Background: an optimization exercise with open tools, aiming at small area. Do not read the settings as production practice. At most, simulation tests tie the RTL to the original design; equivalence was not proved. Some runs may be left out. An edit can pass the tests and still lose a function that they never use. Function not checked in run 6: the RTL went through the layout flow alone. Power and IR drop assume default switching activity.

### flow/config.mk
export PLATFORM = sky130hd
export DESIGN_NAME = acm_top
export DESIGN_NICKNAME = acm_top
export VERILOG_FILES = /design/flow/design.v
export SDC_FILE = /design/flow/constraint.sdc
export NUM_CORES = 4
export LEC_CHECK = 0
export CAP_MARGIN = 20
export CORE_MARGIN = 2
export CORE_UTILIZATION = 60
export CTS_BUF_LIST = sky130_fd_sc_hd__clkbuf_16
export CTS_CLUSTER_DIAMETER = 80
export CTS_CLUSTER_SIZE = 24
export SLEW_MARGIN = 20
### flow/constraint.sdc
create_clock -name core_clock -period 16.0 [get_ports {clk}]
set_input_delay 3.2000 -clock core_clock [delete_from_list [all_inputs] [get_ports {clk}]]
set_output_delay 3.2000 -clock core_clock [all_outputs]
set_load 0.01 [all_outputs]
### flow/design.v
module sine_q (input wire [6:0] idx, output wire [10:0] q);
  wire [6:0] k = idx[6] ? ({1'b0, ~idx[5:0]} + 7'd1) : {1'b0, idx[5:0]};
  localparam [63:0] T0 = 64'h76b59a07ffb58738;
  localparam [63:0] T1 = 64'h8057c1bbde8779aa;
  localparam [63:0] T2 = 64'hd0b6bd7d40d301cc;
  localparam [63:0] T3 = 64'he588d4fe6a4f01f0;
  localparam [63:0] T4 = 64'hf92a4c00736a54aa;
  localparam [63:0] T5 = 64'hfe3369552926cc66;
  localparam [63:0] T6 = 64'hffc38e664db496b4;
  localparam [63:0] T7 = 64'hfffc0f878e38e738;
  localparam [63:0] T8 = 64'hfffff007f03f07c0;
  localparam [63:0] T9 = 64'hfffffff8003ff800;
  localparam [63:0] T10 = 64'hffffffffffc00000;
  assign q[0] = T0[k[5:0]] | k[6];
  assign q[1] = T1[k[5:0]] | k[6];
  assign q[2] = T2[k[5:0]] | k[6];
  assign q[3] = T3[k[5:0]] | k[6];
  assign q[4] = T4[k[5:0]] | k[6];
  assign q[5] = T5[k[5:0]] | k[6];
  assign q[6] = T6[k[5:0]] | k[6];
  assign q[7] = T7[k[5:0]] | k[6];
  assign q[8] = T8[k[5:0]] | k[6];
  assign q[9] = T9[k[5:0]] | k[6];
  assign q[10] = T10[k[5:0]] | k[6];
endmodule
module acm_top #(
  parameter integer TICK_DIV = 562
) (
  input  wire        clk,
  input  wire        rst,
  input  wire [15:0] FMC_AD_i,
  output wire [15:0] FMC_AD_o,
  output wire        FMC_AD_oe,
  input  wire        FMC_NADV,
  input  wire        FMC_NOE,
  input  wire        FMC_NWE,
  input  wire        FMC_NE1,
  output wire        FMC_NWAIT,
  input  wire [15:0] magic_i,
  input  wire [15:0] fpga_id_i,
  input  wire [15:0] version_i,
  output wire [15:0] scratch_o
);
  reg [1:0] ne1_s, noe_s, nwe_s, nadv_s;
  reg [15:0] ad_s0, ad_in;
  always @(posedge clk) begin
    ne1_s  <= {ne1_s[0],  FMC_NE1};
    noe_s  <= {noe_s[0],  FMC_NOE};
    nwe_s  <= {nwe_s[0],  FMC_NWE};
    nadv_s <= {nadv_s[0], FMC_NADV};
    ad_s0  <= FMC_AD_i;
    ad_in  <= ad_s0;
  end
  wire ne1  = ne1_s[1];
  wire noe  = noe_s[1];
  wire nwe  = nwe_s[1];
  wire nadv = nadv_s[1];
  reg  [1:0]  st;         
  reg         wr;         
  reg         nwe_d;
  reg         rd_done;
  reg  [7:0]  addr;
  reg  [7:0]  adr;
  reg  [15:0] wdata;
  reg  [15:0] rd_data;
  wire idle  = (st == 2'd0);
  wire ph1   = st[0];
  wire ph2   = st[1];
  wire start_rd = idle & ~ne1 & ~noe & ~rd_done;
  wire start_wr = idle & ~ne1 & nwe & ~nwe_d & ~start_rd;
  wire start    = start_rd | start_wr;
  wire rd_ph1   = ph1 & ~wr;
  wire wr_ph1   = ph1 &  wr;
  wire rd_ph2   = ph2 & ~wr;
  wire wr_ph2   = ph2 &  wr;
  wire [15:0] wd = wdata & {16{~rst}};
  wire [15:0] rd_mux;
  always @(posedge clk or posedge rst) begin
    if (rst) begin
      st      <= 2'd0;
      wr      <= 1'b0;
      nwe_d   <= 1'b1;
      rd_done <= 1'b0;
    end else begin
      nwe_d <= nwe;
      st    <= {ph1, start};
      if (start) wr <= start_wr;
      if (noe)         rd_done <= 1'b0;
      else if (rd_ph2) rd_done <= 1'b1;
    end
  end
  always @(posedge clk) begin
    if (~nadv | rst) addr <= ad_in[7:0] & {8{~rst}};
    if (start) adr <= addr;
    if (rd_ph1)                  wdata <= rd_mux;
    else if (~ne1 & ~nwe & ~wr_ph1) wdata <= ad_in;
    if (rd_ph2 | rst) rd_data <= wd;
  end
  wire drive_ad = ~ne1 & ~noe;
  assign FMC_AD_oe = drive_ad;
  assign FMC_AD_o  = (drive_ad & ~rst) ? rd_data : 16'd0;
  assign FMC_NWAIT = 1'b1;
  wire sel_audio = adr[6];
  wire [5:0] a = adr[5:0];
  reg [15:0] scratch;
  reg [2:0]  ctrl;
  reg [31:0] freq  [0:7];
  reg        gate  [0:7];
  reg [2:0]  wave  [0:7];
  reg [7:0]  level [0:7];
  wire we_scratch = wr_ph2 & ~sel_audio & (adr[1:0] == 2'd2);
  wire we_ctrl    = wr_ph2 &  sel_audio & (a == 6'd0);
  always @(posedge clk) begin
    if (we_scratch | rst) scratch <= wd;
    if (we_ctrl | rst)    ctrl    <= wd[2:0];
  end
  assign scratch_o = scratch;
  genvar gv;
  generate
    for (gv = 0; gv < 8; gv = gv + 1) begin : g_voice
      wire hit   = wr_ph2 & sel_audio & a[5] & (a[4:2] == gv);
      wire we_hi = hit & (a[1:0] == 2'd0);
      wire we_lo = hit & (a[1:0] == 2'd1);
      wire we_ct = hit & (a[1:0] == 2'd2);
      always @(posedge clk) begin
        if (we_hi | rst) freq[gv][31:16] <= wd;
        if (we_lo | rst) freq[gv][15:0]  <= wd;
        if (we_ct | rst) begin
          gate[gv]  <= wd[0];
          wave[gv]  <= wd[3:1];
          level[gv] <= wd[15:8];
        end
      end
    end
  endgenerate
  reg  [9:0] cnt;
  reg        live;
  wire [9:0] cnt_inc;
  rca #(10) u_cnt (.a(cnt), .b(10'd0), .ci(1'b1), .s(cnt_inc), .co());
  wire wrap = (cnt == TICK_DIV - 1);
  always @(posedge clk or posedge rst) begin
    if (rst) begin
      cnt  <= 10'd10;
      live <= 1'b0;
    end else begin
      cnt  <= wrap ? 10'd0 : cnt_inc;
      if (wrap) live <= 1'b1;
    end
  end
  wire       run_a   = (cnt[9:3] == 7'd1);
  wire       run_b   = (cnt[9:4] == 6'd0) ? (cnt[3] & (cnt[2:0] != 3'd0)) : (cnt == 10'd16);
  wire [2:0] va      = cnt[2:0];
  wire [2:0] vb      = cnt[2:0] - 3'd1;
  wire       d_first = (cnt == 10'd11);
  wire       d_last  = (cnt == 10'd18);
  wire pend_ad = addr[6] & addr[5];
  wire pend_vb = wr & sel_audio & a[5];
  wire fw_lo = (start_wr & pend_ad & (addr[4:2] == va) & (addr[1:0] == 2'd1)) |
               (pend_vb & (ph1 | ph2) & (a[4:2] == va) & (a[1:0] == 2'd1));
  wire fw_hi = pend_vb & (ph1 | ph2) & (a[4:2] == vb) & (a[1:0] == 2'd0);
  wire fw_ct = pend_vb & (ph1 | ph2) & (a[4:2] == vb) & (a[1:0] == 2'd2);
  wire [7:0] oh_a = 8'd1 << va;
  wire [7:0] oh_b = 8'd1 << vb;
  integer v, i;
  reg  [15:0] ph_lo [0:7];
  reg  [15:0] ph_hi [0:7];
  reg  [15:0] a_freq;
  always @(*) begin
    a_freq = wdata & {16{fw_lo}};
    for (v = 0; v < 8; v = v + 1)
      a_freq = a_freq | (freq[v][15:0] & {16{oh_a[v] & ~fw_lo}});
  end
  wire [15:0] pn_lo;
  wire        cy_a;
  rca #(16) u_phl (.a(ph_lo[0]), .b(a_freq), .ci(1'b0), .s(pn_lo), .co(cy_a));
  reg         cy_b;
  always @(posedge clk) begin
    cy_b <= cy_a;
    if (run_a | ~live) begin
      for (i = 0; i < 7; i = i + 1) ph_lo[i] <= ph_lo[i + 1];
      ph_lo[7] <= pn_lo & {16{live}};
    end
  end
  reg  [15:0] b_freq;
  reg  [1:0]  b_wave;
  reg         b_gate;
  reg  [7:0]  b_level;
  always @(*) begin
    b_freq  = wdata & {16{fw_hi}};
    b_wave  = wdata[2:1] & {2{fw_ct}};
    b_gate  = wdata[0] & fw_ct;
    b_level = wdata[15:8] & {8{fw_ct}};
    for (v = 0; v < 8; v = v + 1) begin
      b_freq  = b_freq  | (freq[v][31:16] & {16{oh_b[v] & ~fw_hi}});
      b_wave  = b_wave  | (wave[v][1:0] & {2{oh_b[v] & ~fw_ct}});
      b_gate  = b_gate  | (gate[v] & oh_b[v] & ~fw_ct);
      b_level = b_level | (level[v] & {8{oh_b[v] & ~fw_ct}});
    end
  end
  wire [15:0] pn_hi;
  rca #(16) u_phh (.a(ph_hi[0]), .b(b_freq), .ci(cy_b), .s(pn_hi), .co());
  always @(posedge clk) begin
    if (run_b | ~live) begin
      for (i = 0; i < 7; i = i + 1) ph_hi[i] <= ph_hi[i + 1];
      ph_hi[7] <= pn_hi & {16{live}};
    end
  end
  wire [16:0] pb = {pn_hi, ph_lo[7][15]};    
  wire [10:0] sq;
  sine_q u_sine (.idx(pb[15:9]), .q(sq));
  reg  [15:0] w_b;
  always @(*) begin
    case (b_wave)
      2'd0: w_b = {1'b0, sq, 4'b0};
      2'd1: w_b = pb[16:1] ^ 16'h8000;
      2'd2: w_b = pb[16] ? 16'h7FFF : 16'h8000;
      default: w_b = (pb[15:0] ^ {16{pb[16]}}) ^ 16'h8000;
    endcase
  end
  reg [15:0] w_c;
  reg [7:0]  lv_c;
  reg        neg_c;
  always @(posedge clk) begin
    w_c   <= w_b;
    lv_c  <= b_level & {8{b_gate & live}};
    neg_c <= (b_wave == 2'd0) & pb[16] & live;
  end
  wire [23:0] prod;
  smul16x8 u_mul (.w(w_c), .l(lv_c), .p(prod));
  reg  [15:0] sc_d;
  reg         neg_d, z_d;
  always @(posedge clk) begin
    sc_d  <= prod[23:8];
    neg_d <= neg_c;
    z_d   <= (prod[7:4] == 4'd0);
  end
  reg  [18:0] mix;
  wire [15:0] sc = sc_d ^ {16{neg_d}};
  wire [18:0] mix_sum;
  rca #(19) u_mix (.a(d_first ? 19'd0 : mix), .b({{3{sc[15]}}, sc}), .ci(neg_d & z_d),
                   .s(mix_sum), .co());
  reg  [15:0] sample;
  always @(posedge clk) begin
    mix <= mix_sum;
    if (d_last | rst) sample <= mix_sum[18:3] & {16{~rst}};
  end
  wire [11:0] dac = (sample[15:14] == 2'b10) ? 12'd0 :
                    (sample[15:14] == 2'b01) ? 12'd4095 :
                    {~sample[14], sample[13:3]};
  wire a_core = ~sel_audio;
  wire a_low  = sel_audio & ~a[5] & (a[4:2] == 3'd0);
  wire a_vce  = sel_audio & a[5];
  wire [7:0] oh_r = 8'd1 << a[4:2];
  reg [15:0] rmux;
  integer r;
  always @(*) begin
    rmux = (magic_i   & {16{a_core & (adr[1:0] == 2'd0)}}) |
           (fpga_id_i & {16{a_core & (adr[1:0] == 2'd1)}}) |
           (scratch   & {16{a_core & (adr[1:0] == 2'd2)}}) |
           (version_i & {16{a_core & (adr[1:0] == 2'd3)}}) |
           ({13'd0, ctrl} & {16{a_low & (a[1:0] == 2'd0)}}) |
           (sample        & {16{a_low & (a[1:0] == 2'd2)}}) |
           ({4'd0, dac}   & {16{a_low & (a[1:0] == 2'd3)}});
    for (r = 0; r < 8; r = r + 1)
      rmux = rmux |
             (freq[r][31:16] & {16{a_vce & oh_r[r] & (a[1:0] == 2'd0)}}) |
             (freq[r][15:0]  & {16{a_vce & oh_r[r] & (a[1:0] == 2'd1)}}) |
             ({level[r], 4'b0, wave[r], gate[r]} & {16{a_vce & oh_r[r] & (a[1:0] == 2'd2)}});
  end
  assign rd_mux = rmux;
endmodule
module rca #(parameter integer W = 8) (
  input  wire [W-1:0] a,
  input  wire [W-1:0] b,
  input  wire         ci,
  output wire [W-1:0] s,
  output wire         co
);
  wire [W:0] c;
  assign c[0] = ci;
  genvar k;
  generate
    for (k = 0; k < W; k = k + 1) begin : g_bit
      assign s[k]   = a[k] ^ b[k] ^ c[k];
      assign c[k+1] = (a[k] & b[k]) | (c[k] & (a[k] ^ b[k]));
    end
  endgenerate
  assign co = c[W];
endmodule
module smul16x8 (
  input  wire [15:0] w,
  input  wire [7:0]  l,
  output wire [23:0] p
);
  wire [16:0] r [0:7];
  genvar j;
  generate
    for (j = 0; j < 8; j = j + 1) begin : g_row
      assign r[j] = {1'b0, ~(l[j] & w[15]), w[14:0] & {15{l[j]}}};
    end
  endgenerate
  wire [23:0] acc [0:7];
  assign acc[0] = {7'd0, r[0][15], ~r[0][15], r[0][14:0]};
  generate
    for (j = 1; j < 8; j = j + 1) begin : g_add
      wire [15:0] s;
      wire        co;
      rca #(16) u_row (.a(acc[j-1][j+15:j]), .b(r[j][15:0]), .ci(1'b0), .s(s), .co(co));
      if (j < 7) begin : g_mid
        assign acc[j] = {{(7-j){1'b0}}, co, s, acc[j-1][j-1:0]};
      end else begin : g_last
        assign acc[j] = {co, s, acc[j-1][j-1:0]};
      end
    end
  endgenerate
  assign p = acc[7] ^ 24'h800000;
endmodule
### flow/run.sh
#!/bin/bash
# synth_recipe.tcl (not shown) runs the flow's synth.tcl, then flattens the netlist and writes it again
# the make line also repeats each setting of config.mk as NAME=value (left out here)
make -C /OpenROAD-flow-scripts/flow DESIGN_CONFIG=/design/flow/config.mk WORK_HOME=/design/flow/orfs CLKGATE_MAP_FILE= SYNTH_SCRIPT=/design/flow/synth_recipe.tcl finish
==> run notes, run 1 <==
Post-DR vias/cell: 7.20
Post-synthesis net count: 2807
Clock transition at the registers of the reported paths: 0.10 ns
Slew Limit Headroom: 12.4%
ANT nets after route: 0
Final HPWL DP: 80500 um
Post-synth top cells: 689 x edfxtp_1, 215 x a22oi_1, 153 x fa_1, 143 x and2_1, 142 x nand2_1
Switching power: 1.03 mW
Post-CTS setup buffer count: 0
Hold Vio Cnt, Final: 0
Vias in the first global route: 24311
Status: finished clean
Synthesized area per cell: 14.2 um2
Placer Congestion: 1.05
Arrival time worst endpoint: 14.11 ns
Drt pass-1 iters: 9
Main synth FF type: edfxtp_1
Most common cell in the synthesized netlist: edfxtp_1
Die area: 62400 um2
Max Cap Viol: 0
Power Density: 101 nW/um2
Initial antenna violation count: 5
Unique cell type count in the Yosys netlist: 83
Crit path max-delay cell type: dfxtp_1
Num rows: 90
Max Fclk: 73.5 MHz
Critical path capture point type: register
Crit path launch type: register
Largest cells by area after synthesis: edfxtp_1 57%, fa_1 8.5%, dfxtp_1 5.7%
Logic pwr share: 9.7%
Final min period: 13.61 ns
Multi-input logic area: 12500 um2
Total Power: 4.05 mW
Worst Setup SP: lv_c[1]
Max IR drop VDD: 0.0759 mV
Post-synthesis cell count: 2555
Slew Viols, Final: 0
H-tree depth: 2
Post-synth ARST share: 1.98%
Met1 GRT Util: 49.2%
GRT Max-Usage Layer: met2
Post-placement cell area: 38700 um2
RSZ-0062 raised after global routing: false
Io pins: 104
Inserted Clock Buffers: 41
#FFs+latches synth: 808
FF+latch area: 23200 um2
Tcrit/Tclk final: 85.0%
Max incr delay on CP: 0.69 ns
Starting density of the core: 60.4%
CTS tree: built
Final TNS setup: 0 ns
Worst Skew: 0.0412 ns
Max Root-Sink Buffers: 3
Port bufs: 102
Reg power frac: 62.0%
Crit-path max FO: 16
Net Sw Frac: 25.6%
Ys Warns: 14
Leakage: 15.2 nW
Crit path top cell by count: fa_1
DRT iter0 DRCs: 4237
Cell taking the most area after synthesis: edfxtp_1
Hold slack: 0.330 ns
Root Buffer: clkbuf_16
# hold bufs at CTS: 0
Largest net degree at the start of global routing: 97
EDFF count, synth: 689
Post-Syn Area: 36200 um2
Slew @ Worst Pin: 1.30 ns
Grt total ovfl: 0
CP required: 16.50 ns
Post-CTS resize count: 0
Crit Path Category: reg2reg
FILL cells: 4263
Core footprint: 60000 um2
Post-synth top area share: 57.1%
First-pass GRT wire length: 170000 um
GR Layer Usage met2: 55.3%
Internal power: 3.01 mW
Sequential-to-total area share from yosys stat: 63.9%
Die H: 250 um
Share of layout cells above drive strength 1: 9.67%
Clock power share: 28.3%
Met3 Track Usage GR: 15.1%
DR DRC count: 0
Start point of the worst hold path: ad_s0[7]
Fin nets: 2908
R2r startpoint: lv_c[1]
Die width: 250 um
# setup viols final: 0
-- run 1: path summary, 6_finish.rpt --
check / to / slack (ns) / cells past startpoint
max: sc_d[14] / 2.39 / 33
min: ad_in[7] / 0.33 / 0
max reg2reg: sc_d[14] / 2.39 / 33
min reg2reg: ad_in[7] / 0.33 / 0
max in group asynchronous: nwe_d / 12.48 / 4
min in group asynchronous: cnt[9] / 3.11 / 4
-- run 1: power by group through the flow --
| stage | sequential, mW | clock [mW] | combinational [mW] |
|---|---|---|---|
| after floorplan | 2.50 | 0 | 0.201 |
| after CTS | 2.50 | 1.15 | 0.372 |
| final | 2.51 | 1.15 | 0.393 |
| after detailed placement | 2.55 | 0 | 0.370 |
| after global placement | 2.55 | 0 | 0.367 |
| after global routing | 2.51 | 1.22 | 0.403 |
-- run 1: per-stage QoR --
step           worst slack, ns  util, %  std cells
2_1_floorplan             2.84        -       2555
3_3_place_gp              2.54     64.4       3393
3_5_place_dp              2.36     64.5       3393
4_1_cts                   2.33     66.5       3468
5_1_grt                   1.77     66.6       3470
6_report                  2.39     66.6       3476
-- run 1: per-layer routing --
metal,share of wire (%),vias up,wire length (um)
met1,34,12204,40900
met3,16,609,18500
met5,0.10,-,122
met2,42,2222,50500
met4,7.8,4,9280
li1,-,9985,-
-- run 1: final cells by class --
class / instances / share of cell area, %
clock buffers: 41 / 2.56
clock inverters: 34 / 0.435
flip-flops and latches: 808 / 57.9
inverters: 100 / 0.938
repair buffers: 205 / 4.50
multi-input cells: 1500 / 31.2
well taps: 782 / 2.45
diodes: 6 / 0.0375
-- run 1: cells by family after synthesis --
kind of cell / share of synthesized area (%)
DFF: 63.9
and+or+nand+nor: 9.40
AOI/OAI and AO/OA: 12.7
buffers and inverters: 2.65
adders and majority gates: 9.73
xor gates and xnor gates: 0.939
muxes: 0.687
other: 0.0103
-- run 1: worst max-delay path, delay by kind of cell (launching register included) --
family,cells,cell delay (ns)
DFF,1,0.69
adders and majority gates,27,12.29
and+or+nand+nor,1,0.22
buffers and inverters,5,0.31
-- run 1: cells in the final DEF (no fill, tap or decap), types with 15 or more instances in the layout --
cell type and n:
ha_1 29, and3_1 20, buf_4 100, mux2_2 15
xor2_1 25, nor2_2 19, fa_1 153, inv_1 122
clkdlybuf4s50_1 101, a22o_1 33, nor3_1 17, dfxtp_1 103
nor2b_1 49, a31oi_1 21, a222oi_1 32, o211ai_1 16
nand3_1 52, and2_1 143, edfxtp_1 689, a21oi_1 44
o21ai_0 40, a22oi_1 215, nand2_1 141, a221oi_1 77
nand4_1 31, nor2_1 92, clkbuf_16 41
-- run 1: sequential cells by signal, summed over array words and instances, names as in the netlist, 3 cells and up --
signal and count:
rd_data 16, ph_hi 128, freq 256, scratch 16, addr 7, w_c 16
ad_s0 16, ad_in 16, sc_d 16, cnt 10, mix 19, ph_lo 128
ctrl 3, lv_c 8, gate 8, adr 7, wdata 16, sample 16
wave 24, level 64
run_1/clock_nets.png
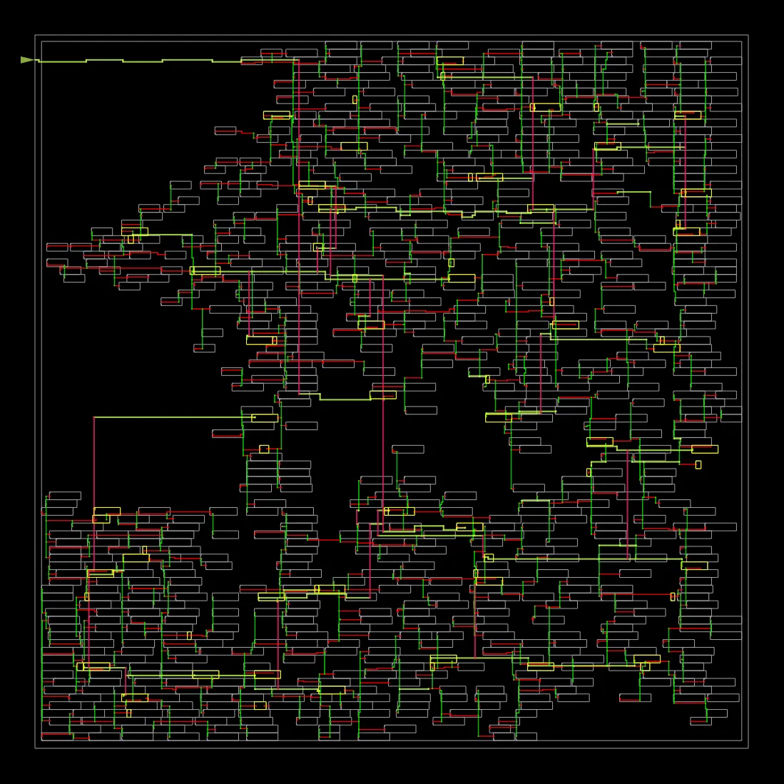
CTS sink cnt: 808
CLK BUF: 41
Clk Latency, worst-skew pair: 0.63 ns

run_1/ff_map.png
The bar under the picture is 50 um long. Other sequential cells in the stronger gray, the rest of the logic in the fainter gray.
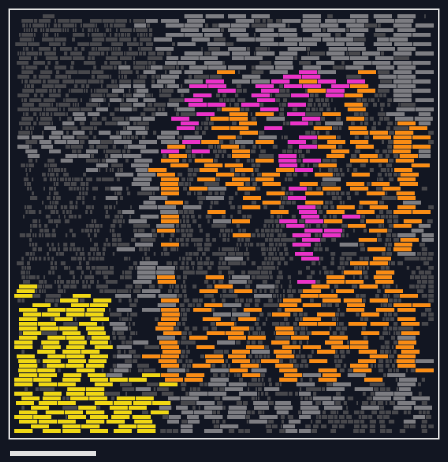
color	netlist name	sequential cells
yellow	ph_hi	128
magenta	level	64
orange	freq	256

run_1/sizing.png
The bar under the picture is 50 um long.
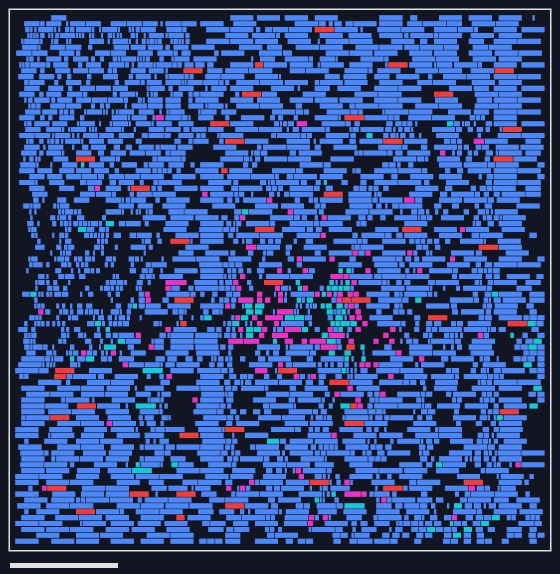
color	size	cells
red	x6 and larger	49
magenta	x3 and x4	122
cyan	x2	89
blue	x1 and smaller	2428
fin worst setup slack: 2.39 ns
fin area: 40000 um2
Syn-to-layout area delta: 10.4%

run_1/route_heat.png
The bar under the picture is 50 um long. The die is cut into 25 by 25 equal tiles; black is low, pale yellow is high, scaled to the fullest tile. Values are wire area over tile area, all layers added.
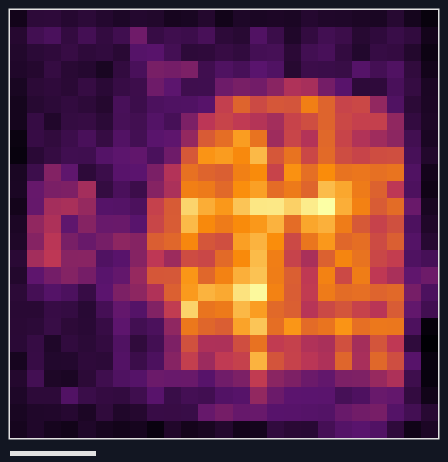
tiles over half the peak	31%
fullest tile	1.0
densest ninth of the die	center
wire per inst: 34.3 um
total wire length: 119000 um
GR Util All Layers: 38.3%
vias post-DR: 25024

run_1/m3.png
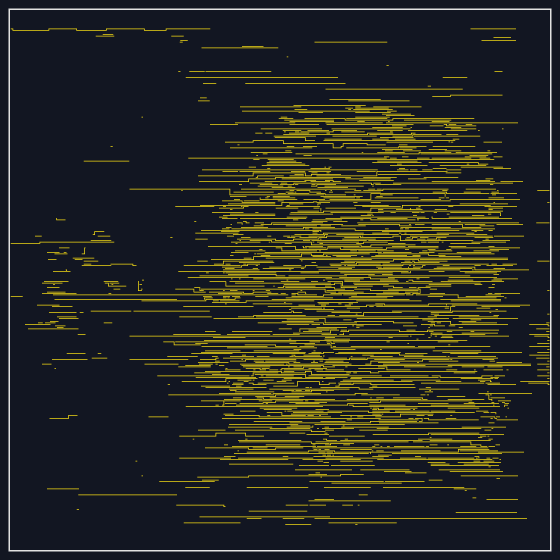

==> run 2, diff against run 1 <==
==> flow/flow/run.sh (new file) <==
#!/bin/bash
set -euo pipefail
bash standard.sh "BUFFER_PORTS_ARGS=-buffer_cell sky130_fd_sc_hd__buf_1" finish > standard_flow.log 2>&1
==> flow/standard.sh (new file) <==
#!/bin/bash
# synth_recipe.tcl (not shown) runs the flow's synth.tcl, then flattens the netlist and writes it again
# the make line also repeats each setting of config.mk as NAME=value (left out here)
make -C /OpenROAD-flow-scripts/flow DESIGN_CONFIG=/design/flow/config.mk WORK_HOME=/design/flow/orfs CLKGATE_MAP_FILE= SYNTH_SCRIPT=/design/flow/synth_recipe.tcl "${@:-finish}"
removed: flow/run.sh
run_2/m3.png
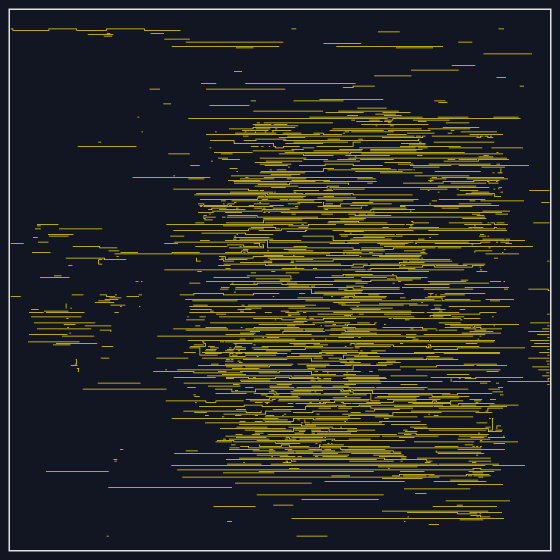
wire length on this layer	17900 um
main direction	horizontal

run_2/route_heat.png
The bar under the picture is 50 um long. The die is cut into 25 by 25 equal tiles; black is low, pale yellow is high, scaled to the fullest tile. Values are wire area over tile area, all layers added.
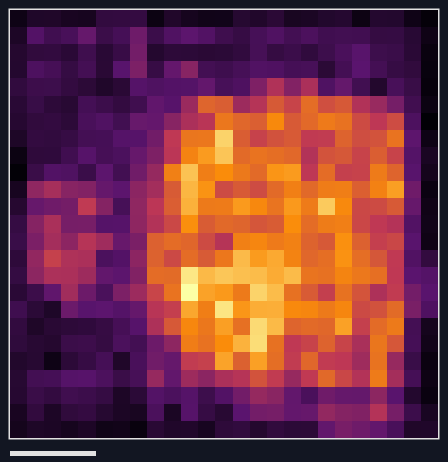
mean over tiles	0.35
fullest tile	0.95
nearly empty tiles	0.60%
densest ninth of the die	center
tiles over half the peak	35%

==> run notes, run 2 <==
Vias post-DR: 24782 (-0.97%)
Post-synthesis cell count: 2555 (unchanged)
Most common cell in the synthesized netlist: edfxtp_1
Hold Vio Cnt, Final: 0 (unchanged)
CP required: 16.50 ns (about the same)
Root Buffer: clkbuf_16
RSZ-0062 raised after global routing: false
GR Util All Layers: 38.5% (+0.28 points)
Die area: 62400 um2 (unchanged)
Post-CTS resize count: 0 (unchanged)
First-pass GRT wire length: 170000 um (about the same)
Final TNS setup: 0 ns (unchanged)
Placer Congestion: 1.04 (-0.37%)
Post-CTS setup buffer count: 0 (unchanged)
Cell taking the most area after synthesis: edfxtp_1
Post-Syn Area: 36200 um2 (unchanged)
Max IR drop VDD: 0.101 mV (+33%)
Port bufs: 102 (unchanged)
Main synth FF type: edfxtp_1
Total wire length: 120000 um (+0.66%)
Post-synth top area share: 57.1% (unchanged)
Critical path capture point type: register
CTS sink cnt: 808 (unchanged)
# setup viols final: 0 (unchanged)
Drt pass-1 iters: 7 (-2)
ANT nets after route: 0 (unchanged)
#FFs+latches synth: 808 (unchanged)
Worst Skew: 0.0514 ns (+0.0102 ns)
Crit path launch type: register
Biggest regs: freq (256), ph_hi (128), ph_lo (128)
Initial antenna violation count: 7 (+2)
Vias in the first global route: 24124 (-0.77%)
Crit path buf inv count: 5 (unchanged)
Ys Warns: 14 (unchanged)
Share of layout cells above drive strength 1: 9.69% (+0.014 points)
Synthesized area per cell: 14.2 um2 (unchanged)
Total Power: 4.06 mW (+0.23%)
Arrival time worst endpoint: 14.03 ns (-0.08 ns)
Post-DR vias/cell: 7.14 (-0.77%)
GRT Max-Usage Layer: met2
Max incr delay on CP: 0.65 ns (-0.04 ns)
Hold crit path type: reg2reg
Post-synth top cells: 689 x edfxtp_1, 215 x a22oi_1, 153 x fa_1, 143 x and2_1, 142 x nand2_1
Top Family by Delay on Critical Path: adder cells
Status: finished clean
Max Root-Sink Buffers: 3 (unchanged)
Max Fclk: 73.9 MHz (+0.54%)
Crit-path max FO: 15 (-1)
EDFF count, synth: 689 (unchanged)
Io pins: 104 (unchanged)
Fin nets: 2904 (-0.14%)
Die width: 250 um (unchanged)
Die H: 250 um (unchanged)
DRT iter0 DRCs: 4335 (+2.3%)
Num rows: 90 (unchanged)
H-tree depth: 2 (unchanged)
Max Cap Viol: 0 (unchanged)
Starting density of the core: 60.4% (unchanged)
Met3 Track Usage GR: 14.3% (-0.82 points)
CTS tree: built
Core footprint: 60000 um2 (unchanged)
Grt total ovfl: 0 (unchanged)
GR Layer Usage met2: 55.7% (+0.44 points)
Crit path top cell by count: fa_1
Slew Limit Headroom: 11.5% (-0.99 points)
Post-synth ARST share: 1.98% (unchanged)
Syn-to-layout area delta: 8.72%
Clk Latency, worst-skew pair: 0.63 ns (about the same)
Wire per inst: 34.6 um (+0.86%)
Slew Viols, Final: 0 (unchanged)
Crit Path Category: reg2reg
Met1 GRT Util: 50.1% (+0.88 points)
Tcrit/Tclk final: 84.6% (-0.46 points)
Most frequent cells in the layout: 689 x edfxtp_1, 215 x a22oi_1, 152 x fa_1
Inserted Clock Buffers: 41 (unchanged)
Power Density: 103 nW/um2 (+1.7%)
Clock transition at the registers of the reported paths: 0.10 ns (about the same)
Leakage: 14.9 nW (-1.7%)
Largest reg by FF count: freq
Largest net degree at the start of global routing: 87 (-10%)
Final min period: 13.53 ns (-0.0730 ns)
Max reg flops: 256 (unchanged)
# hold bufs at CTS: 0 (unchanged)
Commonest non-fill, non-tap cell in the layout: edfxtp_1
Slew @ Worst Pin: 1.32 ns (+0.0147 ns)
Sequential-to-total area share from yosys stat: 63.9% (unchanged)
Unique cell type count in the Yosys netlist: 83 (unchanged)
Post-synthesis net count: 2807 (unchanged)
Crit path max-delay cell type: dfxtp_1
DR DRC count: 0 (unchanged)
Final HPWL DP: 80500 um (about the same)
Largest cells by area after synthesis: edfxtp_1 57%, fa_1 8.5%, dfxtp_1 5.7%
run_2/clock_nets.png
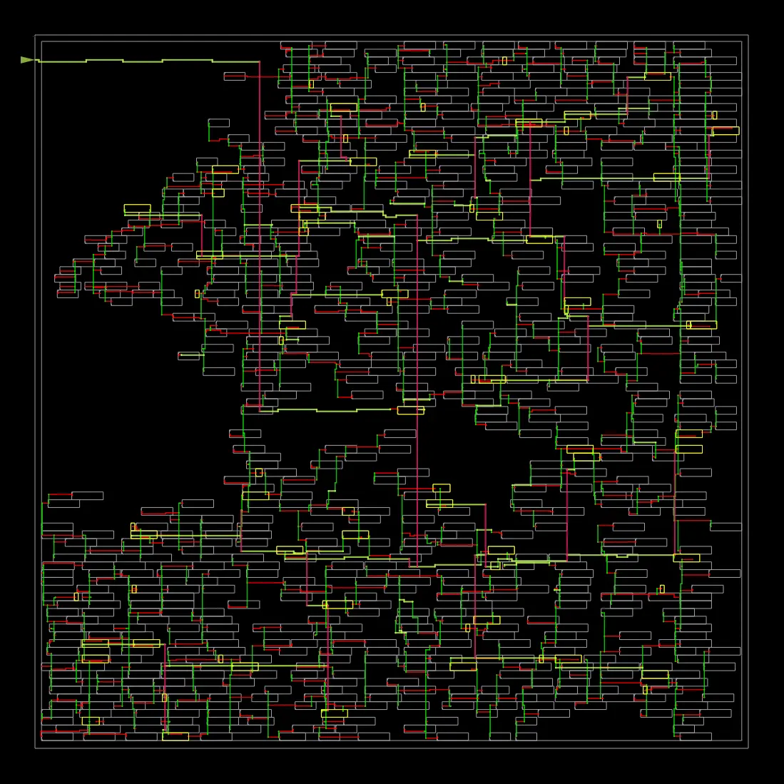
clk pwr: 1.17 mW
seq_cells: 808
CLK BUF: 43

-- run 2: cell counts after synthesis --
No cell type changed its count.
-- run 2: kinds of logic after synthesis --
| group | share of synthesized area, % |
|---|---|
| other | 0.0103 |
| multiplexers | 0.687 |
| adder cells (fa/ha/maj) | 9.73 |
| XOR/XNOR | 0.939 |
| AND/OR/NAND/NOR | 9.40 |
| AO/OA/AOI/OAI | 12.7 |
| flip-flops | 63.9 |
| buffers and inverters | 2.65 |
-- run 2: area by class of cell --
class                   count  area, um2
diodes                      3       7.51
clock buffers              43       1080
clock inverters            32        173
fillers                  4335      20600
inverters                 100        375
multi-input cells        1500      12500
flip-flops and latches    808      23200
well taps                 782        978
repair buffers            201       1130
-- run 2: metrics by stage --
step / setup WS [ns] / std cells / cell area [um2] / utilization (%) / hold WS [ns]
2_1_floorplan: 2.84 / 2555 / 36200 / - / 0.305
3_3_place_gp: 2.54 / 3389 / 38000 / 63.3 / 0.313
3_5_place_dp: 2.38 / 3391 / 38100 / 63.4 / 0.312
4_1_cts: 2.37 / 3466 / 39300 / 65.5 / 0.332
5_1_grt: 1.90 / 3466 / 39400 / 65.6 / 0.338
6_report: 2.47 / 3469 / 39400 / 65.7 / 0.331
-- run 2: per-layer routing --
layer	share of wire, %	wire, um
met5	0.030	36
met4	7.8	9380
met3	15	17900
met2	43	51200
met1	35	41600
-- run 2: where the power goes --
part / leakage (nW) / switching (mW) / internal [mW]
Sequential: 8.59 / 0.0969 / 2.41
Clock: 0.702 / 0.671 / 0.500
Combinational: 5.62 / 0.272 / 0.104
Total: 14.9 / 1.04 / 3.01
-- run 2: path summary, 6_finish.rpt --
path                                from        to  slack [ns]  cells past startpoint
worst max-delay path             lv_c[0]  sc_d[14]        2.47                     33
worst min-delay path            ad_s0[5]  ad_in[5]        0.33                      0
worst max register to register   lv_c[0]  sc_d[14]        2.47                     33
worst min register to register  ad_s0[5]  ad_in[5]        0.33                      0
max in group asynchronous            rst      live       12.11                      4
min in group asynchronous            rst    cnt[7]        2.98                      3
run_2/ff_map.png
The bar under the picture is 50 um long. Other sequential cells in the stronger gray, the rest of the logic in the fainter gray.
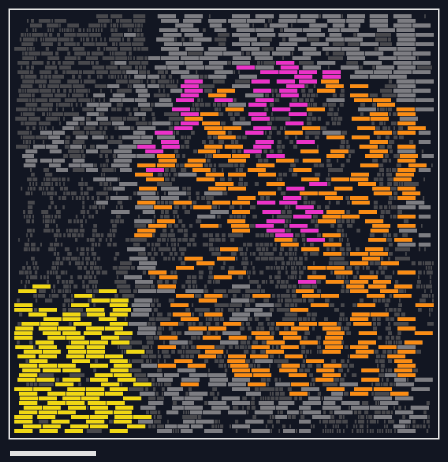

==> run 3, diff against run 2 <==
==> flow/run.sh (new file) <==
#!/bin/bash
# synth_recipe.tcl (not shown) runs the flow's synth.tcl, then flattens the netlist and writes it again
# the make line also repeats each setting of config.mk as NAME=value (left out here)
make -C /OpenROAD-flow-scripts/flow DESIGN_CONFIG=/design/flow/config.mk WORK_HOME=/design/flow/orfs CLKGATE_MAP_FILE= SYNTH_SCRIPT=/design/flow/synth_recipe.tcl finish
--- a/flow/config.mk
+++ b/flow/config.mk
@@ -8,7 +8,7 @@
 export CAP_MARGIN = 20
 export CORE_MARGIN = 2
 export CORE_UTILIZATION = 60
-export CTS_BUF_LIST = sky130_fd_sc_hd__clkbuf_16
-export CTS_CLUSTER_DIAMETER = 80
-export CTS_CLUSTER_SIZE = 24
+export CTS_BUF_LIST = sky130_fd_sc_hd__clkbuf_8
+export CTS_CLUSTER_DIAMETER = 70
+export CTS_CLUSTER_SIZE = 14
 export SLEW_MARGIN = 20
removed: flow/flow/run.sh
removed: flow/standard.sh
run_3/ff_map.png
The bar under the picture is 50 um long. Other sequential cells in the stronger gray, the rest of the logic in the fainter gray.
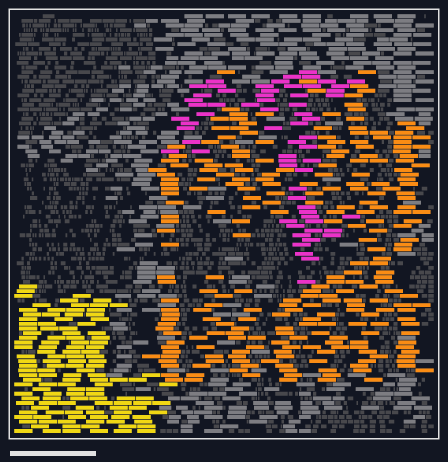
color	netlist name	sequential cells
orange	freq	256
yellow	ph_hi	128
magenta	level	64
register share of the cell area: 57.9%
Seq power: 2.51 mW
Post-Route Utilization: 66.7%
FF+latch area: 23200 um2

run_3/m3.png
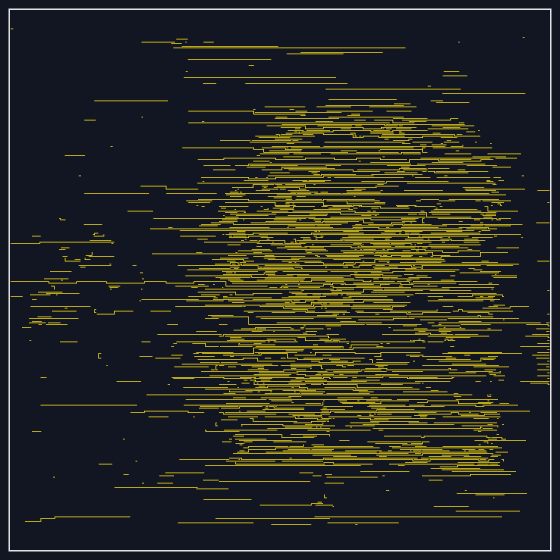
nets with wire on the layer	475
wire length on this layer	18100 um

run_3/clock_nets.png
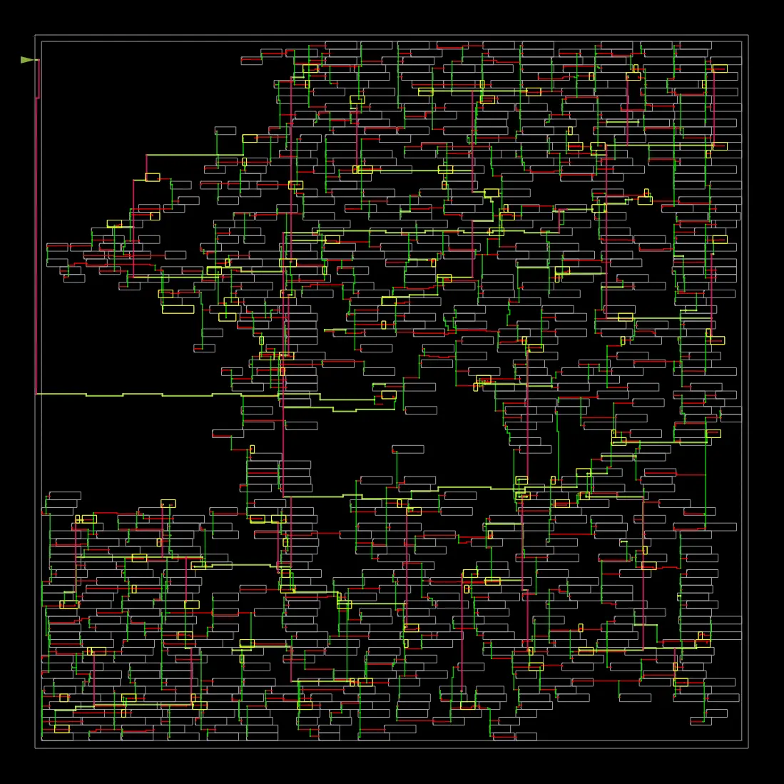
Worst Skew: 0.0719 ns
CLK BUF: 70

==> run notes, run 3 <==
Logic pwr share: 9.8% (+0.5 points)
RSZ-0062 raised after global routing: false
First-pass GRT wire length: 171000 um (+0.53%)
Inserted Clock Buffers: 68 (+66%)
# setup viols final: 0 (unchanged)
Grt total ovfl: 0 (unchanged)
Starting density of the core: 60.4% (unchanged)
Max Root-Sink Buffers: 3 (unchanged)
EDFF count, synth: 689 (unchanged)
Commonest non-fill, non-tap cell in the layout: edfxtp_1
Share of layout cells above drive strength 1: 10.4% (+0.73 points)
CTS sink cnt: 808 (unchanged)
Initial antenna violation count: 7 (unchanged)
Fin area: 40000 um2 (+1.6%)
Post-synthesis net count: 2807 (unchanged)
Most common cell in the synthesized netlist: edfxtp_1
Ys Warns: 14 (unchanged)
Die H: 250 um (unchanged)
Die area: 62400 um2 (unchanged)
Post-CTS setup buffer count: 0 (unchanged)
Wire per inst: 34.2 um (-1.3%)
Final min period: 13.58 ns (+0.0459 ns)
Most frequent cells in the layout: 689 x edfxtp_1, 215 x a22oi_1, 153 x fa_1
Largest net degree at the start of global routing: 97 (+11%)
DR DRC count: 0 (unchanged)
Max Cap Viol: 0 (unchanged)
Die width: 250 um (unchanged)
Status: finished clean
Synthesized area per cell: 14.2 um2 (unchanged)
Tcrit/Tclk final: 84.9% (+0.29 points)
Cell taking the most area after synthesis: edfxtp_1
Root Buffer: clkbuf_8
Switching power: 1.06 mW (+2.2%)
Final HPWL DP: 80500 um (about the same)
Final TNS setup: 0 ns (unchanged)
Core footprint: 60000 um2 (unchanged)
# hold bufs at CTS: 0 (unchanged)
Power Density: 101 nW/um2 (-2.2%)
Fin worst setup slack: 2.42 ns (-0.0459 ns)
Crit-path max FO: 16 (+1)
GR Util All Layers: 38.6% (+0.061 points)
#FFs+latches synth: 808 (unchanged)
Net Sw Frac: 26.4% (+0.74 points)
Main synth FF type: edfxtp_1
Syn-to-layout area delta: 10.4%
Crit Path Category: reg2reg
Hold crit path type: reg2reg
Slew Limit Headroom: 13.3% (+1.9 points)
Fin nets: 2934 (+1.0%)
Placer Congestion: 1.05 (+0.37%)
FILL cells: 4257 (-1.8%)
Post-DR vias/cell: 7.09 (-0.81%)
Post-synth top cells: 689 x edfxtp_1, 215 x a22oi_1, 153 x fa_1, 143 x and2_1, 142 x nand2_1
Internal power: 2.96 mW (-1.7%)
Unique cell type count in the Yosys netlist: 83 (unchanged)
Io pins: 104 (unchanged)
Clock transition at the registers of the reported paths: 0.10 ns (about the same)
Max incr delay on CP: 0.67 ns (+0.02 ns)
CP required: 16.58 ns (+0.08 ns)
Largest cells by area after synthesis: edfxtp_1 57%, fa_1 8.5%, dfxtp_1 5.7%
Sequential-to-total area share from yosys stat: 63.9% (unchanged)
Critical path capture point type: register
Post-Syn Area: 36200 um2 (unchanged)
Vias in the first global route: 24566 (+1.8%)
Slew Viols, Final: 0 (unchanged)
Slew @ Worst Pin: 1.29 ns (-0.0281 ns)
-- run 3: cell count changes in the layout (fill, tap and decap cells not counted), moves of 3 or more --
cell	delta
o21ai_4	-4
o21ai_2	+4
clkdlybuf4s50_1	+101
buf_1	-101
clkbuf_8	+70
a211oi_2	-3
clkbuf_16	-43
inv_1	+22
-- run 3: through the flow --
step | hold WS, ns | std cells
2_1_floorplan | 0.305 | 2555
4_1_cts | 0.329 | 3517
3_5_place_dp | 0.313 | 3393
5_1_grt | 0.333 | 3519
6_report | 0.322 | 3522
3_3_place_gp | 0.313 | 3393
-- run 3: layout make-up --
cell class,count,share of cell area (%)
Antenna cell,4,0.0250
Clock buffer,70,2.41
Clock inverter,54,0.697
Inverter,100,0.938
Multi-Input combinational cell,1500,31.2
Sequential cell,808,57.9
Tap cell,782,2.44
Timing Repair Buffer,204,4.47
-- run 3: path summary, 6_finish.rpt --
kind | end | cells past startpoint | from | slack, ns
max in group asynchronous | nwe_d | 4 | rst | 12.53
worst max-delay path | sc_d[14] | 33 | lv_c[1] | 2.42
min in group asynchronous | cnt[0] | 4 | rst | 3.01
worst max register to register | sc_d[14] | 33 | lv_c[1] | 2.42
worst min-delay path | ad_in[3] | 0 | ad_s0[3] | 0.32
worst min register to register | ad_in[3] | 0 | ad_s0[3] | 0.32
-- run 3: routing by layer --
| layer | global-route usage [%] | part of all wire, % | up-vias |
|---|---|---|---|
| li1 | - | - | 10051 |
| met5 | 2.63 | 0.22 | - |
| met4 | 23.7 | 8.2 | 9 |
| met1 | 49.7 | 35 | 12132 |
| met2 | 55.2 | 42 | 2123 |
| met3 | 15.1 | 15 | 643 |
-- run 3: worst reg2reg max path, delay by kind of cell, from the launching register on --
family / cells / cell delay, ns
flops: 1 / 0.67
buf+inv: 5 / 0.31
simple gates: 1 / 0.22
fa+ha+maj: 27 / 12.29
-- run 3: kinds of logic after synthesis --
group                    Yosys count  synth area share (%)
flip-flops                       808                  63.9
AND/OR/NAND/NOR                  643                  9.40
AO/OA/AOI/OAI                    603                  12.7
buffers and inverters            247                  2.65
adder cells (fa/ha/maj)          192                  9.73
XOR/XNOR                          38                 0.939
multiplexers                      23                 0.687
other                              1                0.0103
-- run 3: power by group through the flow --
stage / Clock, mW / Combinational [mW] / Sequential [mW]
global placement: 0 / 0.367 / 2.55
finish: 1.13 / 0.393 / 2.51
floorplan: 0 / 0.201 / 2.50
CTS: 1.14 / 0.372 / 2.50
detailed placement: 0 / 0.370 / 2.55
global route: 1.21 / 0.402 / 2.51
run_3/sizing.png
The bar under the picture is 50 um long.
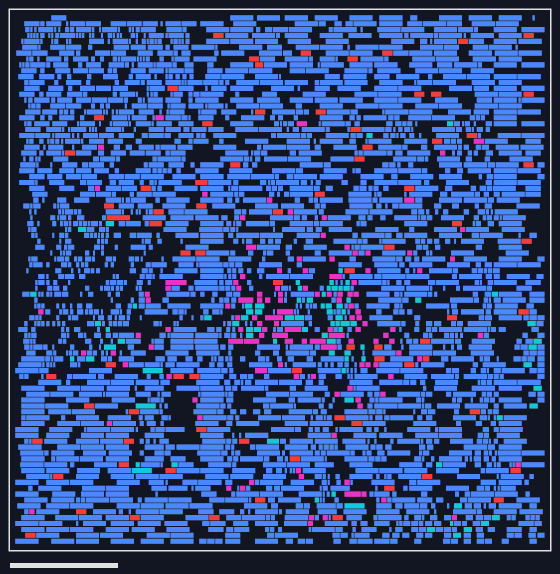

==> run 4, diff against run 3 <==
--- a/flow/design.v
+++ b/flow/design.v
@@ -162,50 +162,65 @@
   wire [7:0] oh_a = 8'd1 << va;
   wire [7:0] oh_b = 8'd1 << vb;
   integer v, i;
+  reg  [1:0]  pq;
+  always @(posedge clk or posedge rst) begin
+    if (rst)       pq <= 2'd0;
+    else if (wrap) pq <= pq + 2'd1;
+  end
+  wire [3:0]  tsel = (4'd1 << pq) & {4{live}};
   reg  [15:0] ph_lo [0:7];
   reg  [15:0] ph_hi [0:7];
+  wire [15:0] lo_tap = (ph_lo[0] & {16{tsel[0]}}) | (ph_lo[6] & {16{tsel[1]}}) |
+                       (ph_lo[4] & {16{tsel[2]}}) | (ph_lo[2] & {16{tsel[3]}});
+  wire [15:0] hi_tap = (ph_hi[0] & {16{tsel[0]}}) | (ph_hi[6] & {16{tsel[1]}}) |
+                       (ph_hi[4] & {16{tsel[2]}}) | (ph_hi[2] & {16{tsel[3]}});
   reg  [15:0] a_freq;
   always @(*) begin
-    a_freq = wdata & {16{fw_lo}};
+    a_freq = wdata & {16{fw_lo & live}};
     for (v = 0; v < 8; v = v + 1)
-      a_freq = a_freq | (freq[v][15:0] & {16{oh_a[v] & ~fw_lo}});
+      a_freq = a_freq | (freq[v][15:0] & {16{oh_a[v] & ~fw_lo & live}});
   end
   wire [15:0] pn_lo;
   wire        cy_a;
-  rca #(16) u_phl (.a(ph_lo[0]), .b(a_freq), .ci(1'b0), .s(pn_lo), .co(cy_a));
-  reg         cy_b;
+  rca #(16) u_phl (.a(lo_tap), .b(a_freq), .ci(1'b0), .s(pn_lo), .co(cy_a));
+  reg         cy_b, p15_b;
+  wire [3:0]  wr_a = tsel & {4{run_a}} | {4{~live}};    
+  wire [3:0]  wr_b = tsel & {4{run_b}} | {4{~live}};
   always @(posedge clk) begin
-    cy_b <= cy_a;
-    if (run_a | ~live) begin
-      for (i = 0; i < 7; i = i + 1) ph_lo[i] <= ph_lo[i + 1];
-      ph_lo[7] <= pn_lo & {16{live}};
-    end
+    cy_b  <= cy_a;
+    p15_b <= pn_lo[15];
+    for (i = 0; i < 8; i = i + 1) ph_lo[i] <= ph_lo[(i + 1) % 8];
+    if (wr_a[0]) ph_lo[7] <= pn_lo;
+    if (wr_a[1]) ph_lo[5] <= pn_lo;
+    if (wr_a[2]) ph_lo[3] <= pn_lo;
+    if (wr_a[3]) ph_lo[1] <= pn_lo;
   end
   reg  [15:0] b_freq;
   reg  [1:0]  b_wave;
   reg         b_gate;
   reg  [7:0]  b_level;
   always @(*) begin
-    b_freq  = wdata & {16{fw_hi}};
+    b_freq  = wdata & {16{fw_hi & live}};
     b_wave  = wdata[2:1] & {2{fw_ct}};
     b_gate  = wdata[0] & fw_ct;
     b_level = wdata[15:8] & {8{fw_ct}};
     for (v = 0; v < 8; v = v + 1) begin
-      b_freq  = b_freq  | (freq[v][31:16] & {16{oh_b[v] & ~fw_hi}});
+      b_freq  = b_freq  | (freq[v][31:16] & {16{oh_b[v] & ~fw_hi & live}});
       b_wave  = b_wave  | (wave[v][1:0] & {2{oh_b[v] & ~fw_ct}});
       b_gate  = b_gate  | (gate[v] & oh_b[v] & ~fw_ct);
       b_level = b_level | (level[v] & {8{oh_b[v] & ~fw_ct}});
     end
   end
   wire [15:0] pn_hi;
-  rca #(16) u_phh (.a(ph_hi[0]), .b(b_freq), .ci(cy_b), .s(pn_hi), .co());
+  rca #(16) u_phh (.a(hi_tap), .b(b_freq), .ci(cy_b), .s(pn_hi), .co());
   always @(posedge clk) begin
-    if (run_b | ~live) begin
-      for (i = 0; i < 7; i = i + 1) ph_hi[i] <= ph_hi[i + 1];
-      ph_hi[7] <= pn_hi & {16{live}};
-    end
+    for (i = 0; i < 8; i = i + 1) ph_hi[i] <= ph_hi[(i + 1) % 8];
+    if (wr_b[0]) ph_hi[7] <= pn_hi;
+    if (wr_b[1]) ph_hi[5] <= pn_hi;
+    if (wr_b[2]) ph_hi[3] <= pn_hi;
+    if (wr_b[3]) ph_hi[1] <= pn_hi;
   end
-  wire [16:0] pb = {pn_hi, ph_lo[7][15]};    
+  wire [16:0] pb = {pn_hi, p15_b};           
   wire [10:0] sq;
   sine_q u_sine (.idx(pb[15:9]), .q(sq));
   reg  [15:0] w_b;
==> flow/flow/run.sh (new file) <==
#!/bin/bash
set -euo pipefail
bash standard.sh "BUFFER_PORTS_ARGS=-buffer_cell sky130_fd_sc_hd__buf_1" finish > standard_flow.log 2>&1
==> flow/standard.sh (new file) <==
#!/bin/bash
# synth_recipe.tcl (not shown) runs the flow's synth.tcl, then flattens the netlist and writes it again
# the make line also repeats each setting of config.mk as NAME=value (left out here)
make -C /OpenROAD-flow-scripts/flow DESIGN_CONFIG=/design/flow/config.mk WORK_HOME=/design/flow/orfs CLKGATE_MAP_FILE= SYNTH_SCRIPT=/design/flow/synth_recipe.tcl "${@:-finish}"
==> flow/config.mk (replaced) <==
export PLATFORM = sky130hd
export DESIGN_NAME = acm_top
export DESIGN_NICKNAME = acm_top
export VERILOG_FILES = /design/flow/design.v
export SDC_FILE = /design/flow/constraint.sdc
export NUM_CORES = 4
export LEC_CHECK = 0
export CAP_MARGIN = 10
export CORE_MARGIN = 2
export CORE_UTILIZATION = 60
export CTS_BUF_LIST = sky130_fd_sc_hd__clkbuf_16
export CTS_CLUSTER_DIAMETER = 80
export CTS_CLUSTER_SIZE = 24
export SLEW_MARGIN = 10
removed: flow/run.sh
run_4/sizing.png
The bar under the picture is 50 um long.
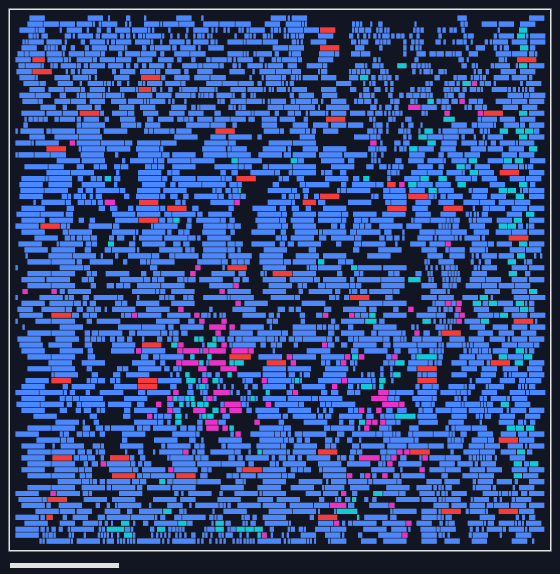
color	size	cells
blue	x1 and smaller	2582
red	x6 and larger	53
magenta	x3 and x4	109
cyan	x2	132
Syn-to-layout area delta: 8.31%
fin worst setup slack: 2.20 ns
non-clock buffer count: 189
fin area: 38400 um2

run_4/route_heat.png
The bar under the picture is 50 um long. The die is cut into 25 by 25 equal tiles; black is low, pale yellow is high, scaled to the fullest tile. Values are wire area over tile area, all layers added.
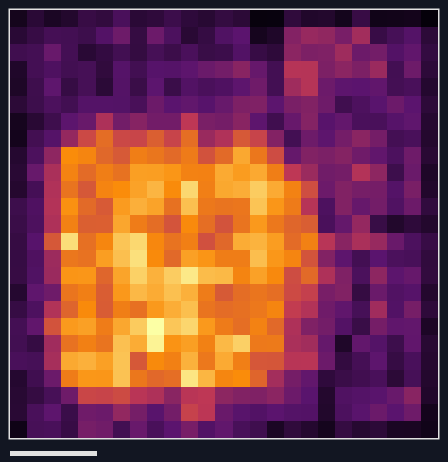
densest ninth of the die	center
nearly empty tiles	0.20%
fullest tile	0.92
tiles over half the peak	34%
mean over tiles	0.37

run_4/m3.png
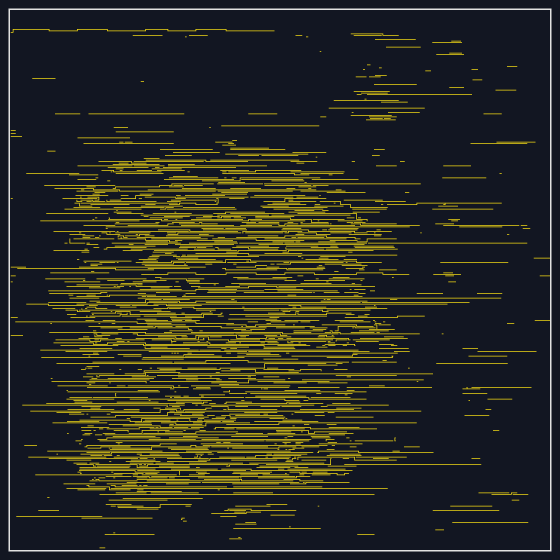
wire length on this layer	19100 um
nets with wire on the layer	445
share of all routed wire	15%
longest straight run	166 um

==> run notes, run 4 <==
Status: finished clean
Crit path top cell by count: fa_1
WHS Path Cells: 0 (unchanged)
First-pass GRT wire length: 178000 um (+4.1%)
Die H: 247 um (-1.0%)
Worst R2R Path Depth: 31 (-6.1%)
Post-Route Utilization: 65.4% (-1.3 points)
Crit-path max FO: 16 (unchanged)
CTS sink cnt: 811 (+0.37%)
Max Cap Viol: 0 (unchanged)
Crit path max-delay cell type: dfxtp_1
FILL cells: 4390 (+3.1%)
Final HPWL DP: 81800 um (+1.6%)
Largest family of logic cells by synthesized area: compound AO/OA/AOI/OAI gates
Die area: 61100 um2 (-2.1%)
Hold slack: 0.330 ns (+0.00800 ns)
Largest reg by FF count: freq
Post-synthesis mux area share: 2.53% (+1.8 points)
Post-synthesis compound-gate area fraction: 15.8% (+3.1 points)
GR Util All Layers: 41.1% (+2.5 points)
Final min period: 13.80 ns (+0.217 ns)
Share of layout cells above drive strength 1: 10.2% (-0.19 points)
# hold bufs at CTS: 0 (unchanged)
Post-synth ARST share: 2.22%
Most frequent cells in the layout: 433 x edfxtp_1, 360 x dfxtp_1, 216 x a22oi_1
CTS tree: built
Clock transition at the registers of the reported paths: 0.08 ns (-0.02 ns)
Biggest regs: freq (256), ph_hi (128), ph_lo (128)
Slew Viols, Final: 0 (unchanged)
Root Buffer: clkbuf_16
Fin cells: 3650 (+3.6%)
Synthesized area per cell: 12.7 um2 (-11%)
Drt pass-1 iters: 10
Crit Path Category: reg2reg
Cell taking the most area after synthesis: edfxtp_1
Io pins: 104 (unchanged)
Hold Vio Cnt, Final: 0
#FFs+latches synth: 811 (+0.37%)
Clk Latency, worst-skew pair: 0.63 ns
Crit path buf inv count: 3
Post-Synth Simple-Gate Area: 9.21% (-0.19 points)
ANT nets after route: 0
Final TNS setup: 0 ns (unchanged)
Largest cells by area after synthesis: edfxtp_1 37%, dfxtp_1 20%, fa_1 8.6%
Post-Synth Adder-Cell Area: 10.1% (+0.35 points)
Tcrit/Tclk final: 86.2% (+1.4 points)
Initial antenna violation count: 4 (-3)
Hold crit path type: reg2reg
Most common cell in the synthesized netlist: edfxtp_1
Placer Congestion: 1.02 (-2.3%)
Critical path capture point type: register
WP depth: 31 (-6.1%)
Slew Limit Headroom: 6.72% (-6.6 points)
Placed instance count: 3575 (+5.4%)
Post-synth top area share: 36.6%
RSZ-0062 raised after global routing: false
Sequential-to-total area share from yosys stat: 58.2% (-5.7 points)
Power Density: 101 nW/um2 (+0.58%)
Largest net degree at the start of global routing: 42 (-57%)
Leakage: 14.5 nW
XOR/XNOR Fraction of Synth Area: 1.12% (+0.19 points)
Top Family by Delay on Critical Path: adder cells
Num rows: 89
Max Root-Sink Buffers: 3 (unchanged)
Post-placement cell area: 37100 um2
Wire per inst: 34.2 um (about the same)
Die width: 247 um (-1.0%)
Crit path launch type: register
EDFF count, synth: 433 (-37%)
Fin nets: 3103 (+5.8%)
Grt total ovfl: 0 (unchanged)
Post-CTS resize count: 0
# setup viols final: 0 (unchanged)
Ys Warns: 8 (-6)
Slew @ Worst Pin: 1.40 ns (+0.106 ns)
Post-synthesis net count: 3054 (+8.8%)
Core footprint: 58800 um2 (-2.0%)
DR DRC count: 0 (unchanged)
Post-synth top cells: 433 x edfxtp_1, 360 x dfxtp_1, 216 x a22oi_1, 173 x nand2_1, 153 x fa_1
Vias in the first global route: 25212 (+2.6%)
Max IR drop VDD: 0.108 mV
Worst Skew: 0.0438 ns (-0.0281 ns)
Max incr delay on CP: 0.68 ns (about the same)
Unique cell type count in the Yosys netlist: 88 (+6.0%)
Post-Syn Area: 35500 um2 (-2.1%)
Commonest non-fill, non-tap cell in the layout: edfxtp_1
Inserted Clock Buffers: 42 (-38%)
CP required: 16.50 ns (-0.08 ns)
Main synth FF type: edfxtp_1
Post-CTS setup buffer count: 0 (unchanged)
Post-DR vias/cell: 7.18 (+1.3%)
Starting density of the core: 60.4% (about the same)
[run 4: cell count changes in the layout (fill, tap and decap cells not counted), sizes merged, moves of 53 or more]
cell,previous run,this run
dfxtp,103,360
edfxtp,689,433
clkdlybuf4s50,101,0
buf,103,188
a21oi,44,122
mux2,15,68
[run 4: power by group]
| group | internal, mW | switching [mW] |
|---|---|---|
| Sequential | 2.33 | 0.0877 |
| Clock | 0.546 | 0.681 |
| Combinational | 0.0635 | 0.185 |
| Total | 2.94 | 0.954 |
[run 4: cells by family after synthesis]
group	count (synthesis)
flip-flops	811
multiplexers	80
adder cells (fa/ha/maj)	196
AO/OA/AOI/OAI	742
buffers and inverters	275
other	1
AND/OR/NAND/NOR	649
XOR/XNOR	44
[run 4: worst paths after layout]
check,slack [ns],from,end
worst max-delay path,2.20,lv_c[1],sc_d[14]
worst min-delay path,0.33,ad_s0[10],ad_in[10]
worst max register to register,2.20,lv_c[1],sc_d[14]
worst min register to register,0.33,ad_s0[10],ad_in[10]
max in group asynchronous,12.60,rst,cnt[3]
min in group asynchronous,3.05,rst,rd_done
[run 4: final cells by class]
type                       count  area [um2]  share of cell area [%]
clock inverter                28         203                   0.527
inverter                      91         342                   0.889
antenna                        1        2.50                 0.00651
clock buffer                  45        1130                    2.93
sequential                   811       20700                    53.8
tap                          773         967                    2.52
multi-input combinational   1712       14100                    36.6
timing repair buffer         189        1060                    2.75
[run 4: routing by layer]
metal  track usage [%]  wire length, um
met5                 0               45
met4              22.5             8760
met3              15.5            19100
met2              57.9            51500
met1              54.9            45300
run_4/ff_map.png
The bar under the picture is 50 um long. Other sequential cells in the stronger gray, the rest of the logic in the fainter gray.
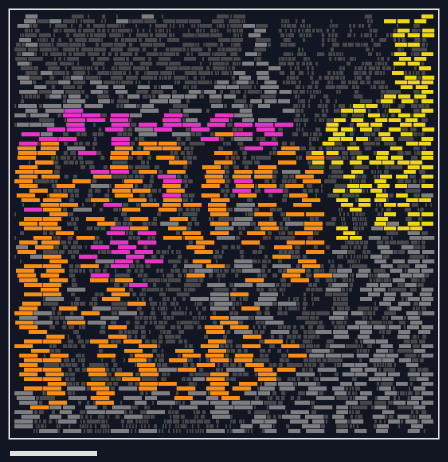

==> run 5, diff against run 4 <==
--- a/flow/config.mk
+++ b/flow/config.mk
@@ -5,10 +5,10 @@
 export SDC_FILE = /design/flow/constraint.sdc
 export NUM_CORES = 4
 export LEC_CHECK = 0
-export CAP_MARGIN = 10
+export CAP_MARGIN = 20
 export CORE_MARGIN = 2
 export CORE_UTILIZATION = 60
 export CTS_BUF_LIST = sky130_fd_sc_hd__clkbuf_16
 export CTS_CLUSTER_DIAMETER = 80
 export CTS_CLUSTER_SIZE = 24
-export SLEW_MARGIN = 10
+export SLEW_MARGIN = 20
run_5/ff_map.png
The bar under the picture is 50 um long. Other sequential cells in the stronger gray, the rest of the logic in the fainter gray.
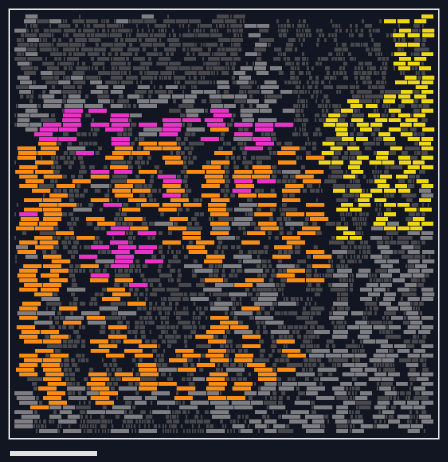
color	netlist name	sequential cells
yellow	ph_hi	128
magenta	level	64
orange	freq	256
not colored	363

run_5/m3.png
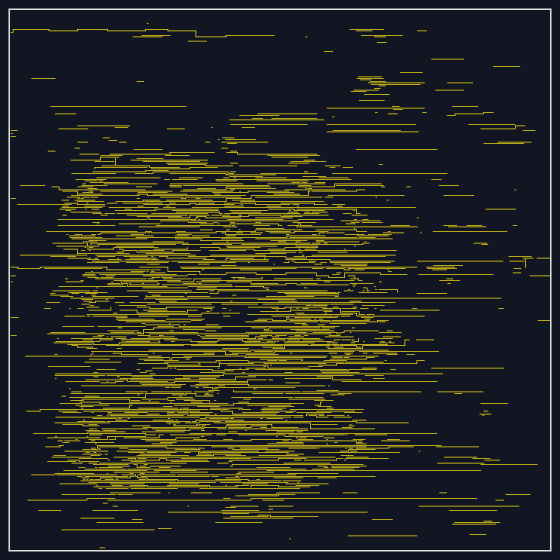
nets with wire on the layer	461
wire length on this layer	19300 um
share of all routed wire	15%
main direction	horizontal
longest straight run	163 um
met3 Track Usage GR: 16.3%
total wire length: 125000 um
vias post-DR: 26385

==> run notes, run 5 <==
Status: finished clean
Hold slack: 0.324 ns (-0.00655 ns)
Max Cap Viol: 0 (unchanged)
FILL cells: 4424 (+0.77%)
Ys Warns: 8 (unchanged)
# setup viols final: 0 (unchanged)
Post-Synth Adder-Cell Area: 10.1% (unchanged)
#FFs+latches synth: 811 (unchanged)
Worst Skew: 0.0394 ns (-0.00437 ns)
Max incr delay on CP: 0.68 ns (about the same)
Sequential-to-total area share from yosys stat: 58.2% (unchanged)
Syn-to-layout area delta: 8.54%
DRT iter0 DRCs: 4821
Crit path top cell by count: fa_1
Slew Viols, Final: 0 (unchanged)
Crit path launch type: register
Slew Limit Headroom: 7.78% (+1.1 points)
Synthesized area per cell: 12.7 um2 (unchanged)
CTS tree: built
Fin area: 38500 um2 (+0.21%)
Final min period: 13.78 ns (-0.0184 ns)
Die H: 247 um (unchanged)
Slew @ Worst Pin: 1.38 ns (-0.0158 ns)
Core footprint: 58800 um2 (unchanged)
Placed instance count: 3577 (+0.056%)
Largest net degree at the start of global routing: 42 (unchanged)
Fin cells: 3656 (+0.16%)
Max reg flops: 256
Crit-path max FO: 16 (unchanged)
Post-synth ARST share: 2.22% (unchanged)
Max IR drop VDD: 0.124 mV (+15%)
XOR/XNOR Fraction of Synth Area: 1.12% (unchanged)
Metal2 WL: 51400 um (-0.11%)
# hold bufs at CTS: 0 (unchanged)
Root Buffer: clkbuf_16
Starting density of the core: 60.4% (unchanged)
Max Root-Sink Buffers: 3 (unchanged)
Most common cell in the synthesized netlist: edfxtp_1
Crit path max-delay cell type: dfxtp_1
Total Power: 3.89 mW
EDFF count, synth: 433 (unchanged)
Die width: 247 um (unchanged)
Grt total ovfl: 0 (unchanged)
Num rows: 89 (unchanged)
Crit Path Category: reg2reg
Final TNS setup: 0 ns (unchanged)
Post-Syn Area: 35500 um2 (unchanged)
Post-synthesis cell count: 2798
Post-synthesis compound-gate area fraction: 15.8% (unchanged)
Tcrit/Tclk final: 86.1% (-0.11 points)
Arrival time worst endpoint: 14.28 ns
Drt pass-1 iters: 10 (unchanged)
Post-synth top cells: 433 x edfxtp_1, 360 x dfxtp_1, 216 x a22oi_1, 173 x nand2_1, 153 x fa_1
Largest cells by area after synthesis: edfxtp_1 37%, dfxtp_1 20%, fa_1 8.6%
Die area: 61100 um2 (unchanged)
Initial antenna violation count: 4 (unchanged)
Io pins: 104 (unchanged)
Final HPWL DP: 81800 um (about the same)
Most frequent cells in the layout: 433 x edfxtp_1, 360 x dfxtp_1, 216 x a22oi_1
ANT nets after route: 0 (unchanged)
Biggest regs: freq (256), ph_hi (128), ph_lo (128)
Crit path to: sc_d[14]
Top Metal Used: met5
Unique cell type count in the Yosys netlist: 88 (unchanged)
Capturing point of the worst reg2reg path: sc_d[14]
Placer Congestion: 1.02 (unchanged)
Critical path capture point type: register
Vias in the first global route: 25345 (+0.53%)
First-pass GRT wire length: 178000 um (+0.12%)
Post-placement cell area: 37100 um2 (+0.11%)
Start point of the worst hold path: ph_hi[3][9]
Power Density: 101 nW/um2 (-0.30%)
Largest reg by FF count: freq
Worst Setup SP: lv_c[1]
Met1 Routed Length: 45000 um (-0.62%)
Share of layout cells above drive strength 1: 10.6% (+0.38 points)
R2r startpoint: lv_c[1]
Post-synthesis net count: 3054 (unchanged)
Post-Synth Simple-Gate Area: 9.21% (unchanged)
Largest family of logic cells by synthesized area: compound AO/OA/AOI/OAI gates
Worst R2R Path Depth: 31 (unchanged)
Leakage: 14.5 nW (+0.13%)
Post-synth top area share: 36.6% (unchanged)
Cell taking the most area after synthesis: edfxtp_1
Clk Latency, worst-skew pair: 0.63 ns (about the same)
Port bufs: 102
Fin nets: 3107 (+0.13%)
RSZ-0062 raised after global routing: false
Max Fclk: 72.6 MHz
Hold crit path type: reg2reg
R2R setup slack: 2.22 ns (+0.02 ns)
CTS sink cnt: 811 (unchanged)
Post-CTS resize count: 0 (unchanged)
DR DRC count: 0 (unchanged)
Post-CTS setup buffer count: 0 (unchanged)
Commonest non-fill, non-tap cell in the layout: edfxtp_1
CP required: 16.51 ns (about the same)
Main synth FF type: edfxtp_1
Clock transition at the registers of the reported paths: 0.09 ns (about the same)
Metal3 WL: 19300 um (+1.4%)
Post-DR vias/cell: 7.22 (+0.54%)
Post-synthesis mux area share: 2.53% (unchanged)
Inserted Clock Buffers: 43 (+2.4%)
Multi-input logic area: 14100 um2 (+0.36%)
H-tree depth: 2
FF+latch area: 20700 um2 (unchanged)
Hold Vio Cnt, Final: 0 (unchanged)
run_5/route_heat.png
The bar under the picture is 50 um long. The die is cut into 25 by 25 equal tiles; black is low, pale yellow is high, scaled to the fullest tile. Values are wire area over tile area, all layers added.
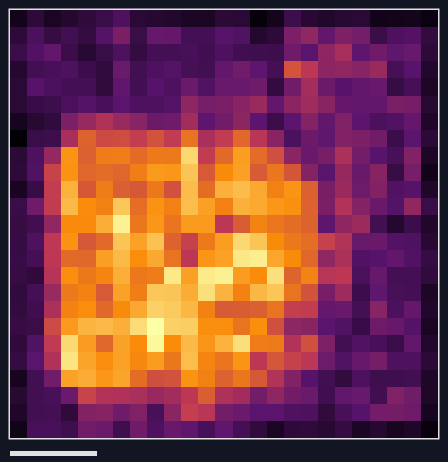
densest ninth of the die	center
tiles over half the peak	35%
nearly empty tiles	0.30%
fullest tile	0.91
GR Util All Layers: 41.2%
wire per inst: 34.2 um

-- run 5: cell families (layout without fill, tap and decap cells) --
group                    count (synthesis)  count (layout)
flip-flops                             811             811
AO/OA/AOI/OAI                          742             742
AND/OR/NAND/NOR                        649             649
buffers and inverters                  275             355
adder cells (fa/ha/maj)                196             196
multiplexers                            80              80
XOR/XNOR                                44              44
other                                    1               6
-- run 5: critical path: cells and delay by family (launching register included) --
kind	cells	cell delay, ns
flip-flops	1	0.68
buffers and inverters	3	0.14
adder cells (fa/ha/maj)	27	12.63
AND/OR/NAND/NOR	1	0.21
-- run 5: worst min path at each step --
stage	endpoint	slack, ns	cells past startpoint
after global routing	ph_hi[0][4]	0.33	0
after CTS	ph_hi[0][4]	0.33	0
final	ph_hi[2][9]	0.32	0
after detailed placement	ph_hi[2][5]	0.31	0
after floorplan	nwe_d	0.31	0
after global placement	ph_hi[2][5]	0.31	0
-- run 5: cell type report --
class                   count  area share [%]
diodes                      5          0.0325
repair buffers            192            2.79
clock buffers              45            2.92
inverters                  91           0.887
multi-input cells        1712            36.7
flip-flops and latches    811            53.7
clock inverters            27           0.533
well taps                 773            2.51
-- run 5: routing by layer --
| metal | GRT usage, % | up-vias |
|---|---|---|
| met5 | 0 | - |
| met4 | 23.8 | 4 |
| met3 | 16.3 | 593 |
| met2 | 57.7 | 2285 |
| met1 | 54.4 | 12871 |
| li1 | - | 10632 |
-- run 5: metrics by stage --
| stage | utilization, % | setup slack [ns] |
|---|---|---|
| floorplan | - | 2.67 |
| global placement | 63.0 | 2.36 |
| detailed placement | 63.1 | 2.14 |
| CTS | 65.4 | 2.10 |
| global route | 65.5 | 1.69 |
| finish | 65.5 | 2.22 |
-- run 5: where the power goes --
part	switching [mW]	leakage [nW]	internal (mW)
sequential	0.0885	7.52	2.33
combinational	0.186	6.28	0.0646
clock	0.688	0.704	0.533
run_5/sizing.png
The bar under the picture is 50 um long.
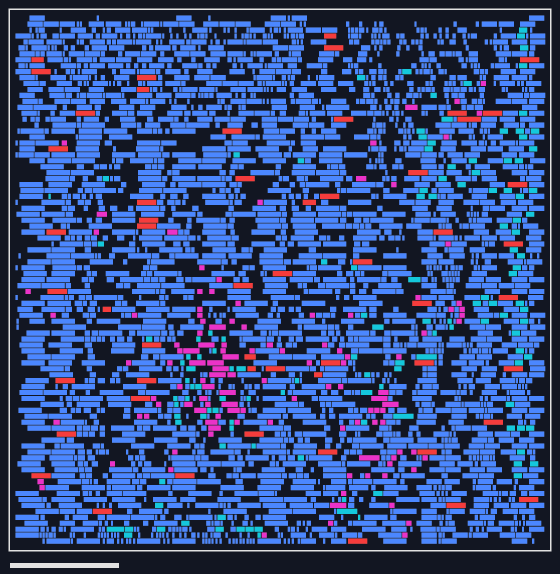

==> run 6: too many edits to list; what changed since run 5 <==
flow/design.v: 332 -> 1678 lines; modules unchanged: 0
  sine_lut: new, 263 lines
  dds_synth: new, 81 lines
  core: new, 135 lines
  audio: new, 975 lines
  fmc_wb_bridge: new, 111 lines
  acm_top: edited, 261 -> 113 lines
  removed: sine_q, rca, smul16x8
==> module core as of run 6 <==
module core
  (
    input   wire rst_n_i,
    input   wire clk_i,
    input   wire wb_cyc_i,
    input   wire wb_stb_i,
    input   wire [2:1] wb_adr_i,
    input   wire [1:0] wb_sel_i,
    input   wire wb_we_i,
    input   wire [15:0] wb_dat_i,
    output  wire wb_ack_o,
    output  wire wb_err_o,
    output  wire wb_rty_o,
    output  wire wb_stall_o,
    output  reg [15:0] wb_dat_o,
    input   wire [15:0] magic_i,
    input   wire [15:0] fpga_id_i,
    output  wire [15:0] scratch_o,
    input   wire [15:0] version_i
  );
  wire rd_req_int;
  wire wr_req_int;
  reg rd_ack_int;
  reg wr_ack_int;
  wire wb_en;
  wire ack_int;
  reg wb_rip;
  reg wb_wip;
  reg [15:0] scratch_reg;
  reg scratch_wreq;
  wire scratch_wack;
  reg rd_ack_d0;
  reg [15:0] rd_dat_d0;
  reg wr_req_d0;
  reg [2:1] wr_adr_d0;
  reg [15:0] wr_dat_d0;
  assign wb_en = wb_cyc_i & wb_stb_i;
  always @(posedge(clk_i))
  begin
    if (!rst_n_i)
      wb_rip <= 1'b0;
    else
      wb_rip <= (wb_rip | (wb_en & ~wb_we_i)) & ~rd_ack_int;
  end
  assign rd_req_int = (wb_en & ~wb_we_i) & ~wb_rip;
  always @(posedge(clk_i))
  begin
    if (!rst_n_i)
      wb_wip <= 1'b0;
    else
      wb_wip <= (wb_wip | (wb_en & wb_we_i)) & ~wr_ack_int;
  end
  assign wr_req_int = (wb_en & wb_we_i) & ~wb_wip;
  assign ack_int = rd_ack_int | wr_ack_int;
  assign wb_ack_o = ack_int;
  assign wb_stall_o = ~ack_int & wb_en;
  assign wb_rty_o = 1'b0;
  assign wb_err_o = 1'b0;
  always @(posedge(clk_i))
  begin
    if (!rst_n_i)
      begin
        rd_ack_int <= 1'b0;
        wb_dat_o <= 16'b0000000000000000;
        wr_req_d0 <= 1'b0;
        wr_adr_d0 <= 2'b00;
        wr_dat_d0 <= 16'b0000000000000000;
      end
    else
      begin
        rd_ack_int <= rd_ack_d0;
        wb_dat_o <= rd_dat_d0;
        wr_req_d0 <= wr_req_int;
        wr_adr_d0 <= wb_adr_i;
        wr_dat_d0 <= wb_dat_i;
      end
  end
  assign scratch_o = scratch_reg;
  assign scratch_wack = scratch_wreq;
  always @(posedge(clk_i))
  begin
    if (!rst_n_i)
      scratch_reg <= 16'b0000000000000000;
    else
      if (scratch_wreq == 1'b1)
        scratch_reg <= wr_dat_d0;
  end
  always @(*)
  begin
    scratch_wreq = 1'b0;
    case (wr_adr_d0[2:1])
    2'b00:
      wr_ack_int = wr_req_d0;
    2'b01:
      wr_ack_int = wr_req_d0;
    2'b10:
      begin
        scratch_wreq = wr_req_d0;
        wr_ack_int = scratch_wack;
      end
    2'b11:
      wr_ack_int = wr_req_d0;
    default:
      wr_ack_int = wr_req_d0;
    endcase
  end
  always @(*)
  begin
    rd_dat_d0 = 16'h0000;
    case (wb_adr_i[2:1])
    2'b00:
      begin
        rd_ack_d0 = rd_req_int;
        rd_dat_d0 = magic_i;
      end
    2'b01:
      begin
        rd_ack_d0 = rd_req_int;
        rd_dat_d0 = fpga_id_i;
      end
    2'b10:
      begin
        rd_ack_d0 = rd_req_int;
        rd_dat_d0 = scratch_reg;
      end
    2'b11:
      begin
        rd_ack_d0 = rd_req_int;
        rd_dat_d0 = version_i;
      end
    default:
      rd_ack_d0 = rd_req_int;
    endcase
  end
endmodule
==> module sine_lut as of run 6 <==
module sine_lut (input wire [7:0] addr, output reg [11:0] data);
  always @(*) begin
    case (addr)
      8'd0  : data = 12'd2048;
      8'd1  : data = 12'd2098;
      8'd2  : data = 12'd2148;
      8'd3  : data = 12'd2199;
      8'd4  : data = 12'd2249;
      8'd5  : data = 12'd2299;
      8'd6  : data = 12'd2348;
      8'd7  : data = 12'd2398;
      8'd8  : data = 12'd2447;
      8'd9  : data = 12'd2497;
      8'd10 : data = 12'd2545;
      8'd11 : data = 12'd2594;
      8'd12 : data = 12'd2642;
      8'd13 : data = 12'd2690;
      8'd14 : data = 12'd2738;
      8'd15 : data = 12'd2785;
      8'd16 : data = 12'd2831;
      8'd17 : data = 12'd2878;
      8'd18 : data = 12'd2923;
      8'd19 : data = 12'd2968;
      8'd20 : data = 12'd3013;
      8'd21 : data = 12'd3057;
      8'd22 : data = 12'd3100;
      8'd23 : data = 12'd3143;
      8'd24 : data = 12'd3185;
      8'd25 : data = 12'd3227;
      8'd26 : data = 12'd3267;
      8'd27 : data = 12'd3307;
      8'd28 : data = 12'd3347;
      8'd29 : data = 12'd3385;
      8'd30 : data = 12'd3423;
      8'd31 : data = 12'd3459;
      8'd32 : data = 12'd3495;
      8'd33 : data = 12'd3531;
      8'd34 : data = 12'd3565;
      8'd35 : data = 12'd3598;
      8'd36 : data = 12'd3630;
      8'd37 : data = 12'd3662;
      8'd38 : data = 12'd3692;
      8'd39 : data = 12'd3722;
      8'd40 : data = 12'd3750;
      8'd41 : data = 12'd3777;
      8'd42 : data = 12'd3804;
      8'd43 : data = 12'd3829;
      8'd44 : data = 12'd3853;
      8'd45 : data = 12'd3876;
      8'd46 : data = 12'd3898;
      8'd47 : data = 12'd3919;
      8'd48 : data = 12'd3939;
      8'd49 : data = 12'd3958;
      8'd50 : data = 12'd3975;
      8'd51 : data = 12'd3992;
      8'd52 : data = 12'd4007;
      8'd53 : data = 12'd4021;
      8'd54 : data = 12'd4034;
      8'd55 : data = 12'd4045;
      8'd56 : data = 12'd4056;
      8'd57 : data = 12'd4065;
      8'd58 : data = 12'd4073;
      8'd59 : data = 12'd4080;
      8'd60 : data = 12'd4085;
      8'd61 : data = 12'd4089;
      8'd62 : data = 12'd4093;
      8'd63 : data = 12'd4094;
      8'd64 : data = 12'd4095;
      8'd65 : data = 12'd4094;
      8'd66 : data = 12'd4093;
      8'd67 : data = 12'd4089;
      8'd68 : data = 12'd4085;
      8'd69 : data = 12'd4080;
      8'd70 : data = 12'd4073;
      8'd71 : data = 12'd4065;
      8'd72 : data = 12'd4056;
      8'd73 : data = 12'd4045;
      8'd74 : data = 12'd4034;
      8'd75 : data = 12'd4021;
      8'd76 : data = 12'd4007;
      8'd77 : data = 12'd3992;
      8'd78 : data = 12'd3975;
      8'd79 : data = 12'd3958;
      8'd80 : data = 12'd3939;
      8'd81 : data = 12'd3919;
      8'd82 : data = 12'd3898;
      8'd83 : data = 12'd3876;
      8'd84 : data = 12'd3853;
      8'd85 : data = 12'd3829;
      8'd86 : data = 12'd3804;
      8'd87 : data = 12'd3777;
      8'd88 : data = 12'd3750;
      8'd89 : data = 12'd3722;
      8'd90 : data = 12'd3692;
      8'd91 : data = 12'd3662;
      8'd92 : data = 12'd3630;
      8'd93 : data = 12'd3598;
      8'd94 : data = 12'd3565;
      8'd95 : data = 12'd3531;
      8'd96 : data = 12'd3495;
      8'd97 : data = 12'd3459;
      8'd98 : data = 12'd3423;
      8'd99 : data = 12'd3385;
      8'd100: data = 12'd3347;
      8'd101: data = 12'd3307;
      8'd102: data = 12'd3267;
      8'd103: data = 12'd3227;
      8'd104: data = 12'd3185;
      8'd105: data = 12'd3143;
      8'd106: data = 12'd3100;
      8'd107: data = 12'd3057;
      8'd108: data = 12'd3013;
      8'd109: data = 12'd2968;
      8'd110: data = 12'd2923;
      8'd111: data = 12'd2878;
      8'd112: data = 12'd2831;
      8'd113: data = 12'd2785;
      8'd114: data = 12'd2738;
      8'd115: data = 12'd2690;
      8'd116: data = 12'd2642;
      8'd117: data = 12'd2594;
      8'd118: data = 12'd2545;
      8'd119: data = 12'd2497;
      8'd120: data = 12'd2447;
      8'd121: data = 12'd2398;
      8'd122: data = 12'd2348;
      8'd123: data = 12'd2299;
      8'd124: data = 12'd2249;
      8'd125: data = 12'd2199;
      8'd126: data = 12'd2148;
      8'd127: data = 12'd2098;
      8'd128: data = 12'd2048;
      8'd129: data = 12'd1998;
      8'd130: data = 12'd1948;
      8'd131: data = 12'd1897;
      8'd132: data = 12'd1847;
      8'd133: data = 12'd1797;
      8'd134: data = 12'd1748;
      8'd135: data = 12'd1698;
      8'd136: data = 12'd1649;
      8'd137: data = 12'd1599;
      8'd138: data = 12'd1551;
      8'd139: data = 12'd1502;
      8'd140: data = 12'd1454;
      8'd141: data = 12'd1406;
      8'd142: data = 12'd1358;
      8'd143: data = 12'd1311;
      8'd144: data = 12'd1265;
      8'd145: data = 12'd1218;
      8'd146: data = 12'd1173;
      8'd147: data = 12'd1128;
      8'd148: data = 12'd1083;
      8'd149: data = 12'd1039;
      8'd150: data = 12'd996;
      8'd151: data = 12'd953;
      8'd152: data = 12'd911;
      8'd153: data = 12'd869;
      8'd154: data = 12'd829;
      8'd155: data = 12'd789;
      8'd156: data = 12'd749;
      8'd157: data = 12'd711;
      8'd158: data = 12'd673;
      8'd159: data = 12'd637;
      8'd160: data = 12'd601;
      8'd161: data = 12'd565;
      8'd162: data = 12'd531;
      8'd163: data = 12'd498;
      8'd164: data = 12'd466;
      8'd165: data = 12'd434;
      8'd166: data = 12'd404;
      8'd167: data = 12'd374;
      8'd168: data = 12'd346;
      8'd169: data = 12'd319;
      8'd170: data = 12'd292;
      8'd171: data = 12'd267;
      8'd172: data = 12'd243;
      8'd173: data = 12'd220;
      8'd174: data = 12'd198;
      8'd175: data = 12'd177;
      8'd176: data = 12'd157;
      8'd177: data = 12'd138;
      8'd178: data = 12'd121;
      8'd179: data = 12'd104;
      8'd180: data = 12'd89;
      8'd181: data = 12'd75;
      8'd182: data = 12'd62;
      8'd183: data = 12'd51;
      8'd184: data = 12'd40;
      8'd185: data = 12'd31;
      8'd186: data = 12'd23;
      8'd187: data = 12'd16;
      8'd188: data = 12'd11;
      8'd189: data = 12'd7;
      8'd190: data = 12'd3;
      8'd191: data = 12'd2;
      8'd192: data = 12'd1;
      8'd193: data = 12'd2;
      8'd194: data = 12'd3;
      8'd195: data = 12'd7;
      8'd196: data = 12'd11;
      8'd197: data = 12'd16;
      8'd198: data = 12'd23;
      8'd199: data = 12'd31;
      8'd200: data = 12'd40;
      8'd201: data = 12'd51;
      8'd202: data = 12'd62;
      8'd203: data = 12'd75;
      8'd204: data = 12'd89;
      8'd205: data = 12'd104;
      8'd206: data = 12'd121;
      8'd207: data = 12'd138;
      8'd208: data = 12'd157;
      8'd209: data = 12'd177;
      8'd210: data = 12'd198;
      8'd211: data = 12'd220;
      8'd212: data = 12'd243;
      8'd213: data = 12'd267;
      8'd214: data = 12'd292;
      8'd215: data = 12'd319;
      8'd216: data = 12'd346;
      8'd217: data = 12'd374;
      8'd218: data = 12'd404;
      8'd219: data = 12'd434;
      8'd220: data = 12'd466;
      8'd221: data = 12'd498;
      8'd222: data = 12'd531;
      8'd223: data = 12'd565;
      8'd224: data = 12'd601;
      8'd225: data = 12'd637;
      8'd226: data = 12'd673;
      8'd227: data = 12'd711;
      8'd228: data = 12'd749;
      8'd229: data = 12'd789;
      8'd230: data = 12'd829;
      8'd231: data = 12'd869;
      8'd232: data = 12'd911;
      8'd233: data = 12'd953;
      8'd234: data = 12'd996;
      8'd235: data = 12'd1039;
      8'd236: data = 12'd1083;
      8'd237: data = 12'd1128;
      8'd238: data = 12'd1173;
      8'd239: data = 12'd1218;
      8'd240: data = 12'd1265;
      8'd241: data = 12'd1311;
      8'd242: data = 12'd1358;
      8'd243: data = 12'd1406;
      8'd244: data = 12'd1454;
      8'd245: data = 12'd1502;
      8'd246: data = 12'd1551;
      8'd247: data = 12'd1599;
      8'd248: data = 12'd1649;
      8'd249: data = 12'd1698;
      8'd250: data = 12'd1748;
      8'd251: data = 12'd1797;
      8'd252: data = 12'd1847;
      8'd253: data = 12'd1897;
      8'd254: data = 12'd1948;
      8'd255: data = 12'd1998;
      default: data = 12'd2048;
    endcase
  end
endmodule
==> flow/run.sh (new file) <==
#!/bin/bash
# synth_recipe.tcl (not shown) runs the flow's synth.tcl, then flattens the netlist and writes it again
# the make line also repeats each setting of config.mk as NAME=value (left out here)
make -C /OpenROAD-flow-scripts/flow DESIGN_CONFIG=/design/flow/config.mk WORK_HOME=/design/flow/orfs CLKGATE_MAP_FILE= SYNTH_SCRIPT=/design/flow/synth_recipe.tcl finish
--- a/flow/config.mk
+++ b/flow/config.mk
@@ -8,7 +8,4 @@
 export CAP_MARGIN = 20
 export CORE_MARGIN = 2
-export CORE_UTILIZATION = 60
-export CTS_BUF_LIST = sky130_fd_sc_hd__clkbuf_16
-export CTS_CLUSTER_DIAMETER = 80
-export CTS_CLUSTER_SIZE = 24
+export CORE_UTILIZATION = 40
 export SLEW_MARGIN = 20
removed: flow/flow/run.sh
removed: flow/standard.sh
run_6/sizing.png
The bar under the picture is 100 um long.
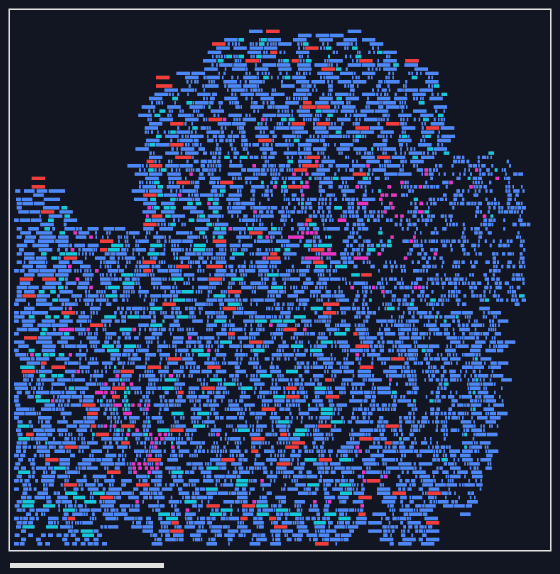
color	size	cells
cyan	x2	297
red	x6 and larger	132
magenta	x3 and x4	137
blue	x1 and smaller	4837

run_6/ff_map.png
The bar under the picture is 100 um long. Other sequential cells in the stronger gray, the rest of the logic in the fainter gray.
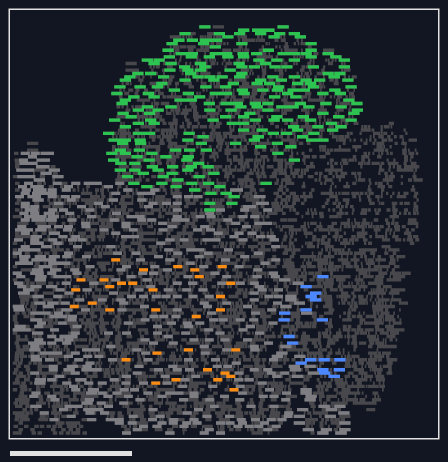
color	netlist name	sequential cells
orange	audio_inst.voice_7_freq_reg	32
green	dds_inst.phase	256
blue	dds_inst.mix	19
register share of the cell area: 35.8%
FF+latch area: 19100 um2
Post-Route Utilization: 45.1%

run_6/clock_nets.png
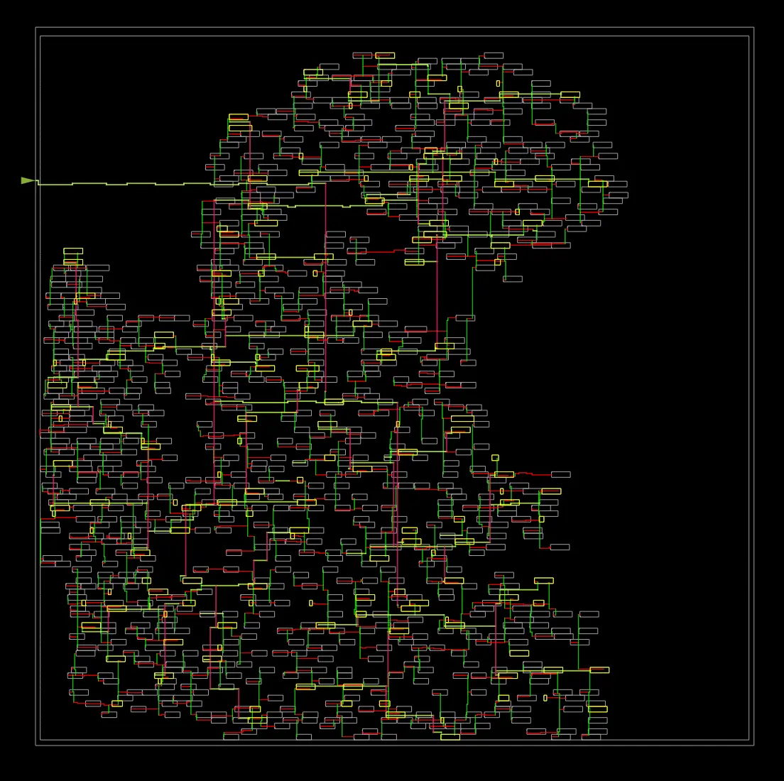
CTS sink cnt: 854
Inserted Clock Buffers: 91

==> run notes, run 6 <==
Grt total ovfl: 0 (unchanged)
Most frequent cells in the layout: 1113 x nand2_1, 472 x dfxtp_1, 445 x a21oi_1
Final min period: 15.16 ns (+1.38 ns)
WHS Path Cells: 0 (unchanged)
Largest cells by area after synthesis: dfxtp_1 20%, dfrtp_1 19%, nand2_1 8.8%
Fin nets: 5611 (+81%)
Status: finished clean
Vias post-DR: 41452 (+57%)
Switching power: 1.47 mW (+53%)
Largest net degree at the start of global routing: 220 (+420%)
R2R setup slack: 0.84 ns (-1.38 ns)
Post-synthesis net count: 5731 (+88%)
Die width: 350 um (+41%)
Crit-path max FO: 30 (+14)
Net Sw Frac: 28.4% (+3.6 points)
Largest reg by FF count: dds_inst.phase
Clock power share: 41.8% (+10 points)
Unique cell type count in the Yosys netlist: 96 (+9.1%)
# hold bufs at CTS: 0 (unchanged)
First-pass GRT wire length: 253000 um (+42%)
Slew Limit Headroom: 19.6% (+12 points)
Max incr delay on CP: 0.73 ns (+0.05 ns)
EDFF count, synth: 16 (-96%)
RSZ-0062 raised after global routing: false
Max IR drop VDD: 0.121 mV (-2.2%)
Synthesized area per cell: 8.78 um2 (-31%)
Post-synth top cells: 1123 x nand2_1, 473 x dfxtp_1, 445 x a21oi_1, 407 x o21ai_0, 364 x dfrtp_1
Io pins: 104 (unchanged)
Post-synthesis cell count: 5447 (+95%)
Num rows: 126 (+42%)
Die H: 350 um (+41%)
Slew @ Worst Pin: 1.20 ns (-0.179 ns)
R2r startpoint: dds_inst.vcnt[1]
Cell taking the most area after synthesis: dfxtp_1
Clock transition at the registers of the reported paths: 0.07 ns (-0.02 ns)
Initial antenna violation count: 4 (unchanged)
Capturing point of the worst reg2reg path: dds_inst.sample_o[14]
Most common cell in the synthesized netlist: nand2_1
Leakage: 20.3 nW (+40%)
Sequential-to-total area share from yosys stat: 39.9% (-18 points)
Worst Setup SP: dds_inst.vcnt[1]
Hold crit path type: reg2reg
ANT nets after route: 0 (unchanged)
Crit path top cell by count: ha_1
Worst R2R Path Depth: 51 (+65%)
Port bufs: 102 (unchanged)
Hold Vio Cnt, Final: 0 (unchanged)
Max Root-Sink Buffers: 3 (unchanged)
Starting density of the core: 40.4% (-20 points)
Reg power frac: 45.9% (-16 points)
Power Density: 97.4 nW/um2 (-3.4%)
#FFs+latches synth: 854 (+5.3%)
CTS tree: built
Core footprint: 118000 um2 (+100%)
Ys Warns: 7 (-1)
Start point of the worst hold path: bridge_inst.ad_s0[0]
Drt pass-1 iters: 8 (-2)
Max Cap Viol: 0 (unchanged)
Post-DR vias/cell: 5.97 (-17%)
CP required: 16.54 ns (+0.03 ns)
FILL cells: 11512 (+160%)
Max Fclk: 66.0 MHz (-9.1%)
Tcrit/Tclk final: 94.7% (+8.6 points)
Placer Congestion: 0.983 (-3.8%)
Critical path capture point type: register
H-tree depth: 3 (+1)
GR Util All Layers: 26.9% (-14 points)
Crit Path Category: reg2reg
Final HPWL DP: 111000 um (+35%)
Post-CTS setup buffer count: 0 (unchanged)
Slew Viols, Final: 0 (unchanged)
Worst Skew: 0.0841 ns (+0.0447 ns)
Commonest non-fill, non-tap cell in the layout: nand2_1
Post-synth ARST share: 42.7% (+41 points)
Share of layout cells above drive strength 1: 10.5% (-0.12 points)
Crit path launch type: register
Total wire length: 167000 um (+34%)
Wire per inst: 24.1 um (-30%)
Main synth FF type: dfxtp_1
Multi-input logic area: 26500 um2 (+88%)
Post-synth top area share: 19.8% (-17 points)
Syn-to-layout area delta: 11.5%
Die area: 122000 um2 (+100%)
Logic pwr share: 12.3% (+5.8 points)
-- run 6: cell types whose count changed after synthesis, sizes merged, moves of 171 or more --
cell / delta
a21oi: +324
a22oi: -171
clkbuf: +214
dfrtp: +349
edfxtp: -417
mux2i: +201
nand2: +951
nor2: +181
o21ai: +353
-- run 6: power groups by stage --
stage | Sequential, mW | Combinational [mW] | Clock (mW)
floorplan | 2.31 | 0.484 | 0
global placement | 2.42 | 0.620 | 0
detailed placement | 2.42 | 0.626 | 0
CTS | 2.38 | 0.627 | 2.20
global route | 2.39 | 0.669 | 2.29
finish | 2.38 | 0.639 | 2.17
-- run 6: area by class of cell --
type,count,area share [%]
Tap cell,1536,3.61
Sequential cell,854,35.8
Inverter,172,1.23
Timing Repair Buffer,226,3.78
Clock inverter,34,0.690
Clock buffer,135,5.10
Multi-Input combinational cell,3982,49.7
Antenna cell,1,0.00470
-- run 6: metrics by stage --
stage / cell area (um2) / hold slack [ns] / total power [mW] / worst slack, ns / std cells
CTS: 53200 / 0.314 / 5.21 / 0.900 / 6937
finish: 53300 / 0.313 / 5.19 / 0.842 / 6940
floorplan: 47800 / 0.305 / 2.80 / 0.757 / 5447
global placement: 50100 / 0.311 / 3.04 / 1.14 / 6767
global route: 53300 / 0.320 / 5.35 / 0.00805 / 6939
detailed placement: 50200 / 0.312 / 3.05 / 0.943 / 6768
-- run 6: repair_timing --
item	CTS	global route
setup endpoints to repair	0	3
resized for setup	0	1
hold endpoints to repair	0	0
-- run 6: worst max-delay path by stage --
stage	end	slack, ns	cells after the start
after CTS	dds_inst.sample_o[14]	0.90	51
after global placement	dds_inst.sample_o[14]	1.14	53
after global routing	dds_inst.sample_o[14]	0.008	51
after detailed placement	dds_inst.sample_o[14]	0.94	51
final	dds_inst.sample_o[14]	0.84	51
after floorplan	dds_inst.mix[17]	0.76	65
-- run 6: metal layers --
metal | up-vias | global-route usage [%] | wire [um]
li1 | 18832 | - | -
met4 | 2 | 12.1 | 8120
met5 | - | 0 | 13
met3 | 432 | 4.52 | 15100
met1 | 20106 | 36.6 | 69400
met2 | 2080 | 41.9 | 74500
-- run 6: critical path: cells and delay by family (launching register included) --
family,cells,cell delay [ns]
AOI/OAI and AO/OA,20,5.06
adders and majority gates,11,4.16
and+or+nand+nor,12,4.03
xor gates and xnor gates,2,0.39
buffers and inverters,6,0.66
DFF,1,0.69
-- run 6: kinds of logic after synthesis --
logic type	synth area share [%]
simple gates	16.6
compound gates	17.8
flops	39.9
buf+inv	4.99
mux	11.8
fa+ha+maj	7.21
xor+xnor	1.68
other cells	0.00784

separate check: timing with driven ports:
The results above use ideal ports. As a check the final layouts listed here were re-extracted and re-timed, cells and wires unchanged.
Step 1 assumes that a clkbuf_16 drives the clock port and a buf_2 every other input.
Step 2 moves the port delays by t, midway between the first and last clock arrival at a register: inputs arrive t later, outputs are due t later. That takes back most of the time a late clock gives input paths.
Three values: ideal, step 1, step 2; two values: the first two.
| run | shift t [ns] | setup WS [ns] | worst setup path at the end | worst slew at a driven data input, ns |
|---|---|---|---|---|
| run 1 | 0.673 | 2.394 / 2.394 / 2.394 | register to register | 0.06 |
| run 2 | 0.672 | 2.467 / 2.467 / 2.467 | register to register | 0.07 |
| run 3 | 0.752 | 2.421 / 2.421 / 2.421 | register to register | 0.07 |
| run 4 | 0.669 | 2.204 / 2.204 / 2.204 | register to register | 0.05 |
| run 5 | 0.673 | 2.223 / 2.223 / 2.223 | register to register | 0.05 |
| run 6 | 0.714 | 0.842 / 0.842 / 0.842 | register to register | 0.08 |
After both steps every run listed still meets setup and hold.
